This design comes from an exercise in tuning for small area, a short achievable clock period and few clock cycles per item on the open sky130 flow, not from production work.
Function was checked by simulation only, so behaviour that the tests miss may differ from the original.
Some runs may be left out. An edit can pass the tests and still lose a function that they never use.

`float64_mul_countbkb_rom.dat`:
```
8
7
6
6
5
5
5
5
4
4
4
4
4
4
4
4
3
3
3
3
3
3
3
3
3
3
3
3
3
3
3
3
2
2
2
2
2
2
2
2
2
2
2
2
2
2
2
2
2
2
2
2
2
2
2
2
2
2
2
2
2
2
2
2
1
1
1
1
1
1
1
1
1
1
1
1
1
1
1
1
1
1
1
1
1
1
1
1
1
1
1
1
1
1
1
1
1
1
1
1
1
1
1
1
1
1
1
1
1
1
1
1
1
1
1
1
1
1
1
1
1
1
1
1
1
1
1
1
0
0
0
0
0
0
0
0
0
0
0
0
0
0
0
0
0
0
0
0
0
0
0
0
0
0
0
0
0
0
0
0
0
0
0
0
0
0
0
0
0
0
0
0
0
0
0
0
0
0
0
0
0
0
0
0
0
0
0
0
0
0
0
0
0
0
0
0
0
0
0
0
0
0
0
0
0
0
0
0
0
0
0
0
0
0
0
0
0
0
0
0
0
0
0
0
0
0
0
0
0
0
0
0
0
0
0
0
0
0
0
0
0
0
0
0
0
0
0
0
0
0
0
0
0
0
0
0

```
`run.sh`:
```
#!/bin/bash
# synth_recipe.tcl (not shown) runs the flow's synth.tcl, then flattens the netlist and writes it again
# the make line also repeats each setting of config.mk as NAME=value (left out here)
make -C /OpenROAD-flow-scripts/flow DESIGN_CONFIG=/design/flow/config.mk WORK_HOME=/design/flow/orfs CLKGATE_MAP_FILE= SYNTH_SCRIPT=/design/flow/synth_recipe.tcl finish
```
`config.mk`:
```
export PLATFORM = sky130hd
export DESIGN_NAME = float64_mul
export DESIGN_NICKNAME = float64_mul
export VERILOG_FILES = /design/flow/design.v
export SDC_FILE = /design/flow/constraint.sdc
export NUM_CORES = 4
export LEC_CHECK = 0
export CAP_MARGIN = 20
export CORE_MARGIN = 2
export CORE_UTILIZATION = 40
export SLEW_MARGIN = 20
```
`constraint.sdc`:
```
create_clock -name core_clock -period 10.0 [get_ports {ap_clk}]
set_input_delay 2.0000 -clock core_clock [delete_from_list [all_inputs] [get_ports {ap_clk}]]
set_output_delay 2.0000 -clock core_clock [all_outputs]
set_load 0.01 [all_outputs]
```
`design.v`:
```
`timescale 1 ns / 1 ps
module float64_mul_countbkb_rom (
addr0, ce0, q0, clk);
parameter DWIDTH = 4;
parameter AWIDTH = 8;
parameter MEM_SIZE = 256;
input[AWIDTH-1:0] addr0;
input ce0;
output reg[DWIDTH-1:0] q0;
input clk;
reg [DWIDTH-1:0] ram[0:MEM_SIZE-1];
initial begin
    $readmemh("float64_mul_countbkb_rom.dat", ram);
end
always @(posedge clk)  
begin 
    if (ce0) 
    begin
        q0 <= ram[addr0];
    end
end
endmodule
`timescale 1 ns / 1 ps
module float64_mul_countbkb(
    reset,
    clk,
    address0,
    ce0,
    q0);
parameter DataWidth = 32'd4;
parameter AddressRange = 32'd256;
parameter AddressWidth = 32'd8;
input reset;
input clk;
input[AddressWidth - 1:0] address0;
input ce0;
output[DataWidth - 1:0] q0;
float64_mul_countbkb_rom float64_mul_countbkb_rom_U(
    .clk( clk ),
    .addr0( address0 ),
    .ce0( ce0 ),
    .q0( q0 ));
endmodule
`timescale 1 ns / 1 ps 
module roundAndPackFloat64 (
        ap_clk,
        ap_rst,
        ap_start,
        ap_done,
        ap_idle,
        ap_ready,
        zSign,
        zExp,
        zSig,
        float_exception_flag_i,
        float_exception_flag_o,
        float_exception_flag_o_ap_vld,
        ap_return
);
parameter    ap_ST_fsm_state1 = 4'd1;
parameter    ap_ST_fsm_state2 = 4'd2;
parameter    ap_ST_fsm_state3 = 4'd4;
parameter    ap_ST_fsm_state4 = 4'd8;
input   ap_clk;
input   ap_rst;
input   ap_start;
output   ap_done;
output   ap_idle;
output   ap_ready;
input  [0:0] zSign;
input  [12:0] zExp;
input  [63:0] zSig;
input  [31:0] float_exception_flag_i;
output  [31:0] float_exception_flag_o;
output   float_exception_flag_o_ap_vld;
output  [63:0] ap_return;
reg ap_done;
reg ap_idle;
reg ap_ready;
reg[31:0] float_exception_flag_o;
reg float_exception_flag_o_ap_vld;
reg[63:0] ap_return;
(* fsm_encoding = "none" *) reg   [3:0] ap_CS_fsm;
wire    ap_CS_fsm_state1;
wire   [9:0] roundBits_fu_145_p1;
wire   [0:0] tmp_s_fu_149_p2;
reg   [0:0] tmp_s_reg_456;
wire   [0:0] tmp_1_fu_155_p2;
reg   [0:0] tmp_1_reg_460;
wire   [0:0] tmp_2_fu_161_p2;
reg   [0:0] tmp_2_reg_464;
wire   [0:0] tmp_fu_173_p3;
reg   [0:0] tmp_reg_468;
wire   [12:0] count_assign_fu_189_p2;
reg   [12:0] count_assign_reg_475;
wire   [0:0] tmp_6_fu_181_p3;
wire   [0:0] icmp_fu_205_p2;
reg   [0:0] icmp_reg_480;
wire   [63:0] tmp_34_i9_fu_231_p2;
wire   [63:0] z_2_fu_300_p3;
wire    ap_CS_fsm_state2;
wire   [9:0] roundBits_2_fu_307_p1;
wire   [53:0] zSig_assign_2_fu_383_p2;
reg   [53:0] zSig_assign_2_reg_506;
wire    ap_CS_fsm_state3;
reg   [63:0] zSig_assign1_reg_96;
reg   [12:0] zExp_assign_1_reg_107;
reg   [9:0] roundBits_1_reg_121;
reg   [63:0] ap_phi_mux_p_0_phi_fu_135_p4;
reg   [63:0] p_0_reg_132;
wire   [63:0] tmp_34_i8_fu_422_p2;
wire    ap_CS_fsm_state4;
wire   [0:0] tmp_3_fu_311_p2;
wire   [0:0] tmp_5_fu_329_p2;
wire   [31:0] float_exception_flag_2_fu_211_p2;
wire   [31:0] float_exception_flag_4_fu_317_p2;
wire   [31:0] tmp_8_fu_335_p2;
wire   [63:0] tmp_4_fu_167_p2;
wire   [5:0] tmp_7_fu_195_p4;
wire   [63:0] tmp_i_fu_223_p3;
wire   [63:0] tmp_6_i_fu_237_p1;
wire   [5:0] tmp_15_fu_245_p1;
wire   [63:0] tmp_i3_fu_248_p1;
wire   [63:0] tmp_1_i_fu_252_p2;
wire   [63:0] tmp_7_i_fu_240_p2;
wire   [0:0] tmp_16_fu_263_p1;
wire   [0:0] tmp_2_i_fu_257_p2;
wire   [62:0] tmp_11_i_fu_273_p4;
wire   [0:0] tmp_10_i_fu_267_p2;
wire   [0:0] tmp_4_i_fu_291_p2;
wire   [63:0] z_fu_283_p3;
wire   [63:0] z_1_fu_296_p1;
wire   [63:0] tmp_9_fu_347_p2;
wire   [0:0] tmp_10_fu_363_p2;
wire   [31:0] tmp_11_fu_369_p1;
wire   [31:0] tmp_12_fu_373_p2;
wire   [53:0] zSig_assign_1_cast_fu_353_p4;
wire  signed [53:0] tmp_17_cast_fu_379_p1;
wire   [0:0] tmp_13_fu_389_p2;
wire   [11:0] tmp_18_fu_394_p1;
wire   [11:0] tmp_14_fu_398_p3;
wire   [63:0] tmp_33_i_fu_414_p4;
wire   [63:0] tmp_32_i_fu_406_p3;
reg   [63:0] ap_return_preg;
reg   [3:0] ap_NS_fsm;
always @ (posedge ap_clk) begin
    if (ap_rst == 1'b1) begin
        ap_CS_fsm <= ap_ST_fsm_state1;
    end else begin
        ap_CS_fsm <= ap_NS_fsm;
    end
end
always @ (posedge ap_clk) begin
    if (ap_rst == 1'b1) begin
        ap_return_preg <= 64'd0;
    end else begin
        if ((1'b1 == ap_CS_fsm_state4)) begin
            ap_return_preg <= ap_phi_mux_p_0_phi_fu_135_p4;
        end
    end
end
always @ (posedge ap_clk) begin
    if (((1'b1 == ap_CS_fsm_state4) & ((tmp_s_reg_456 == 1'd0) | (((tmp_2_reg_464 == 1'd0) & (tmp_1_reg_460 == 1'd0)) | ((tmp_reg_468 == 1'd0) & (tmp_1_reg_460 == 1'd0)))))) begin
        p_0_reg_132 <= tmp_34_i8_fu_422_p2;
    end else if (((ap_start == 1'b1) & (1'b1 == ap_CS_fsm_state1) & (((tmp_1_fu_155_p2 == 1'd1) & (tmp_s_fu_149_p2 == 1'd1)) | ((tmp_fu_173_p3 == 1'd1) & (tmp_2_fu_161_p2 == 1'd1) & (tmp_s_fu_149_p2 == 1'd1))))) begin
        p_0_reg_132 <= tmp_34_i9_fu_231_p2;
    end
end
always @ (posedge ap_clk) begin
    if ((((ap_start == 1'b1) & (tmp_s_fu_149_p2 == 1'd0) & (1'b1 == ap_CS_fsm_state1)) | ((ap_start == 1'b1) & (1'b1 == ap_CS_fsm_state1) & (((tmp_6_fu_181_p3 == 1'd0) & (tmp_2_fu_161_p2 == 1'd0) & (tmp_1_fu_155_p2 == 1'd0) & (tmp_s_fu_149_p2 == 1'd1)) | ((tmp_6_fu_181_p3 == 1'd0) & (tmp_fu_173_p3 == 1'd0) & (tmp_1_fu_155_p2 == 1'd0) & (tmp_s_fu_149_p2 == 1'd1)))))) begin
        roundBits_1_reg_121 <= roundBits_fu_145_p1;
    end else if ((1'b1 == ap_CS_fsm_state2)) begin
        roundBits_1_reg_121 <= roundBits_2_fu_307_p1;
    end
end
always @ (posedge ap_clk) begin
    if ((((ap_start == 1'b1) & (tmp_s_fu_149_p2 == 1'd0) & (1'b1 == ap_CS_fsm_state1)) | ((ap_start == 1'b1) & (1'b1 == ap_CS_fsm_state1) & (((tmp_6_fu_181_p3 == 1'd0) & (tmp_2_fu_161_p2 == 1'd0) & (tmp_1_fu_155_p2 == 1'd0) & (tmp_s_fu_149_p2 == 1'd1)) | ((tmp_6_fu_181_p3 == 1'd0) & (tmp_fu_173_p3 == 1'd0) & (tmp_1_fu_155_p2 == 1'd0) & (tmp_s_fu_149_p2 == 1'd1)))))) begin
        zExp_assign_1_reg_107 <= zExp;
    end else if ((1'b1 == ap_CS_fsm_state2)) begin
        zExp_assign_1_reg_107 <= 13'd0;
    end
end
always @ (posedge ap_clk) begin
    if ((((ap_start == 1'b1) & (tmp_s_fu_149_p2 == 1'd0) & (1'b1 == ap_CS_fsm_state1)) | ((ap_start == 1'b1) & (1'b1 == ap_CS_fsm_state1) & (((tmp_6_fu_181_p3 == 1'd0) & (tmp_2_fu_161_p2 == 1'd0) & (tmp_1_fu_155_p2 == 1'd0) & (tmp_s_fu_149_p2 == 1'd1)) | ((tmp_6_fu_181_p3 == 1'd0) & (tmp_fu_173_p3 == 1'd0) & (tmp_1_fu_155_p2 == 1'd0) & (tmp_s_fu_149_p2 == 1'd1)))))) begin
        zSig_assign1_reg_96 <= zSig;
    end else if ((1'b1 == ap_CS_fsm_state2)) begin
        zSig_assign1_reg_96 <= z_2_fu_300_p3;
    end
end
always @ (posedge ap_clk) begin
    if (((ap_start == 1'b1) & (1'b1 == ap_CS_fsm_state1) & (((tmp_2_fu_161_p2 == 1'd0) & (tmp_6_fu_181_p3 == 1'd1) & (tmp_1_fu_155_p2 == 1'd0) & (tmp_s_fu_149_p2 == 1'd1)) | ((tmp_fu_173_p3 == 1'd0) & (tmp_6_fu_181_p3 == 1'd1) & (tmp_1_fu_155_p2 == 1'd0) & (tmp_s_fu_149_p2 == 1'd1))))) begin
        count_assign_reg_475 <= count_assign_fu_189_p2;
        icmp_reg_480 <= icmp_fu_205_p2;
    end
end
always @ (posedge ap_clk) begin
    if (((ap_start == 1'b1) & (tmp_s_fu_149_p2 == 1'd1) & (1'b1 == ap_CS_fsm_state1))) begin
        tmp_1_reg_460 <= tmp_1_fu_155_p2;
    end
end
always @ (posedge ap_clk) begin
    if (((ap_start == 1'b1) & (tmp_1_fu_155_p2 == 1'd0) & (tmp_s_fu_149_p2 == 1'd1) & (1'b1 == ap_CS_fsm_state1))) begin
        tmp_2_reg_464 <= tmp_2_fu_161_p2;
    end
end
always @ (posedge ap_clk) begin
    if (((ap_start == 1'b1) & (tmp_2_fu_161_p2 == 1'd1) & (tmp_1_fu_155_p2 == 1'd0) & (tmp_s_fu_149_p2 == 1'd1) & (1'b1 == ap_CS_fsm_state1))) begin
        tmp_reg_468 <= tmp_4_fu_167_p2[32'd63];
    end
end
always @ (posedge ap_clk) begin
    if (((ap_start == 1'b1) & (1'b1 == ap_CS_fsm_state1))) begin
        tmp_s_reg_456 <= tmp_s_fu_149_p2;
    end
end
always @ (posedge ap_clk) begin
    if ((1'b1 == ap_CS_fsm_state3)) begin
        zSig_assign_2_reg_506 <= zSig_assign_2_fu_383_p2;
    end
end
always @ (*) begin
    if (((1'b1 == ap_CS_fsm_state4) | ((ap_start == 1'b0) & (1'b1 == ap_CS_fsm_state1)))) begin
        ap_done = 1'b1;
    end else begin
        ap_done = 1'b0;
    end
end
always @ (*) begin
    if (((ap_start == 1'b0) & (1'b1 == ap_CS_fsm_state1))) begin
        ap_idle = 1'b1;
    end else begin
        ap_idle = 1'b0;
    end
end
always @ (*) begin
    if (((1'b1 == ap_CS_fsm_state4) & ((tmp_s_reg_456 == 1'd0) | (((tmp_2_reg_464 == 1'd0) & (tmp_1_reg_460 == 1'd0)) | ((tmp_reg_468 == 1'd0) & (tmp_1_reg_460 == 1'd0)))))) begin
        ap_phi_mux_p_0_phi_fu_135_p4 = tmp_34_i8_fu_422_p2;
    end else begin
        ap_phi_mux_p_0_phi_fu_135_p4 = p_0_reg_132;
    end
end
always @ (*) begin
    if ((1'b1 == ap_CS_fsm_state4)) begin
        ap_ready = 1'b1;
    end else begin
        ap_ready = 1'b0;
    end
end
always @ (*) begin
    if ((1'b1 == ap_CS_fsm_state4)) begin
        ap_return = ap_phi_mux_p_0_phi_fu_135_p4;
    end else begin
        ap_return = ap_return_preg;
    end
end
always @ (*) begin
    if (((tmp_5_fu_329_p2 == 1'd0) & (1'b1 == ap_CS_fsm_state3))) begin
        float_exception_flag_o = tmp_8_fu_335_p2;
    end else if (((tmp_3_fu_311_p2 == 1'd0) & (1'b1 == ap_CS_fsm_state2))) begin
        float_exception_flag_o = float_exception_flag_4_fu_317_p2;
    end else if (((ap_start == 1'b1) & (1'b1 == ap_CS_fsm_state1) & (((tmp_1_fu_155_p2 == 1'd1) & (tmp_s_fu_149_p2 == 1'd1)) | ((tmp_fu_173_p3 == 1'd1) & (tmp_2_fu_161_p2 == 1'd1) & (tmp_s_fu_149_p2 == 1'd1))))) begin
        float_exception_flag_o = float_exception_flag_2_fu_211_p2;
    end else begin
        float_exception_flag_o = float_exception_flag_i;
    end
end
always @ (*) begin
    if ((((tmp_5_fu_329_p2 == 1'd0) & (1'b1 == ap_CS_fsm_state3)) | ((tmp_3_fu_311_p2 == 1'd0) & (1'b1 == ap_CS_fsm_state2)) | ((ap_start == 1'b1) & (1'b1 == ap_CS_fsm_state1) & (((tmp_1_fu_155_p2 == 1'd1) & (tmp_s_fu_149_p2 == 1'd1)) | ((tmp_fu_173_p3 == 1'd1) & (tmp_2_fu_161_p2 == 1'd1) & (tmp_s_fu_149_p2 == 1'd1)))))) begin
        float_exception_flag_o_ap_vld = 1'b1;
    end else begin
        float_exception_flag_o_ap_vld = 1'b0;
    end
end
always @ (*) begin
    case (ap_CS_fsm)
        ap_ST_fsm_state1 : begin
            if (((ap_start == 1'b1) & (1'b1 == ap_CS_fsm_state1) & (((tmp_1_fu_155_p2 == 1'd1) & (tmp_s_fu_149_p2 == 1'd1)) | ((tmp_fu_173_p3 == 1'd1) & (tmp_2_fu_161_p2 == 1'd1) & (tmp_s_fu_149_p2 == 1'd1))))) begin
                ap_NS_fsm = ap_ST_fsm_state4;
            end else if (((ap_start == 1'b1) & (1'b1 == ap_CS_fsm_state1) & (((tmp_2_fu_161_p2 == 1'd0) & (tmp_6_fu_181_p3 == 1'd1) & (tmp_1_fu_155_p2 == 1'd0) & (tmp_s_fu_149_p2 == 1'd1)) | ((tmp_fu_173_p3 == 1'd0) & (tmp_6_fu_181_p3 == 1'd1) & (tmp_1_fu_155_p2 == 1'd0) & (tmp_s_fu_149_p2 == 1'd1))))) begin
                ap_NS_fsm = ap_ST_fsm_state2;
            end else if (((ap_start == 1'b1) & (1'b1 == ap_CS_fsm_state1) & ((tmp_s_fu_149_p2 == 1'd0) | (((tmp_6_fu_181_p3 == 1'd0) & (tmp_2_fu_161_p2 == 1'd0) & (tmp_1_fu_155_p2 == 1'd0)) | ((tmp_6_fu_181_p3 == 1'd0) & (tmp_fu_173_p3 == 1'd0) & (tmp_1_fu_155_p2 == 1'd0)))))) begin
                ap_NS_fsm = ap_ST_fsm_state3;
            end else begin
                ap_NS_fsm = ap_ST_fsm_state1;
            end
        end
        ap_ST_fsm_state2 : begin
            ap_NS_fsm = ap_ST_fsm_state3;
        end
        ap_ST_fsm_state3 : begin
            ap_NS_fsm = ap_ST_fsm_state4;
        end
        ap_ST_fsm_state4 : begin
            ap_NS_fsm = ap_ST_fsm_state1;
        end
        default : begin
            ap_NS_fsm = 'bx;
        end
    endcase
end
assign ap_CS_fsm_state1 = ap_CS_fsm[32'd0];
assign ap_CS_fsm_state2 = ap_CS_fsm[32'd1];
assign ap_CS_fsm_state3 = ap_CS_fsm[32'd2];
assign ap_CS_fsm_state4 = ap_CS_fsm[32'd3];
assign count_assign_fu_189_p2 = (13'd0 - zExp);
assign float_exception_flag_2_fu_211_p2 = (float_exception_flag_i | 32'd9);
assign float_exception_flag_4_fu_317_p2 = (float_exception_flag_i | 32'd4);
assign icmp_fu_205_p2 = (($signed(tmp_7_fu_195_p4) < $signed(6'd1)) ? 1'b1 : 1'b0);
assign roundBits_2_fu_307_p1 = z_2_fu_300_p3[9:0];
assign roundBits_fu_145_p1 = zSig[9:0];
assign tmp_10_fu_363_p2 = ((roundBits_1_reg_121 == 10'd512) ? 1'b1 : 1'b0);
assign tmp_10_i_fu_267_p2 = (tmp_2_i_fu_257_p2 | tmp_16_fu_263_p1);
assign tmp_11_fu_369_p1 = tmp_10_fu_363_p2;
assign tmp_11_i_fu_273_p4 = {{tmp_7_i_fu_240_p2[63:1]}};
assign tmp_12_fu_373_p2 = (tmp_11_fu_369_p1 ^ 32'd4294967295);
assign tmp_13_fu_389_p2 = ((zSig_assign_2_reg_506 == 54'd0) ? 1'b1 : 1'b0);
assign tmp_14_fu_398_p3 = ((tmp_13_fu_389_p2[0:0] === 1'b1) ? 12'd0 : tmp_18_fu_394_p1);
assign tmp_15_fu_245_p1 = zExp[5:0];
assign tmp_16_fu_263_p1 = tmp_7_i_fu_240_p2[0:0];
assign tmp_17_cast_fu_379_p1 = $signed(tmp_12_fu_373_p2);
assign tmp_18_fu_394_p1 = zExp_assign_1_reg_107[11:0];
assign tmp_1_fu_155_p2 = (($signed(zExp) > $signed(13'd2045)) ? 1'b1 : 1'b0);
assign tmp_1_i_fu_252_p2 = zSig << tmp_i3_fu_248_p1;
assign tmp_2_fu_161_p2 = ((zExp == 13'd2045) ? 1'b1 : 1'b0);
assign tmp_2_i_fu_257_p2 = ((tmp_1_i_fu_252_p2 != 64'd0) ? 1'b1 : 1'b0);
assign tmp_32_i_fu_406_p3 = {{tmp_14_fu_398_p3}, {52'd0}};
assign tmp_33_i_fu_414_p4 = {{{zSign}, {9'd0}}, {zSig_assign_2_reg_506}};
assign tmp_34_i8_fu_422_p2 = (tmp_33_i_fu_414_p4 + tmp_32_i_fu_406_p3);
assign tmp_34_i9_fu_231_p2 = (tmp_i_fu_223_p3 | 64'd9218868437227405312);
assign tmp_3_fu_311_p2 = ((roundBits_2_fu_307_p1 == 10'd0) ? 1'b1 : 1'b0);
assign tmp_4_fu_167_p2 = (zSig + 64'd512);
assign tmp_4_i_fu_291_p2 = ((zSig != 64'd0) ? 1'b1 : 1'b0);
assign tmp_5_fu_329_p2 = ((roundBits_1_reg_121 == 10'd0) ? 1'b1 : 1'b0);
assign tmp_6_fu_181_p3 = zExp[32'd12];
assign tmp_6_i_fu_237_p1 = count_assign_reg_475;
assign tmp_7_fu_195_p4 = {{count_assign_fu_189_p2[11:6]}};
assign tmp_7_i_fu_240_p2 = zSig >> tmp_6_i_fu_237_p1;
assign tmp_8_fu_335_p2 = (float_exception_flag_i | 32'd1);
assign tmp_9_fu_347_p2 = (64'd512 + zSig_assign1_reg_96);
assign tmp_fu_173_p3 = tmp_4_fu_167_p2[32'd63];
assign tmp_i3_fu_248_p1 = tmp_15_fu_245_p1;
assign tmp_i_fu_223_p3 = {{zSign}, {63'd0}};
assign tmp_s_fu_149_p2 = ((zExp > 13'd2044) ? 1'b1 : 1'b0);
assign zSig_assign_1_cast_fu_353_p4 = {{tmp_9_fu_347_p2[63:10]}};
assign zSig_assign_2_fu_383_p2 = (zSig_assign_1_cast_fu_353_p4 & tmp_17_cast_fu_379_p1);
assign z_1_fu_296_p1 = tmp_4_i_fu_291_p2;
assign z_2_fu_300_p3 = ((icmp_reg_480[0:0] === 1'b1) ? z_fu_283_p3 : z_1_fu_296_p1);
assign z_fu_283_p3 = {{tmp_11_i_fu_273_p4}, {tmp_10_i_fu_267_p2}};
endmodule  
`timescale 1 ns / 1 ps 
module float64_mul (
        ap_clk,
        ap_rst,
        ap_start,
        ap_done,
        ap_idle,
        ap_ready,
        a,
        b,
        ap_return
);
parameter    ap_ST_fsm_state1 = 13'd1;
parameter    ap_ST_fsm_state2 = 13'd2;
parameter    ap_ST_fsm_state3 = 13'd4;
parameter    ap_ST_fsm_state4 = 13'd8;
parameter    ap_ST_fsm_state5 = 13'd16;
parameter    ap_ST_fsm_state6 = 13'd32;
parameter    ap_ST_fsm_state7 = 13'd64;
parameter    ap_ST_fsm_state8 = 13'd128;
parameter    ap_ST_fsm_state9 = 13'd256;
parameter    ap_ST_fsm_state10 = 13'd512;
parameter    ap_ST_fsm_state11 = 13'd1024;
parameter    ap_ST_fsm_state12 = 13'd2048;
parameter    ap_ST_fsm_state13 = 13'd4096;
input   ap_clk;
input   ap_rst;
input   ap_start;
output   ap_done;
output   ap_idle;
output   ap_ready;
input  [63:0] a;
input  [63:0] b;
output  [63:0] ap_return;
reg ap_done;
reg ap_idle;
reg ap_ready;
reg[63:0] ap_return;
(* fsm_encoding = "none" *) reg   [12:0] ap_CS_fsm;
wire    ap_CS_fsm_state1;
reg   [31:0] float_exception_flag;
reg   [7:0] countLeadingZerosHig_address0;
reg    countLeadingZerosHig_ce0;
wire   [3:0] countLeadingZerosHig_q0;
wire   [63:0] aSig_1_cast_fu_304_p1;
reg   [63:0] aSig_1_cast_reg_1366;
wire   [11:0] aExp_cast_fu_318_p1;
wire   [51:0] bSig_fu_330_p1;
reg   [51:0] bSig_reg_1377;
wire   [63:0] bSig_1_cast_fu_335_p1;
reg   [63:0] bSig_1_cast_reg_1382;
wire   [10:0] bExp_fu_339_p4;
reg   [10:0] bExp_reg_1388;
wire   [11:0] bExp_cast_fu_349_p1;
reg   [11:0] bExp_cast_reg_1393;
wire   [0:0] zSign_fu_361_p2;
reg   [0:0] zSign_reg_1398;
wire   [0:0] tmp_fu_367_p2;
reg   [0:0] tmp_reg_1404;
wire   [0:0] tmp_15_fu_373_p2;
reg   [0:0] tmp_15_reg_1408;
wire   [0:0] tmp_19_fu_379_p2;
reg   [0:0] tmp_19_reg_1412;
wire   [0:0] grp_fu_241_p2;
reg   [0:0] tmp_25_reg_1416;
wire   [0:0] icmp_fu_395_p2;
reg   [0:0] icmp_reg_1420;
wire   [0:0] icmp6_fu_437_p2;
reg   [0:0] icmp6_reg_1425;
reg   [7:0] tmp_59_reg_1431;
reg   [7:0] tmp_46_reg_1436;
reg   [7:0] tmp_47_reg_1441;
wire   [63:0] tmp_i6_fu_487_p3;
wire   [63:0] tmp_i1_fu_589_p3;
wire   [0:0] grp_fu_246_p2;
wire   [63:0] tmp_34_i1_fu_639_p2;
wire   [0:0] tmp_24_fu_625_p2;
wire   [63:0] tmp_i_fu_751_p3;
wire   [0:0] or_cond_fu_651_p2;
wire   [63:0] tmp_34_i_fu_801_p2;
wire   [0:0] tmp_20_fu_787_p2;
wire   [0:0] icmp9_fu_807_p2;
reg   [0:0] icmp9_reg_1492;
wire    ap_CS_fsm_state2;
wire   [6:0] shiftCount_1_fu_859_p2;
reg   [6:0] shiftCount_1_reg_1502;
wire    ap_CS_fsm_state3;
wire  signed [12:0] aExp2_cast_fu_894_p1;
reg  signed [12:0] aExp2_cast_reg_1508;
wire    ap_CS_fsm_state4;
wire   [0:0] tmp_28_fu_898_p2;
reg   [0:0] tmp_28_reg_1513;
reg   [0:0] tmp_29_reg_1517;
wire   [0:0] icmp1_fu_912_p2;
reg   [0:0] icmp1_reg_1521;
wire   [0:0] icmp2_fu_952_p2;
reg   [0:0] icmp2_reg_1526;
reg   [7:0] tmp_64_reg_1532;
reg   [7:0] tmp_50_reg_1537;
reg   [7:0] tmp_51_reg_1542;
wire   [63:0] tmp_i8_fu_1002_p3;
wire   [0:0] icmp3_fu_1009_p2;
reg   [0:0] icmp3_reg_1552;
wire    ap_CS_fsm_state5;
wire   [6:0] shiftCount_4_fu_1061_p2;
reg   [6:0] shiftCount_4_reg_1562;
wire    ap_CS_fsm_state6;
wire   [63:0] zSigPtr_temp_1_fu_1080_p2;
wire    ap_CS_fsm_state7;
wire  signed [11:0] zExpPtr_temp_1_cast_fu_1090_p1;
wire   [21:0] tmp_65_fu_1094_p1;
reg   [21:0] tmp_65_reg_1578;
reg   [31:0] tmp_4_reg_1583;
wire   [63:0] z1_fu_1156_p2;
reg   [63:0] z1_reg_1588;
wire    ap_CS_fsm_state8;
wire   [63:0] zMiddleA_fu_1166_p2;
reg   [63:0] zMiddleA_reg_1593;
wire   [63:0] zMiddleB_fu_1176_p2;
reg   [63:0] zMiddleB_reg_1598;
wire   [63:0] z0_fu_1182_p2;
reg   [63:0] z0_reg_1604;
wire   [0:0] tmp_39_i_fu_1192_p2;
reg   [0:0] tmp_39_i_reg_1609;
wire    ap_CS_fsm_state9;
reg   [31:0] tmp_54_reg_1614;
wire   [63:0] zMiddleA_2_fu_1207_p2;
reg   [63:0] zMiddleA_2_reg_1619;
wire   [63:0] z1_2_fu_1213_p2;
reg   [63:0] z1_2_reg_1624;
wire   [0:0] tmp_70_fu_1300_p3;
reg   [0:0] tmp_70_reg_1630;
wire    ap_CS_fsm_state10;
wire   [63:0] zSig0_3_fu_1328_p3;
reg   [63:0] zSig0_3_reg_1635;
wire   [12:0] zExp_fu_1353_p2;
reg   [12:0] zExp_reg_1640;
wire    ap_CS_fsm_state11;
wire   [63:0] grp_roundAndPackFloat64_fu_232_ap_return;
reg   [63:0] tmp_37_reg_1645;
wire    ap_CS_fsm_state12;
wire    grp_roundAndPackFloat64_fu_232_ap_ready;
wire    grp_roundAndPackFloat64_fu_232_ap_done;
wire    grp_roundAndPackFloat64_fu_232_ap_start;
wire    grp_roundAndPackFloat64_fu_232_ap_idle;
wire   [31:0] grp_roundAndPackFloat64_fu_232_float_exception_flag_o;
wire    grp_roundAndPackFloat64_fu_232_float_exception_flag_o_ap_vld;
wire   [63:0] zSigPtr_temp_fu_878_p2;
reg   [63:0] aSig2_reg_169;
wire  signed [11:0] zExpPtr_temp_cast_fu_889_p1;
reg   [11:0] ap_phi_mux_aExp2_phi_fu_182_p4;
reg   [11:0] aExp2_reg_179;
reg   [63:0] bSig2_reg_188;
reg   [11:0] bExp2_reg_197;
reg   [63:0] ap_phi_mux_p_0_phi_fu_210_p18;
reg   [63:0] p_0_reg_206;
wire    ap_CS_fsm_state13;
reg    grp_roundAndPackFloat64_fu_232_ap_start_reg;
wire   [63:0] tmp_80_i_i_i_fu_818_p1;
wire   [63:0] tmp_80_i_i_i1_fu_1020_p1;
wire   [31:0] grp_fu_287_p2;
wire   [0:0] tmp_i2_fu_567_p2;
wire   [0:0] tmp_i9_fu_729_p2;
wire   [51:0] aSig_fu_299_p1;
reg   [51:0] grp_fu_246_p0;
wire   [10:0] aExp_fu_308_p4;
wire   [0:0] tmp_34_fu_353_p3;
wire   [0:0] tmp_30_fu_322_p3;
wire   [19:0] tmp_53_fu_385_p4;
wire   [19:0] tmp_44_fu_405_p4;
wire   [31:0] tmp_55_fu_401_p1;
wire   [31:0] tmp_27_fu_415_p1;
wire   [31:0] a_assign_s_fu_419_p3;
wire   [15:0] tmp_57_fu_427_p4;
wire   [31:0] tmp_58_fu_443_p2;
wire   [31:0] p_a_i_i_i_fu_449_p3;
wire   [11:0] grp_fu_251_p4;
wire   [62:0] tmp_i_i2_fu_495_p3;
wire   [50:0] tmp_45_fu_509_p1;
wire   [0:0] tmp_i_i1_fu_503_p2;
wire   [0:0] tmp_74_i_i1_fu_513_p2;
wire   [63:0] tmp_49_fu_525_p2;
wire   [11:0] grp_fu_261_p4;
wire   [62:0] tmp_i3_i1_fu_537_p3;
wire   [50:0] tmp_52_fu_551_p1;
wire   [0:0] tmp_i4_i1_fu_545_p2;
wire   [0:0] tmp_74_i6_i1_fu_555_p2;
wire   [0:0] tmp_75_i7_i1_fu_561_p2;
wire   [0:0] tmp_75_i_i1_fu_519_p2;
wire   [63:0] grp_fu_277_p2;
wire   [63:0] grp_fu_271_p2;
wire   [0:0] tmp_i2_i1_fu_531_p2;
wire   [63:0] b_assign_mux_i1_fu_573_p3;
wire   [63:0] a_assign_6_fu_581_p3;
wire   [10:0] tmp_42_fu_597_p1;
wire   [40:0] tmp_22_fu_607_p4;
wire   [10:0] tmp_21_fu_601_p2;
wire   [51:0] tmp_23_fu_617_p3;
wire   [63:0] tmp_i5_fu_631_p3;
wire   [0:0] tmp_16_fu_645_p2;
wire   [62:0] tmp_i_i3_fu_657_p3;
wire   [50:0] tmp_36_fu_671_p1;
wire   [0:0] tmp_i_i_fu_665_p2;
wire   [0:0] tmp_74_i_i_fu_675_p2;
wire   [63:0] tmp_38_fu_687_p2;
wire   [62:0] tmp_i3_i_fu_699_p3;
wire   [50:0] tmp_39_fu_713_p1;
wire   [0:0] tmp_i4_i_fu_707_p2;
wire   [0:0] tmp_74_i6_i_fu_717_p2;
wire   [0:0] tmp_75_i7_i_fu_723_p2;
wire   [0:0] tmp_75_i_i_fu_681_p2;
wire   [0:0] tmp_i2_i_fu_693_p2;
wire   [63:0] b_assign_mux_i_fu_735_p3;
wire   [63:0] a_assign_1_fu_743_p3;
wire   [10:0] tmp_40_fu_759_p1;
wire   [40:0] tmp_9_fu_769_p4;
wire   [10:0] tmp_8_fu_763_p2;
wire   [51:0] tmp_10_fu_779_p3;
wire   [63:0] tmp_i4_fu_793_p3;
wire   [7:0] p_v1_fu_812_p3;
wire   [4:0] shiftCount_fu_830_p3;
wire   [4:0] p_i_i_i_fu_823_p3;
wire   [4:0] shiftCount_1_i_i_i_fu_837_p3;
wire   [5:0] tmp29_fu_848_p3;
wire   [6:0] countLeadingZerosHig_3_fu_844_p1;
wire   [6:0] tmp32_cast_fu_855_p1;
wire   [6:0] shiftCount_2_fu_865_p2;
wire  signed [31:0] shiftCount_3_cast_fu_870_p1;
wire   [63:0] tmp_i7_fu_874_p1;
wire   [6:0] zExpPtr_temp_fu_884_p2;
wire   [19:0] tmp_60_fu_903_p4;
wire   [19:0] tmp_48_fu_921_p4;
wire   [31:0] tmp_61_fu_918_p1;
wire   [31:0] tmp_31_fu_930_p1;
wire   [31:0] a_assign_2_fu_934_p3;
wire   [15:0] tmp_62_fu_942_p4;
wire   [31:0] tmp_63_fu_958_p2;
wire   [31:0] p_a_i_i_i1_fu_964_p3;
wire   [7:0] p_v_fu_1014_p3;
wire   [4:0] shiftCount_3_fu_1032_p3;
wire   [4:0] p_i_i_i1_fu_1025_p3;
wire   [4:0] shiftCount_1_i_i_i1_fu_1039_p3;
wire   [5:0] tmp33_fu_1050_p3;
wire   [6:0] countLeadingZerosHig_6_fu_1046_p1;
wire   [6:0] tmp33_cast_fu_1057_p1;
wire   [6:0] shiftCount_5_fu_1067_p2;
wire  signed [31:0] shiftCount_7_cast_fu_1072_p1;
wire   [63:0] tmp_i9_12_fu_1076_p1;
wire   [6:0] zExpPtr_temp_1_fu_1085_p2;
wire   [20:0] tmp_66_fu_1120_p1;
wire   [31:0] tmp_6_fu_1132_p4;
wire   [31:0] aLow_fu_1108_p3;
wire   [31:0] bLow_fu_1124_p3;
wire   [31:0] z1_fu_1156_p0;
wire   [63:0] tmp_35_i_fu_1148_p1;
wire   [31:0] z1_fu_1156_p1;
wire   [63:0] tmp_36_i_fu_1152_p1;
wire   [31:0] bHigh_fu_1142_p2;
wire   [31:0] zMiddleA_fu_1166_p0;
wire   [31:0] zMiddleA_fu_1166_p1;
wire   [63:0] tmp_37_i_fu_1162_p1;
wire   [31:0] aHigh_fu_1115_p2;
wire   [31:0] zMiddleB_fu_1176_p0;
wire   [31:0] zMiddleB_fu_1176_p1;
wire   [63:0] tmp_38_i_fu_1172_p1;
wire   [31:0] z0_fu_1182_p0;
wire   [31:0] z0_fu_1182_p1;
wire   [63:0] zMiddleA_1_fu_1188_p2;
wire   [32:0] tmp_43_i_fu_1218_p3;
wire   [0:0] tmp_44_i_fu_1228_p2;
wire   [63:0] tmp_43_i_cast_fu_1224_p1;
wire   [63:0] z0_1_i_fu_1236_p2;
wire   [63:0] tmp_45_i_fu_1232_p1;
wire   [62:0] tmp_69_fu_1249_p1;
wire   [62:0] tmp_35_fu_1245_p1;
wire   [0:0] tmp_68_fu_1241_p1;
wire   [0:0] tmp_12_fu_1270_p2;
wire   [0:0] tmp_32_fu_1265_p2;
wire   [63:0] z0_2_fu_1253_p2;
wire   [62:0] tmp_14_fu_1282_p4;
wire   [0:0] tmp_13_fu_1276_p2;
wire   [62:0] z0_2_cast_fu_1259_p2;
wire   [61:0] tmp_56_fu_1308_p4;
wire   [63:0] zSig0_1_fu_1292_p3;
wire   [63:0] zSig0_2_fu_1318_p4;
wire   [11:0] zExp2_v_cast_cast_fu_1336_p3;
wire   [11:0] tmp34_fu_1343_p2;
wire  signed [12:0] tmp34_cast_fu_1349_p1;
reg   [63:0] ap_return_preg;
reg   [12:0] ap_NS_fsm;
float64_mul_countbkb #(
    .DataWidth( 4 ),
    .AddressRange( 256 ),
    .AddressWidth( 8 ))
countLeadingZerosHig_U(
    .clk(ap_clk),
    .reset(ap_rst),
    .address0(countLeadingZerosHig_address0),
    .ce0(countLeadingZerosHig_ce0),
    .q0(countLeadingZerosHig_q0)
);
roundAndPackFloat64 grp_roundAndPackFloat64_fu_232(
    .ap_clk(ap_clk),
    .ap_rst(ap_rst),
    .ap_start(grp_roundAndPackFloat64_fu_232_ap_start),
    .ap_done(grp_roundAndPackFloat64_fu_232_ap_done),
    .ap_idle(grp_roundAndPackFloat64_fu_232_ap_idle),
    .ap_ready(grp_roundAndPackFloat64_fu_232_ap_ready),
    .zSign(zSign_reg_1398),
    .zExp(zExp_reg_1640),
    .zSig(zSig0_3_reg_1635),
    .float_exception_flag_i(float_exception_flag),
    .float_exception_flag_o(grp_roundAndPackFloat64_fu_232_float_exception_flag_o),
    .float_exception_flag_o_ap_vld(grp_roundAndPackFloat64_fu_232_float_exception_flag_o_ap_vld),
    .ap_return(grp_roundAndPackFloat64_fu_232_ap_return)
);
always @ (posedge ap_clk) begin
    if (ap_rst == 1'b1) begin
        ap_CS_fsm <= ap_ST_fsm_state1;
    end else begin
        ap_CS_fsm <= ap_NS_fsm;
    end
end
always @ (posedge ap_clk) begin
    if (ap_rst == 1'b1) begin
        ap_return_preg <= 64'd0;
    end else begin
        if ((1'b1 == ap_CS_fsm_state13)) begin
            ap_return_preg <= ap_phi_mux_p_0_phi_fu_210_p18;
        end
    end
end
always @ (posedge ap_clk) begin
    if (ap_rst == 1'b1) begin
        grp_roundAndPackFloat64_fu_232_ap_start_reg <= 1'b0;
    end else begin
        if ((1'b1 == ap_CS_fsm_state11)) begin
            grp_roundAndPackFloat64_fu_232_ap_start_reg <= 1'b1;
        end else if ((grp_roundAndPackFloat64_fu_232_ap_ready == 1'b1)) begin
            grp_roundAndPackFloat64_fu_232_ap_start_reg <= 1'b0;
        end
    end
end
always @ (posedge ap_clk) begin
    if (((tmp_19_fu_379_p2 == 1'd0) & (tmp_15_fu_373_p2 == 1'd0) & (tmp_fu_367_p2 == 1'd0) & (1'b1 == ap_CS_fsm_state1) & (ap_start == 1'b1))) begin
        aExp2_reg_179 <= aExp_cast_fu_318_p1;
    end else if (((tmp_19_reg_1412 == 1'd1) & (1'b1 == ap_CS_fsm_state4))) begin
        aExp2_reg_179 <= zExpPtr_temp_cast_fu_889_p1;
    end
end
always @ (posedge ap_clk) begin
    if (((tmp_19_fu_379_p2 == 1'd0) & (tmp_15_fu_373_p2 == 1'd0) & (tmp_fu_367_p2 == 1'd0) & (1'b1 == ap_CS_fsm_state1) & (ap_start == 1'b1))) begin
        aSig2_reg_169 <= aSig_1_cast_fu_304_p1;
    end else if (((tmp_19_reg_1412 == 1'd1) & (1'b1 == ap_CS_fsm_state4))) begin
        aSig2_reg_169 <= zSigPtr_temp_fu_878_p2;
    end
end
always @ (posedge ap_clk) begin
    if (((tmp_28_fu_898_p2 == 1'd0) & (1'b1 == ap_CS_fsm_state4))) begin
        bExp2_reg_197 <= bExp_cast_reg_1393;
    end else if (((tmp_28_reg_1513 == 1'd1) & (1'b1 == ap_CS_fsm_state7))) begin
        bExp2_reg_197 <= zExpPtr_temp_1_cast_fu_1090_p1;
    end
end
always @ (posedge ap_clk) begin
    if (((tmp_28_fu_898_p2 == 1'd0) & (1'b1 == ap_CS_fsm_state4))) begin
        bSig2_reg_188 <= bSig_1_cast_reg_1382;
    end else if (((tmp_28_reg_1513 == 1'd1) & (1'b1 == ap_CS_fsm_state7))) begin
        bSig2_reg_188 <= zSigPtr_temp_1_fu_1080_p2;
    end
end
always @ (posedge ap_clk) begin
    if ((((tmp_20_fu_787_p2 == 1'd1) & (or_cond_fu_651_p2 == 1'd1) & (grp_fu_241_p2 == 1'd1) & (tmp_fu_367_p2 == 1'd1) & (1'b1 == ap_CS_fsm_state1) & (ap_start == 1'b1)) | ((tmp_24_fu_625_p2 == 1'd1) & (grp_fu_246_p2 == 1'd1) & (tmp_15_fu_373_p2 == 1'd1) & (tmp_fu_367_p2 == 1'd0) & (1'b1 == ap_CS_fsm_state1) & (ap_start == 1'b1)) | ((tmp_i2_fu_567_p2 == 1'd1) & (grp_fu_246_p2 == 1'd0) & (tmp_15_fu_373_p2 == 1'd1) & (tmp_fu_367_p2 == 1'd0) & (1'b1 == ap_CS_fsm_state1) & (ap_start == 1'b1)) | ((1'b1 == ap_CS_fsm_state1) & (ap_start == 1'b1) & (((tmp_i9_fu_729_p2 == 1'd1) & (grp_fu_241_p2 == 1'd0) & (tmp_fu_367_p2 == 1'd1)) | ((tmp_i9_fu_729_p2 == 1'd1) & (or_cond_fu_651_p2 == 1'd0) & (tmp_fu_367_p2 == 1'd1)))))) begin
        float_exception_flag <= grp_fu_287_p2;
    end else if (((grp_roundAndPackFloat64_fu_232_float_exception_flag_o_ap_vld == 1'b1) & (1'b1 == ap_CS_fsm_state12))) begin
        float_exception_flag <= grp_roundAndPackFloat64_fu_232_float_exception_flag_o;
    end
end
always @ (posedge ap_clk) begin
    if (((1'b1 == ap_CS_fsm_state13) & (((((tmp_25_reg_1416 == 1'd0) & (tmp_28_reg_1513 == 1'd0) & (tmp_15_reg_1408 == 1'd0) & (tmp_reg_1404 == 1'd0)) | ((tmp_25_reg_1416 == 1'd0) & (tmp_29_reg_1517 == 1'd0) & (tmp_15_reg_1408 == 1'd0) & (tmp_reg_1404 == 1'd0))) | ((tmp_19_reg_1412 == 1'd0) & (tmp_29_reg_1517 == 1'd0) & (tmp_15_reg_1408 == 1'd0) & (tmp_reg_1404 == 1'd0))) | ((tmp_19_reg_1412 == 1'd0) & (tmp_28_reg_1513 == 1'd0) & (tmp_15_reg_1408 == 1'd0) & (tmp_reg_1404 == 1'd0))))) begin
        p_0_reg_206 <= tmp_37_reg_1645;
    end else if (((tmp_28_fu_898_p2 == 1'd1) & (grp_fu_246_p2 == 1'd1) & (1'b1 == ap_CS_fsm_state4))) begin
        p_0_reg_206 <= tmp_i8_fu_1002_p3;
    end else if (((grp_fu_241_p2 == 1'd1) & (tmp_19_fu_379_p2 == 1'd1) & (tmp_15_fu_373_p2 == 1'd0) & (tmp_fu_367_p2 == 1'd0) & (1'b1 == ap_CS_fsm_state1) & (ap_start == 1'b1))) begin
        p_0_reg_206 <= tmp_i6_fu_487_p3;
    end else if (((grp_fu_246_p2 == 1'd1) & (tmp_24_fu_625_p2 == 1'd0) & (tmp_15_fu_373_p2 == 1'd1) & (tmp_fu_367_p2 == 1'd0) & (1'b1 == ap_CS_fsm_state1) & (ap_start == 1'b1))) begin
        p_0_reg_206 <= tmp_34_i1_fu_639_p2;
    end else if (((grp_fu_246_p2 == 1'd0) & (tmp_15_fu_373_p2 == 1'd1) & (tmp_fu_367_p2 == 1'd0) & (1'b1 == ap_CS_fsm_state1) & (ap_start == 1'b1))) begin
        p_0_reg_206 <= tmp_i1_fu_589_p3;
    end else if (((or_cond_fu_651_p2 == 1'd1) & (grp_fu_241_p2 == 1'd1) & (tmp_20_fu_787_p2 == 1'd0) & (tmp_fu_367_p2 == 1'd1) & (1'b1 == ap_CS_fsm_state1) & (ap_start == 1'b1))) begin
        p_0_reg_206 <= tmp_34_i_fu_801_p2;
    end else if ((((tmp_20_fu_787_p2 == 1'd1) & (or_cond_fu_651_p2 == 1'd1) & (grp_fu_241_p2 == 1'd1) & (tmp_fu_367_p2 == 1'd1) & (1'b1 == ap_CS_fsm_state1) & (ap_start == 1'b1)) | ((tmp_24_fu_625_p2 == 1'd1) & (grp_fu_246_p2 == 1'd1) & (tmp_15_fu_373_p2 == 1'd1) & (tmp_fu_367_p2 == 1'd0) & (1'b1 == ap_CS_fsm_state1) & (ap_start == 1'b1)))) begin
        p_0_reg_206 <= 64'd9223372036854775807;
    end else if (((1'b1 == ap_CS_fsm_state1) & (ap_start == 1'b1) & (((grp_fu_241_p2 == 1'd0) & (tmp_fu_367_p2 == 1'd1)) | ((or_cond_fu_651_p2 == 1'd0) & (tmp_fu_367_p2 == 1'd1))))) begin
        p_0_reg_206 <= tmp_i_fu_751_p3;
    end
end
always @ (posedge ap_clk) begin
    if ((1'b1 == ap_CS_fsm_state4)) begin
        aExp2_cast_reg_1508 <= aExp2_cast_fu_894_p1;
        tmp_28_reg_1513 <= tmp_28_fu_898_p2;
    end
end
always @ (posedge ap_clk) begin
    if (((1'b1 == ap_CS_fsm_state1) & (ap_start == 1'b1))) begin
        aSig_1_cast_reg_1366[51 : 0] <= aSig_1_cast_fu_304_p1[51 : 0];
        bExp_cast_reg_1393[10 : 0] <= bExp_cast_fu_349_p1[10 : 0];
        bExp_reg_1388 <= {{b[62:52]}};
        bSig_1_cast_reg_1382[51 : 0] <= bSig_1_cast_fu_335_p1[51 : 0];
        bSig_reg_1377 <= bSig_fu_330_p1;
        tmp_reg_1404 <= tmp_fu_367_p2;
        zSign_reg_1398 <= zSign_fu_361_p2;
    end
end
always @ (posedge ap_clk) begin
    if (((tmp_28_fu_898_p2 == 1'd1) & (grp_fu_246_p2 == 1'd0) & (1'b1 == ap_CS_fsm_state4))) begin
        icmp1_reg_1521 <= icmp1_fu_912_p2;
        icmp2_reg_1526 <= icmp2_fu_952_p2;
        tmp_50_reg_1537 <= {{p_a_i_i_i1_fu_964_p3[23:16]}};
        tmp_51_reg_1542 <= {{p_a_i_i_i1_fu_964_p3[31:24]}};
        tmp_64_reg_1532 <= {{p_a_i_i_i1_fu_964_p3[31:24]}};
    end
end
always @ (posedge ap_clk) begin
    if ((1'b1 == ap_CS_fsm_state5)) begin
        icmp3_reg_1552 <= icmp3_fu_1009_p2;
    end
end
always @ (posedge ap_clk) begin
    if (((tmp_19_fu_379_p2 == 1'd1) & (grp_fu_241_p2 == 1'd0) & (tmp_15_fu_373_p2 == 1'd0) & (tmp_fu_367_p2 == 1'd0) & (1'b1 == ap_CS_fsm_state1) & (ap_start == 1'b1))) begin
        icmp6_reg_1425 <= icmp6_fu_437_p2;
        icmp_reg_1420 <= icmp_fu_395_p2;
        tmp_46_reg_1436 <= {{p_a_i_i_i_fu_449_p3[23:16]}};
        tmp_47_reg_1441 <= {{p_a_i_i_i_fu_449_p3[31:24]}};
        tmp_59_reg_1431 <= {{p_a_i_i_i_fu_449_p3[31:24]}};
    end
end
always @ (posedge ap_clk) begin
    if ((1'b1 == ap_CS_fsm_state2)) begin
        icmp9_reg_1492 <= icmp9_fu_807_p2;
    end
end
always @ (posedge ap_clk) begin
    if ((1'b1 == ap_CS_fsm_state3)) begin
        shiftCount_1_reg_1502 <= shiftCount_1_fu_859_p2;
    end
end
always @ (posedge ap_clk) begin
    if ((1'b1 == ap_CS_fsm_state6)) begin
        shiftCount_4_reg_1562 <= shiftCount_4_fu_1061_p2;
    end
end
always @ (posedge ap_clk) begin
    if (((tmp_fu_367_p2 == 1'd0) & (1'b1 == ap_CS_fsm_state1) & (ap_start == 1'b1))) begin
        tmp_15_reg_1408 <= tmp_15_fu_373_p2;
    end
end
always @ (posedge ap_clk) begin
    if (((tmp_15_fu_373_p2 == 1'd0) & (tmp_fu_367_p2 == 1'd0) & (1'b1 == ap_CS_fsm_state1) & (ap_start == 1'b1))) begin
        tmp_19_reg_1412 <= tmp_19_fu_379_p2;
    end
end
always @ (posedge ap_clk) begin
    if (((tmp_19_fu_379_p2 == 1'd1) & (tmp_15_fu_373_p2 == 1'd0) & (tmp_fu_367_p2 == 1'd0) & (1'b1 == ap_CS_fsm_state1) & (ap_start == 1'b1))) begin
        tmp_25_reg_1416 <= grp_fu_241_p2;
    end
end
always @ (posedge ap_clk) begin
    if (((tmp_28_fu_898_p2 == 1'd1) & (1'b1 == ap_CS_fsm_state4))) begin
        tmp_29_reg_1517 <= grp_fu_246_p2;
    end
end
always @ (posedge ap_clk) begin
    if (((grp_roundAndPackFloat64_fu_232_ap_done == 1'b1) & (1'b1 == ap_CS_fsm_state12))) begin
        tmp_37_reg_1645 <= grp_roundAndPackFloat64_fu_232_ap_return;
    end
end
always @ (posedge ap_clk) begin
    if ((1'b1 == ap_CS_fsm_state9)) begin
        tmp_39_i_reg_1609 <= tmp_39_i_fu_1192_p2;
        tmp_54_reg_1614 <= {{zMiddleA_1_fu_1188_p2[63:32]}};
        z1_2_reg_1624[63 : 11] <= z1_2_fu_1213_p2[63 : 11];
        zMiddleA_2_reg_1619[63 : 32] <= zMiddleA_2_fu_1207_p2[63 : 32];
    end
end
always @ (posedge ap_clk) begin
    if ((1'b1 == ap_CS_fsm_state7)) begin
        tmp_4_reg_1583 <= {{aSig2_reg_169[53:22]}};
        tmp_65_reg_1578 <= tmp_65_fu_1094_p1;
    end
end
always @ (posedge ap_clk) begin
    if ((1'b1 == ap_CS_fsm_state10)) begin
        tmp_70_reg_1630 <= z0_2_cast_fu_1259_p2[32'd62];
        zSig0_3_reg_1635 <= zSig0_3_fu_1328_p3;
    end
end
always @ (posedge ap_clk) begin
    if ((1'b1 == ap_CS_fsm_state8)) begin
        z0_reg_1604 <= z0_fu_1182_p2;
        z1_reg_1588[63 : 11] <= z1_fu_1156_p2[63 : 11];
        zMiddleA_reg_1593 <= zMiddleA_fu_1166_p2;
        zMiddleB_reg_1598 <= zMiddleB_fu_1176_p2;
    end
end
always @ (posedge ap_clk) begin
    if ((1'b1 == ap_CS_fsm_state11)) begin
        zExp_reg_1640 <= zExp_fu_1353_p2;
    end
end
always @ (*) begin
    if (((1'b1 == ap_CS_fsm_state13) | ((ap_start == 1'b0) & (1'b1 == ap_CS_fsm_state1)))) begin
        ap_done = 1'b1;
    end else begin
        ap_done = 1'b0;
    end
end
always @ (*) begin
    if (((ap_start == 1'b0) & (1'b1 == ap_CS_fsm_state1))) begin
        ap_idle = 1'b1;
    end else begin
        ap_idle = 1'b0;
    end
end
always @ (*) begin
    if (((tmp_19_reg_1412 == 1'd1) & (1'b1 == ap_CS_fsm_state4))) begin
        ap_phi_mux_aExp2_phi_fu_182_p4 = zExpPtr_temp_cast_fu_889_p1;
    end else begin
        ap_phi_mux_aExp2_phi_fu_182_p4 = aExp2_reg_179;
    end
end
always @ (*) begin
    if (((1'b1 == ap_CS_fsm_state13) & (((((tmp_25_reg_1416 == 1'd0) & (tmp_28_reg_1513 == 1'd0) & (tmp_15_reg_1408 == 1'd0) & (tmp_reg_1404 == 1'd0)) | ((tmp_25_reg_1416 == 1'd0) & (tmp_29_reg_1517 == 1'd0) & (tmp_15_reg_1408 == 1'd0) & (tmp_reg_1404 == 1'd0))) | ((tmp_19_reg_1412 == 1'd0) & (tmp_29_reg_1517 == 1'd0) & (tmp_15_reg_1408 == 1'd0) & (tmp_reg_1404 == 1'd0))) | ((tmp_19_reg_1412 == 1'd0) & (tmp_28_reg_1513 == 1'd0) & (tmp_15_reg_1408 == 1'd0) & (tmp_reg_1404 == 1'd0))))) begin
        ap_phi_mux_p_0_phi_fu_210_p18 = tmp_37_reg_1645;
    end else begin
        ap_phi_mux_p_0_phi_fu_210_p18 = p_0_reg_206;
    end
end
always @ (*) begin
    if ((1'b1 == ap_CS_fsm_state13)) begin
        ap_ready = 1'b1;
    end else begin
        ap_ready = 1'b0;
    end
end
always @ (*) begin
    if ((1'b1 == ap_CS_fsm_state13)) begin
        ap_return = ap_phi_mux_p_0_phi_fu_210_p18;
    end else begin
        ap_return = ap_return_preg;
    end
end
always @ (*) begin
    if ((1'b1 == ap_CS_fsm_state5)) begin
        countLeadingZerosHig_address0 = tmp_80_i_i_i1_fu_1020_p1;
    end else if ((1'b1 == ap_CS_fsm_state2)) begin
        countLeadingZerosHig_address0 = tmp_80_i_i_i_fu_818_p1;
    end else begin
        countLeadingZerosHig_address0 = 'bx;
    end
end
always @ (*) begin
    if (((1'b1 == ap_CS_fsm_state5) | (1'b1 == ap_CS_fsm_state2))) begin
        countLeadingZerosHig_ce0 = 1'b1;
    end else begin
        countLeadingZerosHig_ce0 = 1'b0;
    end
end
always @ (*) begin
    if ((1'b1 == ap_CS_fsm_state4)) begin
        grp_fu_246_p0 = bSig_reg_1377;
    end else if ((((grp_fu_241_p2 == 1'd1) & (tmp_fu_367_p2 == 1'd1) & (1'b1 == ap_CS_fsm_state1)) | ((tmp_15_fu_373_p2 == 1'd1) & (tmp_fu_367_p2 == 1'd0) & (1'b1 == ap_CS_fsm_state1)))) begin
        grp_fu_246_p0 = bSig_fu_330_p1;
    end else begin
        grp_fu_246_p0 = 'bx;
    end
end
always @ (*) begin
    case (ap_CS_fsm)
        ap_ST_fsm_state1 : begin
            if (((1'b1 == ap_CS_fsm_state1) & (ap_start == 1'b1) & ((tmp_fu_367_p2 == 1'd1) | ((tmp_15_fu_373_p2 == 1'd1) | ((grp_fu_241_p2 == 1'd1) & (tmp_19_fu_379_p2 == 1'd1)))))) begin
                ap_NS_fsm = ap_ST_fsm_state13;
            end else if (((tmp_19_fu_379_p2 == 1'd1) & (grp_fu_241_p2 == 1'd0) & (tmp_15_fu_373_p2 == 1'd0) & (tmp_fu_367_p2 == 1'd0) & (1'b1 == ap_CS_fsm_state1) & (ap_start == 1'b1))) begin
                ap_NS_fsm = ap_ST_fsm_state2;
            end else if (((tmp_19_fu_379_p2 == 1'd0) & (tmp_15_fu_373_p2 == 1'd0) & (tmp_fu_367_p2 == 1'd0) & (1'b1 == ap_CS_fsm_state1) & (ap_start == 1'b1))) begin
                ap_NS_fsm = ap_ST_fsm_state4;
            end else begin
                ap_NS_fsm = ap_ST_fsm_state1;
            end
        end
        ap_ST_fsm_state2 : begin
            ap_NS_fsm = ap_ST_fsm_state3;
        end
        ap_ST_fsm_state3 : begin
            ap_NS_fsm = ap_ST_fsm_state4;
        end
        ap_ST_fsm_state4 : begin
            if (((tmp_28_fu_898_p2 == 1'd1) & (grp_fu_246_p2 == 1'd1) & (1'b1 == ap_CS_fsm_state4))) begin
                ap_NS_fsm = ap_ST_fsm_state13;
            end else if (((tmp_28_fu_898_p2 == 1'd1) & (grp_fu_246_p2 == 1'd0) & (1'b1 == ap_CS_fsm_state4))) begin
                ap_NS_fsm = ap_ST_fsm_state5;
            end else begin
                ap_NS_fsm = ap_ST_fsm_state7;
            end
        end
        ap_ST_fsm_state5 : begin
            ap_NS_fsm = ap_ST_fsm_state6;
        end
        ap_ST_fsm_state6 : begin
            ap_NS_fsm = ap_ST_fsm_state7;
        end
        ap_ST_fsm_state7 : begin
            ap_NS_fsm = ap_ST_fsm_state8;
        end
        ap_ST_fsm_state8 : begin
            ap_NS_fsm = ap_ST_fsm_state9;
        end
        ap_ST_fsm_state9 : begin
            ap_NS_fsm = ap_ST_fsm_state10;
        end
        ap_ST_fsm_state10 : begin
            ap_NS_fsm = ap_ST_fsm_state11;
        end
        ap_ST_fsm_state11 : begin
            ap_NS_fsm = ap_ST_fsm_state12;
        end
        ap_ST_fsm_state12 : begin
            if (((grp_roundAndPackFloat64_fu_232_ap_done == 1'b1) & (1'b1 == ap_CS_fsm_state12))) begin
                ap_NS_fsm = ap_ST_fsm_state13;
            end else begin
                ap_NS_fsm = ap_ST_fsm_state12;
            end
        end
        ap_ST_fsm_state13 : begin
            ap_NS_fsm = ap_ST_fsm_state1;
        end
        default : begin
            ap_NS_fsm = 'bx;
        end
    endcase
end
assign aExp2_cast_fu_894_p1 = $signed(ap_phi_mux_aExp2_phi_fu_182_p4);
assign aExp_cast_fu_318_p1 = aExp_fu_308_p4;
assign aExp_fu_308_p4 = {{a[62:52]}};
assign aHigh_fu_1115_p2 = (tmp_4_reg_1583 | 32'd1073741824);
assign aLow_fu_1108_p3 = {{tmp_65_reg_1578}, {10'd0}};
assign aSig_1_cast_fu_304_p1 = aSig_fu_299_p1;
assign aSig_fu_299_p1 = a[51:0];
assign a_assign_1_fu_743_p3 = ((tmp_i2_i_fu_693_p2[0:0] === 1'b1) ? grp_fu_277_p2 : grp_fu_271_p2);
assign a_assign_2_fu_934_p3 = ((icmp1_fu_912_p2[0:0] === 1'b1) ? tmp_61_fu_918_p1 : tmp_31_fu_930_p1);
assign a_assign_6_fu_581_p3 = ((tmp_i2_i1_fu_531_p2[0:0] === 1'b1) ? grp_fu_277_p2 : grp_fu_271_p2);
assign a_assign_s_fu_419_p3 = ((icmp_fu_395_p2[0:0] === 1'b1) ? tmp_55_fu_401_p1 : tmp_27_fu_415_p1);
assign ap_CS_fsm_state1 = ap_CS_fsm[32'd0];
assign ap_CS_fsm_state10 = ap_CS_fsm[32'd9];
assign ap_CS_fsm_state11 = ap_CS_fsm[32'd10];
assign ap_CS_fsm_state12 = ap_CS_fsm[32'd11];
assign ap_CS_fsm_state13 = ap_CS_fsm[32'd12];
assign ap_CS_fsm_state2 = ap_CS_fsm[32'd1];
assign ap_CS_fsm_state3 = ap_CS_fsm[32'd2];
assign ap_CS_fsm_state4 = ap_CS_fsm[32'd3];
assign ap_CS_fsm_state5 = ap_CS_fsm[32'd4];
assign ap_CS_fsm_state6 = ap_CS_fsm[32'd5];
assign ap_CS_fsm_state7 = ap_CS_fsm[32'd6];
assign ap_CS_fsm_state8 = ap_CS_fsm[32'd7];
assign ap_CS_fsm_state9 = ap_CS_fsm[32'd8];
assign bExp_cast_fu_349_p1 = bExp_fu_339_p4;
assign bExp_fu_339_p4 = {{b[62:52]}};
assign bHigh_fu_1142_p2 = (tmp_6_fu_1132_p4 | 32'd2147483648);
assign bLow_fu_1124_p3 = {{tmp_66_fu_1120_p1}, {11'd0}};
assign bSig_1_cast_fu_335_p1 = bSig_fu_330_p1;
assign bSig_fu_330_p1 = b[51:0];
assign b_assign_mux_i1_fu_573_p3 = ((tmp_75_i7_i1_fu_561_p2[0:0] === 1'b1) ? grp_fu_277_p2 : grp_fu_271_p2);
assign b_assign_mux_i_fu_735_p3 = ((tmp_75_i7_i_fu_723_p2[0:0] === 1'b1) ? grp_fu_277_p2 : grp_fu_271_p2);
assign countLeadingZerosHig_3_fu_844_p1 = countLeadingZerosHig_q0;
assign countLeadingZerosHig_6_fu_1046_p1 = countLeadingZerosHig_q0;
assign grp_fu_241_p2 = ((aSig_fu_299_p1 == 52'd0) ? 1'b1 : 1'b0);
assign grp_fu_246_p2 = ((grp_fu_246_p0 == 52'd0) ? 1'b1 : 1'b0);
assign grp_fu_251_p4 = {{a[62:51]}};
assign grp_fu_261_p4 = {{b[62:51]}};
assign grp_fu_271_p2 = (64'd2251799813685248 | a);
assign grp_fu_277_p2 = (b | 64'd2251799813685248);
assign grp_fu_287_p2 = (float_exception_flag | 32'd16);
assign grp_roundAndPackFloat64_fu_232_ap_start = grp_roundAndPackFloat64_fu_232_ap_start_reg;
assign icmp1_fu_912_p2 = ((tmp_60_fu_903_p4 == 20'd0) ? 1'b1 : 1'b0);
assign icmp2_fu_952_p2 = ((tmp_62_fu_942_p4 == 16'd0) ? 1'b1 : 1'b0);
assign icmp3_fu_1009_p2 = ((tmp_64_reg_1532 == 8'd0) ? 1'b1 : 1'b0);
assign icmp6_fu_437_p2 = ((tmp_57_fu_427_p4 == 16'd0) ? 1'b1 : 1'b0);
assign icmp9_fu_807_p2 = ((tmp_59_reg_1431 == 8'd0) ? 1'b1 : 1'b0);
assign icmp_fu_395_p2 = ((tmp_53_fu_385_p4 == 20'd0) ? 1'b1 : 1'b0);
assign or_cond_fu_651_p2 = (tmp_16_fu_645_p2 | grp_fu_246_p2);
assign p_a_i_i_i1_fu_964_p3 = ((icmp2_fu_952_p2[0:0] === 1'b1) ? tmp_63_fu_958_p2 : a_assign_2_fu_934_p3);
assign p_a_i_i_i_fu_449_p3 = ((icmp6_fu_437_p2[0:0] === 1'b1) ? tmp_58_fu_443_p2 : a_assign_s_fu_419_p3);
assign p_i_i_i1_fu_1025_p3 = ((icmp2_reg_1526[0:0] === 1'b1) ? 5'd16 : 5'd0);
assign p_i_i_i_fu_823_p3 = ((icmp6_reg_1425[0:0] === 1'b1) ? 5'd16 : 5'd0);
assign p_v1_fu_812_p3 = ((icmp9_fu_807_p2[0:0] === 1'b1) ? tmp_46_reg_1436 : tmp_47_reg_1441);
assign p_v_fu_1014_p3 = ((icmp3_fu_1009_p2[0:0] === 1'b1) ? tmp_50_reg_1537 : tmp_51_reg_1542);
assign shiftCount_1_fu_859_p2 = (countLeadingZerosHig_3_fu_844_p1 + tmp32_cast_fu_855_p1);
assign shiftCount_1_i_i_i1_fu_1039_p3 = ((icmp3_reg_1552[0:0] === 1'b1) ? shiftCount_3_fu_1032_p3 : p_i_i_i1_fu_1025_p3);
assign shiftCount_1_i_i_i_fu_837_p3 = ((icmp9_reg_1492[0:0] === 1'b1) ? shiftCount_fu_830_p3 : p_i_i_i_fu_823_p3);
assign shiftCount_2_fu_865_p2 = ($signed(7'd117) + $signed(shiftCount_1_reg_1502));
assign shiftCount_3_cast_fu_870_p1 = $signed(shiftCount_2_fu_865_p2);
assign shiftCount_3_fu_1032_p3 = ((icmp2_reg_1526[0:0] === 1'b1) ? 5'd24 : 5'd8);
assign shiftCount_4_fu_1061_p2 = (countLeadingZerosHig_6_fu_1046_p1 + tmp33_cast_fu_1057_p1);
assign shiftCount_5_fu_1067_p2 = ($signed(7'd117) + $signed(shiftCount_4_reg_1562));
assign shiftCount_7_cast_fu_1072_p1 = $signed(shiftCount_5_fu_1067_p2);
assign shiftCount_fu_830_p3 = ((icmp6_reg_1425[0:0] === 1'b1) ? 5'd24 : 5'd8);
assign tmp29_fu_848_p3 = {{icmp_reg_1420}, {shiftCount_1_i_i_i_fu_837_p3}};
assign tmp32_cast_fu_855_p1 = tmp29_fu_848_p3;
assign tmp33_cast_fu_1057_p1 = tmp33_fu_1050_p3;
assign tmp33_fu_1050_p3 = {{icmp1_reg_1521}, {shiftCount_1_i_i_i1_fu_1039_p3}};
assign tmp34_cast_fu_1349_p1 = $signed(tmp34_fu_1343_p2);
assign tmp34_fu_1343_p2 = (zExp2_v_cast_cast_fu_1336_p3 + bExp2_reg_197);
assign tmp_10_fu_779_p3 = {{tmp_9_fu_769_p4}, {tmp_8_fu_763_p2}};
assign tmp_12_fu_1270_p2 = (tmp_68_fu_1241_p1 ^ tmp_44_i_fu_1228_p2);
assign tmp_13_fu_1276_p2 = (tmp_32_fu_1265_p2 | tmp_12_fu_1270_p2);
assign tmp_14_fu_1282_p4 = {{z0_2_fu_1253_p2[63:1]}};
assign tmp_15_fu_373_p2 = ((bExp_fu_339_p4 == 11'd2047) ? 1'b1 : 1'b0);
assign tmp_16_fu_645_p2 = ((bExp_fu_339_p4 != 11'd2047) ? 1'b1 : 1'b0);
assign tmp_19_fu_379_p2 = ((aExp_fu_308_p4 == 11'd0) ? 1'b1 : 1'b0);
assign tmp_20_fu_787_p2 = ((tmp_10_fu_779_p3 == 52'd0) ? 1'b1 : 1'b0);
assign tmp_21_fu_601_p2 = (tmp_42_fu_597_p1 | aExp_fu_308_p4);
assign tmp_22_fu_607_p4 = {{a[51:11]}};
assign tmp_23_fu_617_p3 = {{tmp_22_fu_607_p4}, {tmp_21_fu_601_p2}};
assign tmp_24_fu_625_p2 = ((tmp_23_fu_617_p3 == 52'd0) ? 1'b1 : 1'b0);
assign tmp_27_fu_415_p1 = tmp_44_fu_405_p4;
assign tmp_28_fu_898_p2 = ((bExp_reg_1388 == 11'd0) ? 1'b1 : 1'b0);
assign tmp_30_fu_322_p3 = a[32'd63];
assign tmp_31_fu_930_p1 = tmp_48_fu_921_p4;
assign tmp_32_fu_1265_p2 = ((z1_2_reg_1624 != 64'd0) ? 1'b1 : 1'b0);
assign tmp_34_fu_353_p3 = b[32'd63];
assign tmp_34_i1_fu_639_p2 = (tmp_i5_fu_631_p3 | 64'd9218868437227405312);
assign tmp_34_i_fu_801_p2 = (tmp_i4_fu_793_p3 | 64'd9218868437227405312);
assign tmp_35_fu_1245_p1 = tmp_44_i_fu_1228_p2;
assign tmp_35_i_fu_1148_p1 = aLow_fu_1108_p3;
assign tmp_36_fu_671_p1 = a[50:0];
assign tmp_36_i_fu_1152_p1 = bLow_fu_1124_p3;
assign tmp_37_i_fu_1162_p1 = bHigh_fu_1142_p2;
assign tmp_38_fu_687_p2 = b << 64'd1;
assign tmp_38_i_fu_1172_p1 = aHigh_fu_1115_p2;
assign tmp_39_fu_713_p1 = b[50:0];
assign tmp_39_i_fu_1192_p2 = ((zMiddleA_1_fu_1188_p2 < zMiddleB_reg_1598) ? 1'b1 : 1'b0);
assign tmp_40_fu_759_p1 = b[10:0];
assign tmp_42_fu_597_p1 = a[10:0];
assign tmp_43_i_cast_fu_1224_p1 = tmp_43_i_fu_1218_p3;
assign tmp_43_i_fu_1218_p3 = {{tmp_39_i_reg_1609}, {tmp_54_reg_1614}};
assign tmp_44_fu_405_p4 = {{a[51:32]}};
assign tmp_44_i_fu_1228_p2 = ((z1_2_reg_1624 < zMiddleA_2_reg_1619) ? 1'b1 : 1'b0);
assign tmp_45_fu_509_p1 = a[50:0];
assign tmp_45_i_fu_1232_p1 = tmp_44_i_fu_1228_p2;
assign tmp_48_fu_921_p4 = {{b[51:32]}};
assign tmp_49_fu_525_p2 = b << 64'd1;
assign tmp_52_fu_551_p1 = b[50:0];
assign tmp_53_fu_385_p4 = {{a[51:32]}};
assign tmp_55_fu_401_p1 = a[31:0];
assign tmp_56_fu_1308_p4 = {{z0_2_fu_1253_p2[62:1]}};
assign tmp_57_fu_427_p4 = {{a_assign_s_fu_419_p3[31:16]}};
assign tmp_58_fu_443_p2 = a_assign_s_fu_419_p3 << 32'd16;
assign tmp_60_fu_903_p4 = {{b[51:32]}};
assign tmp_61_fu_918_p1 = b[31:0];
assign tmp_62_fu_942_p4 = {{a_assign_2_fu_934_p3[31:16]}};
assign tmp_63_fu_958_p2 = a_assign_2_fu_934_p3 << 32'd16;
assign tmp_65_fu_1094_p1 = aSig2_reg_169[21:0];
assign tmp_66_fu_1120_p1 = bSig2_reg_188[20:0];
assign tmp_68_fu_1241_p1 = z0_1_i_fu_1236_p2[0:0];
assign tmp_69_fu_1249_p1 = z0_1_i_fu_1236_p2[62:0];
assign tmp_6_fu_1132_p4 = {{bSig2_reg_188[52:21]}};
assign tmp_70_fu_1300_p3 = z0_2_cast_fu_1259_p2[32'd62];
assign tmp_74_i6_i1_fu_555_p2 = ((tmp_52_fu_551_p1 != 51'd0) ? 1'b1 : 1'b0);
assign tmp_74_i6_i_fu_717_p2 = ((tmp_39_fu_713_p1 != 51'd0) ? 1'b1 : 1'b0);
assign tmp_74_i_i1_fu_513_p2 = ((tmp_45_fu_509_p1 != 51'd0) ? 1'b1 : 1'b0);
assign tmp_74_i_i_fu_675_p2 = ((tmp_36_fu_671_p1 != 51'd0) ? 1'b1 : 1'b0);
assign tmp_75_i7_i1_fu_561_p2 = (tmp_i4_i1_fu_545_p2 & tmp_74_i6_i1_fu_555_p2);
assign tmp_75_i7_i_fu_723_p2 = (tmp_i4_i_fu_707_p2 & tmp_74_i6_i_fu_717_p2);
assign tmp_75_i_i1_fu_519_p2 = (tmp_i_i1_fu_503_p2 & tmp_74_i_i1_fu_513_p2);
assign tmp_75_i_i_fu_681_p2 = (tmp_i_i_fu_665_p2 & tmp_74_i_i_fu_675_p2);
assign tmp_80_i_i_i1_fu_1020_p1 = p_v_fu_1014_p3;
assign tmp_80_i_i_i_fu_818_p1 = p_v1_fu_812_p3;
assign tmp_8_fu_763_p2 = (tmp_40_fu_759_p1 | bExp_fu_339_p4);
assign tmp_9_fu_769_p4 = {{b[51:11]}};
assign tmp_fu_367_p2 = ((aExp_fu_308_p4 == 11'd2047) ? 1'b1 : 1'b0);
assign tmp_i1_fu_589_p3 = ((tmp_i2_fu_567_p2[0:0] === 1'b1) ? b_assign_mux_i1_fu_573_p3 : a_assign_6_fu_581_p3);
assign tmp_i2_fu_567_p2 = (tmp_75_i_i1_fu_519_p2 | tmp_75_i7_i1_fu_561_p2);
assign tmp_i2_i1_fu_531_p2 = ((tmp_49_fu_525_p2 > 64'd18437736874454810624) ? 1'b1 : 1'b0);
assign tmp_i2_i_fu_693_p2 = ((tmp_38_fu_687_p2 > 64'd18437736874454810624) ? 1'b1 : 1'b0);
assign tmp_i3_i1_fu_537_p3 = {{grp_fu_261_p4}, {51'd0}};
assign tmp_i3_i_fu_699_p3 = {{grp_fu_261_p4}, {51'd0}};
assign tmp_i4_fu_793_p3 = {{zSign_fu_361_p2}, {63'd0}};
assign tmp_i4_i1_fu_545_p2 = ((tmp_i3_i1_fu_537_p3 == 63'd9218868437227405312) ? 1'b1 : 1'b0);
assign tmp_i4_i_fu_707_p2 = ((tmp_i3_i_fu_699_p3 == 63'd9218868437227405312) ? 1'b1 : 1'b0);
assign tmp_i5_fu_631_p3 = {{zSign_fu_361_p2}, {63'd0}};
assign tmp_i6_fu_487_p3 = {{zSign_fu_361_p2}, {63'd0}};
assign tmp_i7_fu_874_p1 = $unsigned(shiftCount_3_cast_fu_870_p1);
assign tmp_i8_fu_1002_p3 = {{zSign_reg_1398}, {63'd0}};
assign tmp_i9_12_fu_1076_p1 = $unsigned(shiftCount_7_cast_fu_1072_p1);
assign tmp_i9_fu_729_p2 = (tmp_75_i_i_fu_681_p2 | tmp_75_i7_i_fu_723_p2);
assign tmp_i_fu_751_p3 = ((tmp_i9_fu_729_p2[0:0] === 1'b1) ? b_assign_mux_i_fu_735_p3 : a_assign_1_fu_743_p3);
assign tmp_i_i1_fu_503_p2 = ((tmp_i_i2_fu_495_p3 == 63'd9218868437227405312) ? 1'b1 : 1'b0);
assign tmp_i_i2_fu_495_p3 = {{grp_fu_251_p4}, {51'd0}};
assign tmp_i_i3_fu_657_p3 = {{grp_fu_251_p4}, {51'd0}};
assign tmp_i_i_fu_665_p2 = ((tmp_i_i3_fu_657_p3 == 63'd9218868437227405312) ? 1'b1 : 1'b0);
assign z0_1_i_fu_1236_p2 = (z0_reg_1604 + tmp_43_i_cast_fu_1224_p1);
assign z0_2_cast_fu_1259_p2 = (tmp_69_fu_1249_p1 + tmp_35_fu_1245_p1);
assign z0_2_fu_1253_p2 = (tmp_45_i_fu_1232_p1 + z0_1_i_fu_1236_p2);
assign z0_fu_1182_p0 = tmp_38_i_fu_1172_p1;
assign z0_fu_1182_p1 = tmp_37_i_fu_1162_p1;
assign z0_fu_1182_p2 = (z0_fu_1182_p0 * z0_fu_1182_p1);
assign z1_2_fu_1213_p2 = (z1_reg_1588 + zMiddleA_2_fu_1207_p2);
assign z1_fu_1156_p0 = tmp_35_i_fu_1148_p1;
assign z1_fu_1156_p1 = tmp_36_i_fu_1152_p1;
assign z1_fu_1156_p2 = (z1_fu_1156_p0 * z1_fu_1156_p1);
assign zExp2_v_cast_cast_fu_1336_p3 = ((tmp_70_reg_1630[0:0] === 1'b1) ? 12'd3073 : 12'd3072);
assign zExpPtr_temp_1_cast_fu_1090_p1 = $signed(zExpPtr_temp_1_fu_1085_p2);
assign zExpPtr_temp_1_fu_1085_p2 = (7'd12 - shiftCount_4_reg_1562);
assign zExpPtr_temp_cast_fu_889_p1 = $signed(zExpPtr_temp_fu_884_p2);
assign zExpPtr_temp_fu_884_p2 = (7'd12 - shiftCount_1_reg_1502);
assign zExp_fu_1353_p2 = ($signed(aExp2_cast_reg_1508) + $signed(tmp34_cast_fu_1349_p1));
assign zMiddleA_1_fu_1188_p2 = (zMiddleB_reg_1598 + zMiddleA_reg_1593);
assign zMiddleA_2_fu_1207_p2 = zMiddleA_1_fu_1188_p2 << 64'd32;
assign zMiddleA_fu_1166_p0 = tmp_35_i_fu_1148_p1;
assign zMiddleA_fu_1166_p1 = tmp_37_i_fu_1162_p1;
assign zMiddleA_fu_1166_p2 = (zMiddleA_fu_1166_p0 * zMiddleA_fu_1166_p1);
assign zMiddleB_fu_1176_p0 = tmp_36_i_fu_1152_p1;
assign zMiddleB_fu_1176_p1 = tmp_38_i_fu_1172_p1;
assign zMiddleB_fu_1176_p2 = (zMiddleB_fu_1176_p0 * zMiddleB_fu_1176_p1);
assign zSig0_1_fu_1292_p3 = {{tmp_14_fu_1282_p4}, {tmp_13_fu_1276_p2}};
assign zSig0_2_fu_1318_p4 = {{{tmp_56_fu_1308_p4}, {tmp_13_fu_1276_p2}}, {1'd0}};
assign zSig0_3_fu_1328_p3 = ((tmp_70_fu_1300_p3[0:0] === 1'b1) ? zSig0_1_fu_1292_p3 : zSig0_2_fu_1318_p4);
assign zSigPtr_temp_1_fu_1080_p2 = bSig_1_cast_reg_1382 << tmp_i9_12_fu_1076_p1;
assign zSigPtr_temp_fu_878_p2 = aSig_1_cast_reg_1366 << tmp_i7_fu_874_p1;
assign zSign_fu_361_p2 = (tmp_34_fu_353_p3 ^ tmp_30_fu_322_p3);
always @ (posedge ap_clk) begin
    aSig_1_cast_reg_1366[63:52] <= 12'b000000000000;
    bSig_1_cast_reg_1382[63:52] <= 12'b000000000000;
    bExp_cast_reg_1393[11] <= 1'b0;
    z1_reg_1588[10:0] <= 11'b00000000000;
    zMiddleA_2_reg_1619[31:0] <= 32'b00000000000000000000000000000000;
    z1_2_reg_1624[10:0] <= 11'b00000000000;
end
endmodule  
```
==> run_1/metal_stack.png <==
Scale: 1 px per µm. Only two layers are drawn.
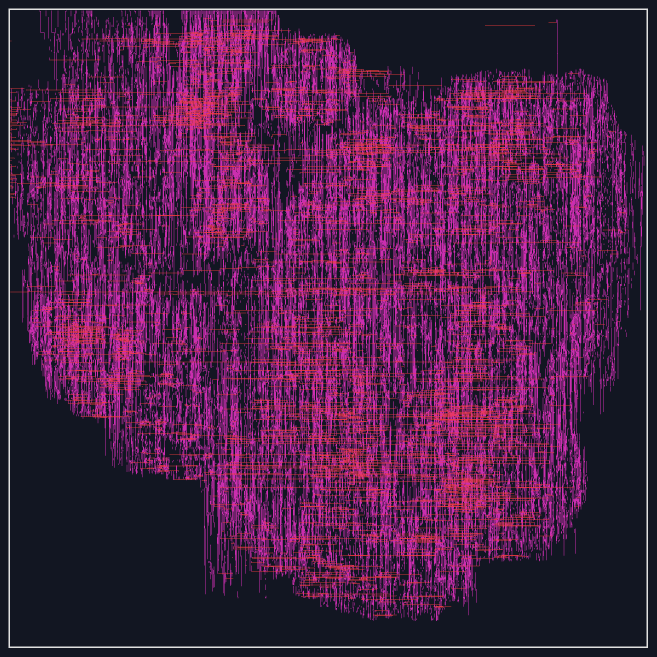
[magenta] met2 | wire length: 245 mm
[red] met3 | wire length: 50.8 mm
post-DR wirelength/cell: 25.02 µm
Via Count: 122100
drt total wl: 546900 µm
Total GRT Usage: 26.81%

==> run_1/final_clocks.png <==
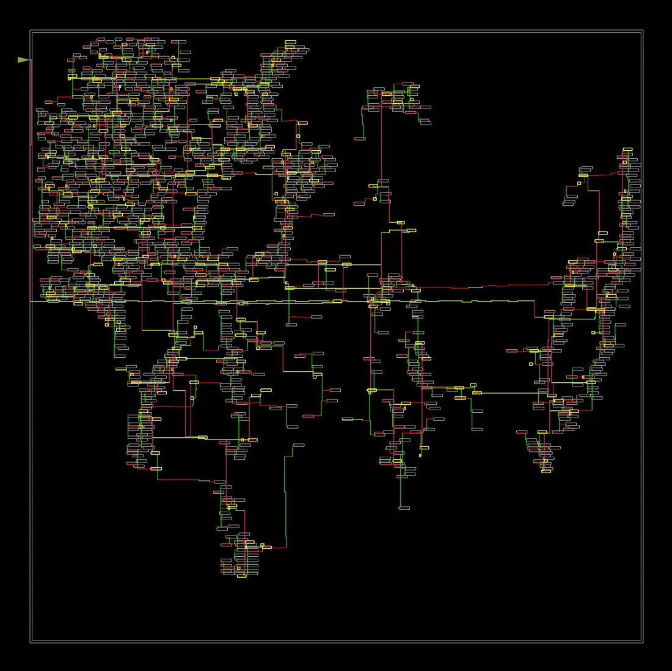
CTS Buf Count: 148

==> run_1/zoom.png <==
Region (457, 139) to (497, 179) µm. Cells in grey, sequential cells in the stronger grey; small squares are vias.
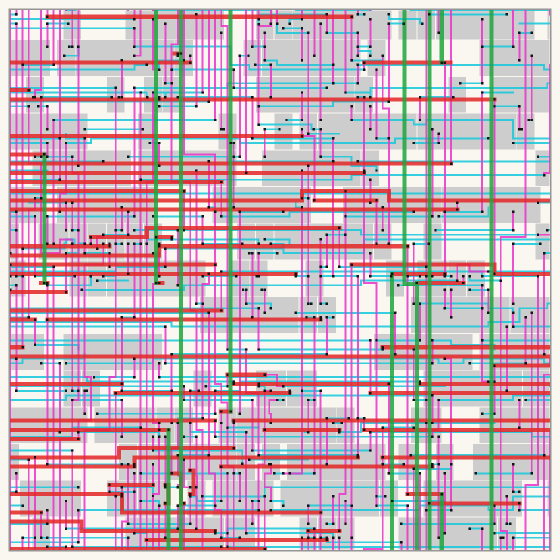
[red] met3
[green] met4
[magenta] met2
[cyan] met1
cells with their middle in the window: 108
most frequent: fa_1 (36), inv_1 (28), nand2_1 (26)
sequential cells in the window: 0

==> flow_metrics.py, run 1 <==
metrics = {
    "clocking": {
        "clkTransAtPathRegs_ns": 0.06,
        "root_buffer": "clkbuf_16",
        "clkLatencyLatePin_ns": 0.87,
        "clockBufferDepth": 4,
        "ctsResizeCount": 0,
        "postCtsSetupRepairBufs": 0,
    },
    "worst_setup_path": {
        "rrSetupSlack_ns": 0.69,
        "cp_slowest_stage_delay_ns": 0.59,
        "path_class": "reg2reg",
        "path_buf_inv": 7,
        "crit_path_start": "tmp_4_reg_1583[16]$_DFFE_PP_",
        "path_max_fanout": 7,
        "timing.rr.start": "tmp_4_reg_1583[16]$_DFFE_PP_",
        "crit_end": "z0_reg_1604[63]$_DFFE_PP_",
        "cp_common_cell": "fa_1",
        "cp.depth": 30,
        "worstReg2RegEnd": "z0_reg_1604[63]$_DFFE_PP_",
        "reg2regPathDepth": 30,
    },
    "worst_hold_path": {
        "hold_start": "z1_reg_1588[21]$_DFFE_PP_",
        "hold_path.class": "reg2reg",
    },
    "die": {
        "rows": 232,
        "core_um2": 398800,
        "die_height_um": 636.6,
        "io_pins": 198,
        "dieArea_um2": 405300,
        "nWellTaps": 5265,
    },
    "detailed_routing": {
        "topRoutingLayerUsed": "met5",
        "via_per_inst": 5.584,
        "drcViolationCount": 0,
        "firstDrtPassIters": 11,
        "drtIter0Drc": 12440,
    },
    "yosys": {
        "synth_compound_area_share_pct": 7.808,
        "post_synth_most_frequent_cells": "2592 x inv_1, 2448 x nand2_1, 2441 x fa_1",
        "synthSimpleGateAreaFrac_pct": 16.36,
        "yosys.area_share.xor_xnor_pct": 2.762,
        "synth_area_leaders": "fa_1 31%, edfxtp_1 20%, ha_1 7.5%",
        "synth_top_cell_by_area": "fa_1",
        "syn_area_um2": 160100,
        "yosysMostFrequentCell": "inv_1",
        "synth-edff-count": 1088,
        "synth_fa_ha_area_share_pct": 38.01,
        "netlist-cell-type-count": 101,
    },
    "sta": {
        "rsz0062_at_grt": "no",
        "fin_crit_sh_pct": 93.13,
        "fin_skew_ns": 0.1153,
        "setup_viol_count_final": 0,
        "hold_viol": 0,
        "fin_tns_setup_ns": 0,
        "report.final.slew_viol_count": 0,
        "slew_headroom_pct": 21.61,
        "timing.hold.ws_ns": 0.4151,
        "fmax_mhz": 107.4,
    },
    "global_routing": {
        "grt_pass1_vias": 123200,
        "grt_max_degree": 105,
        "use_met1_pct": 35.39,
        "grt_busiest_layer": "met2",
        "overflow": 0,
        "grt_use_met3_pct": 5.171,
        "grt_antenna_before_repair": 35,
    },
    "place": {
        "post-dp-hpwl_um": 418600,
        "port_buffers": 197,
        "globalplace.congestion": 0.9804,
    },
    "layout": {
        "seq-cell-share_pct": 20.72,
        "area_delta_synth_final_pct": 8.189,
        "dominant-cell-class": "multi-input combinational cells",
        "inv_count": 2609,
        "n_fill_cell": 38710,
        "buf_share_pct": 2.909,
        "clockBufferCount": 184,
        "clk_share_pct": 2.849,
        "instances_no_fill": 21860,
        "buffers_excl_clock": 543,
        "drive_gt1_share_pct": 5.067,
        "fin_area_um2": 173200,
    },
    "outcome": {
        "status": "finished clean",
    },
    "job": {
        "cap_violations": 0,
    },
}
Testbench counts for the RTL of run 1, summed over its fixed seeds: cycles 26,400, items 2,400.
==> run_1/final_worst_path.png <==
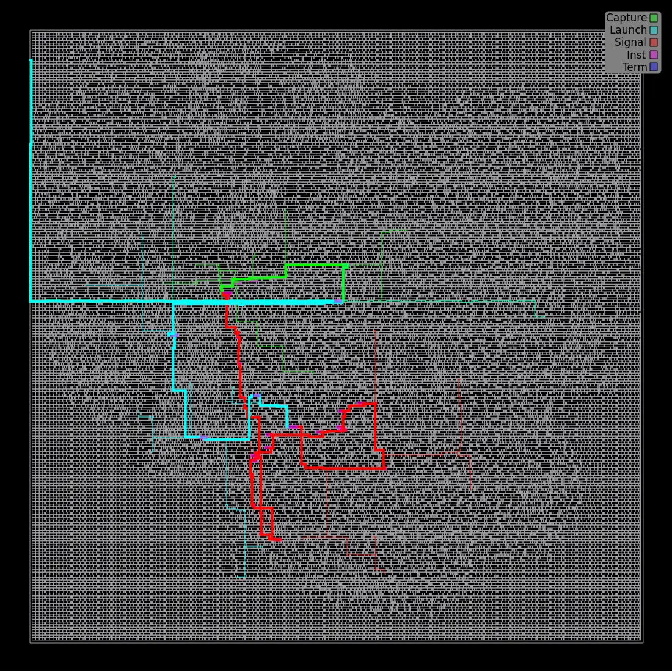

--- run 2: outline of the changes from run 1 ---
design.v: 1188 -> 3542 lines; modules unchanged: 0
  mstep: new, 3372 lines
  float64_mul: edited, 838 -> 170 lines
  removed: float64_mul_countbkb_rom, float64_mul_countbkb, roundAndPackFloat64
==> module float64_mul as of run 2 <==
module float64_mul (
        ap_clk,
        ap_rst,
        ap_start,
        ap_done,
        ap_idle,
        ap_ready,
        a,
        b,
        ap_return
);
input   ap_clk;
input   ap_rst;
input   ap_start;
output  ap_done;
output  ap_idle;
output  ap_ready;
input  [63:0] a;
input  [63:0] b;
output [63:0] ap_return;
localparam [2:0] S_IDLE = 3'd0, S_IT1 = 3'd1, S_IT2 = 3'd2, S_FIN = 3'd3, S_SLOW = 3'd4;
wire        sa = a[63];
wire        sb = b[63];
wire [10:0] ea = a[62:52];
wire [10:0] eb = b[62:52];
wire [51:0] fa = a[51:0];
wire [51:0] fb = b[51:0];
wire        zs = sa ^ sb;
wire a_ez = (ea == 11'd0);
wire b_ez = (eb == 11'd0);
wire a_em = (ea == 11'h7ff);
wire b_em = (eb == 11'h7ff);
wire a_fz = (fa == 52'd0);
wire b_fz = (fb == 52'd0);
wire a_nan  = a_em & ~a_fz;
wire b_nan  = b_em & ~b_fz;
wire a_snan = a_nan & ~fa[51];
wire b_snan = b_nan & ~fb[51];
wire a_inf  = a_em & a_fz;
wire b_inf  = b_em & b_fz;
wire a_zero = a_ez & a_fz;
wire b_zero = b_ez & b_fz;
reg        special;
reg [63:0] special_val;
always @(*) begin
    special = 1'b1;
    if (a_nan | b_nan) begin
        if (b_snan | (b_nan & ~a_snan))
            special_val = b | 64'h0008_0000_0000_0000;
        else
            special_val = a | 64'h0008_0000_0000_0000;
    end else if ((a_inf & b_zero) | (b_inf & a_zero)) begin
        special_val = 64'h7FFF_FFFF_FFFF_FFFF;
    end else if (a_inf | b_inf) begin
        special_val = {zs, 11'h7ff, 52'd0};
    end else if (a_zero | b_zero | (a_ez & b_ez)) begin
        special_val = {zs, 63'd0};
    end else begin
        special = 1'b0;
        special_val = {zs, 63'd0};
    end
end
wire [11:0] esum = {1'b0, ea[10:1], ea[0] | a_ez} + {1'b0, eb[10:1], eb[0] | b_ez};
wire fast = ~a_ez & ~b_ez & (esum >= 12'd1024) & (esum <= 12'd3068);
reg  [2:0]  state;
reg  [72:0] acc_s;
reg  [72:0] acc_c;
reg  [17:0] ch0;          
reg  [17:0] ch1;          
reg  [12:0] e;            
reg         fast_r;       
reg  [10:0] ebase_r;
wire st_idle = (state == S_IDLE);
wire st_it1  = (state == S_IT1);
wire st_it2  = (state == S_IT2);
wire st_fin  = (state == S_FIN);
wire st_slow = (state == S_SLOW);
wire [52:0] sig_a = {~a_ez, fa};
wire [56:0] ywin  = {3'b000, ~b_ez, fb, 1'b0};
wire [18:0] w     = st_it2 ? ywin[54:36] : st_it1 ? ywin[36:18] : ywin[18:0];
wire [18:0] rsum  = {1'b0, acc_s[17:0]} + {1'b0, acc_c[17:0]};
wire [54:0] as_in = st_idle ? 55'd0 : acc_s[72:18];
wire [54:0] ac_in = st_idle ? 55'd0 : acc_c[72:18];
wire        cin   = ~st_idle & rsum[18];
wire [72:0] ts, tc;
mstep u_step (.x(sig_a), .w(w), .first(st_idle), .as_in(as_in), .ac_in(ac_in), .cin(cin),
              .ts(ts), .tc(tc));
wire [69:0]  hi   = acc_s[69:0] + acc_c[69:0];
wire [105:0] prod = {hi, ch1, ch0};
wire r_top   = prod[105];
wire e_gt1   = ~e[12] & (e > 13'd1);
wire e_lt1   = e[12] | (e == 13'd0);
wire e_vlow  = e[12] & (e < 13'h1fc8);          
wire slow_done = ~(~r_top & e_gt1) & ~e_lt1;
wire slow_ovf  = ~e[12] & (e >= 13'd2047);
wire shl = ~r_top & e_gt1;
always @(posedge ap_clk) begin
    if (ap_rst) begin
        state <= S_IDLE;
    end else begin
        case (state)
        S_IDLE: if (ap_start & ~special) state <= S_IT1;
        S_IT1:  state <= S_IT2;
        S_IT2:  state <= S_FIN;
        S_FIN:  state <= fast_r ? S_IDLE : S_SLOW;
        default: if (slow_done) state <= S_IDLE;
        endcase
    end
end
reg [105:0] r_next;
always @(*) begin
    if (shl)
        r_next = {prod[104:0], 1'b0};
    else if (e_vlow)
        r_next = 106'd1;
    else
        r_next = {1'b0, prod[105:2], prod[1] | prod[0]};
end
always @(posedge ap_clk) begin
    if (st_slow) begin
        acc_s <= {3'b000, r_next[105:36]};
        acc_c <= 73'd0;
    end else if (st_fin) begin
        acc_s <= {3'b000, hi};
        acc_c <= 73'd0;
    end else begin
        acc_s <= ts;
        acc_c <= tc;
    end
end
always @(posedge ap_clk) begin
    if (st_slow) begin
        ch0 <= r_next[17:0];
        ch1 <= r_next[35:18];
    end else begin
        if (st_it1) ch0 <= rsum[17:0];
        if (st_it2) ch1 <= rsum[17:0];
    end
end
always @(posedge ap_clk) begin
    fast_r  <= fast;
    ebase_r <= esum[10:0] - 11'd1023;
end
always @(posedge ap_clk) begin
    if (st_fin)
        e <= {1'b0, esum} - 13'd1022;
    else if (st_slow) begin
        if (shl)
            e <= e - 13'd1;
        else if (e_vlow)
            e <= 13'd1;
        else if (e_lt1)
            e <= e + 13'd1;
    end
end
wire        t    = prod[105] | st_slow;
wire [52:0] m    = t ? prod[105:53] : prod[104:52];
wire        g    = t ? prod[52]     : prod[51];
wire        st   = (|prod[50:0]) | (t & prod[51]);
wire [10:0] ebase = st_slow ? (e[10:0] - 11'd1) : ebase_r;
wire [10:0] efld = ebase + {10'd0, prod[105]};
wire        inc  = g & (st | m[0]);
wire [62:0] rounded = {efld, m[51:0]} + {62'd0, inc};
assign ap_return = special ? special_val :
                   (st_slow & slow_ovf) ? {zs, 11'h7ff, 52'd0} :
                   {zs, rounded};
assign ap_ready = ap_start & ((st_idle & special) | (st_fin & fast_r) | (st_slow & slow_done));
assign ap_idle  = ~ap_start;
assign ap_done  = ap_ready | ap_idle;
endmodule
removed: float64_mul_countbkb_rom.dat
==> run_2/final_worst_path.png <==
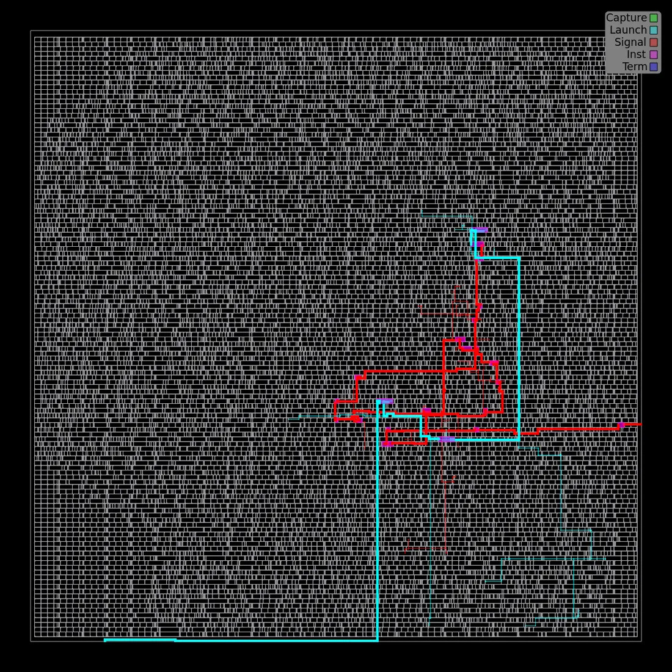
Finished Layout Cells: 8178
Final WS setup: 0.5151 ns

==> run 2 against run 1 <==
Compared with the run above: area after synthesis shrank 70%; clock skew shrank 0.077 ns; critical path type is now reg2out.
==> flow_metrics.py, run 2 <==
metrics = {
    "sta": {
        "hold_viol": 0,
        "rsz0062_at_grt": "no",
        "tightestPinTransition_ns": 1.209,
        "report.final.slew_viol_count": 0,
        "finalCriticalPeriod_ns": 9.485,
        "fmax_mhz": 105.4,
        "fin_skew_ns": 0.03845,
        "setup_viol_count_final": 0,
        "slew_headroom_pct": 19.37,
        "timing.hold.ws_ns": 0.5501,
        "fin_tns_setup_ns": 0,
        "fin_crit_sh_pct": 94.85,
    },
    "die": {
        "die_w_um": 349.2,
        "core_um2": 118100,
        "io_pins": 198,
        "nWellTaps": 1536,
        "dieArea_um2": 122000,
        "rows": 126,
        "start_util_pct": 40.37,
        "die_height_um": 349.2,
    },
    "global_routing": {
        "grt_busiest_layer": "met2",
        "grt_usage_pct": 40.70,
        "grt_pass1_wl_um": 365900,
        "use_met1_pct": 55.44,
        "grt_max_degree": 90,
        "grt_antenna_before_repair": 16,
        "grt_pass1_vias": 49650,
        "use_met2_pct": 59.98,
        "grt_use_met3_pct": 8.053,
        "overflow": 0,
    },
    "outcome": {
        "status": "finished clean",
    },
    "yosys": {
        "netlist-cell-type-count": 115,
        "synth-seq-cells": 207,
        "synth_fa_ha_area_share_pct": 24.17,
        "synth-main-ff-cell": "dfxtp_1",
        "synthMuxAreaShare_pct": 0.4094,
        "yosysSeqAreaShare_pct": 9.722,
        "syn_area_um2": 47670,
        "synth_area_leaders": "fa_1 20%, nand2_1 9.4%, a21oi_1 7.2%",
        "synth-edff-count": 49,
        "yosysWarnings": 1,
        "synth_cells": 6923,
        "synth_top_cell_by_area": "fa_1",
        "syn_area_per_cell_um2": 6.886,
        "syn-num-nets": 7690,
        "synth_top_family_by_area": "compound AO/OA/AOI/OAI gates",
        "post_synth_most_frequent_cells": "1191 x nand2_1, 689 x a21oi_1, 611 x clkbuf_1",
        "yosys.area_share.xor_xnor_pct": 3.207,
        "synthSimpleGateAreaFrac_pct": 22.85,
        "yosysMostFrequentCell": "nand2_1",
        "synth_compound_area_share_pct": 28.70,
        "ys_async_sr_fraction_pct": 0,
    },
    "worst_setup_path": {
        "path_max_fanout": 15,
        "crit_end": "ap_return[44]",
        "path_class": "reg2out",
        "worstSetupEndpointType": "output port",
        "reg2regPathDepth": 24,
        "rrSetupSlack_ns": 1.91,
        "crit_family": "compound AO/OA/AOI/OAI gates",
        "crit_path_start": "acc_s[24]$_DFF_P_",
        "cp_common_cell": "a21oi_1",
        "cp_slowest_stage_delay_ns": 0.65,
        "cp_cell_sequence": "ha_1, a21oi_1, o21ai_0, a32oi_1, a21oi_1, nor2_1, a31o_1, nand4_1, a21oi_1, ha_1, inv_1, a221oi_2, nand4b_2, and4bb_1, nor4b_1, xor2_1, o22ai_1, buf_4, clkdlybuf4s50_1",
        "slowest_stage": "and4bb_1",
        "worstReg2RegEnd": "acc_s[38]$_DFF_P_",
        "cp.depth": 19,
        "timing.rr.start": "state[2]$_SDFFE_PP0P_",
        "path_buf_inv": 3,
    },
    "detailed_routing": {
        "via_per_inst": 6.702,
        "topRoutingLayerUsed": "met5",
        "routed_wl_um": 256300,
        "wl_per_cell_um": 31.34,
        "met2WireLength_um": 106800,
        "wl_met1_um": 99900,
        "drtIter0Drc": 9036,
        "vias": 54810,
        "drcViolationCount": 0,
        "firstDrtPassIters": 7,
        "drtAntennaViolNets": 0,
        "wl_met3_um": 31290,
    },
    "clocking": {
        "cts_hold_buf": 0,
        "clkLatencyLatePin_ns": 0.64,
        "root_buffer": "clkbuf_16",
        "ctsResizeCount": 0,
        "cts_tree": "yes",
        "postCtsSetupRepairBufs": 0,
        "htreeDepth": 1,
        "clkTransAtPathRegs_ns": 0.07,
        "cts_buffers": 28,
        "clockBufferDepth": 3,
    },
    "layout": {
        "largest_reg_flops": 72,
        "inv_count": 608,
        "fin_area_um2": 51670,
        "drive_gt1_share_pct": 6.295,
        "n_fill_cell": 12190,
        "regArea_um2": 4634,
        "dominant-cell-class": "multi-input combinational cells",
        "layout_common_cells": "1180 x nand2_1, 687 x a21oi_1, 601 x inv_1, 518 x nor2_1, 475 x fa_1",
        "area_delta_synth_final_pct": 8.386,
        "antenna_cells": 2,
        "final_common_cell": "nand2_1",
        "clk_share_pct": 1.855,
        "numSequentialCells": 207,
        "nNetsFinal": 7386,
        "largest-register": "acc_s",
        "clockBufferCount": 39,
        "seq-cell-share_pct": 8.970,
        "buffers_excl_clock": 407,
        "buf_share_pct": 7.057,
        "multi_input_area_um2": 38220,
    },
    "place": {
        "port_buffers": 197,
        "dpl_worst_slack_ns": 1.261,
        "globalplace.congestion": 1.091,
        "post-dp-hpwl_um": 193500,
        "placed_area_um2": 50700,
    },
    "worst_hold_path": {
        "hold_depth": 2,
        "hold_end": "state[1]$_SDFFE_PP0P_",
        "hold_start": "state[1]$_SDFFE_PP0P_",
        "hold_path.class": "reg2reg",
    },
    "job": {
        "cap_violations": 0,
    },
}
Testbench counts for the RTL of run 2, summed over its fixed seeds: cycles 9,600, items 2,400.
==> run_2/zoom.png <==
Region (242, 67) to (282, 107) µm. Cells in grey, sequential cells in the stronger grey; small squares are vias.
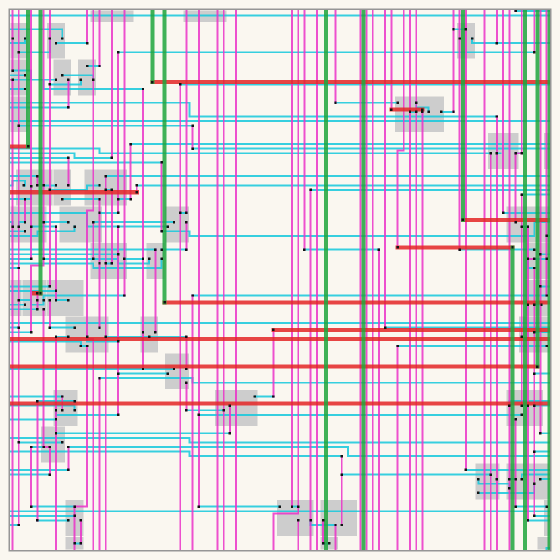
[green] met4
[cyan] met1
[red] met3
[magenta] met2
cells with their middle in the window: 35
sequential cells in the window: 0
most frequent: nand2_1 (8), xnor2_1 (4), o21ai_0 (4)

==> port drivers added, routing unchanged <==
The results above use ideal ports. As a check the final layouts listed here were re-extracted and re-timed, cells and wires unchanged. Step 1 assumes that a clkbuf_16 drives the clock port and a buf_2 every other input. Step 2 also shifts input and output timing later by t, the mid clock arrival at the registers, as if the neighbouring blocks saw the same clock. Slacks: no drivers / after step 1 / after step 2; pairs: no drivers / after step 1.
| run | shift t [ns] | slack for setup (ns) | hold WS [ns] | worst setup path after step 2 | clock arrival spread, ns |
|---|---|---|---|---|---|
| run 1 | 0.921 | 0.687 / 0.687 / 0.687 | 0.415 / 0.415 / 0.415 | register to register | 0.123 / 0.122 |
| run 2 | 0.683 | 0.515 / 0.448 / 0.883 | 0.550 / 0.550 / 0.550 | input to output | 0.038 / 0.038 |
After both steps setup and hold are still met in every run listed.
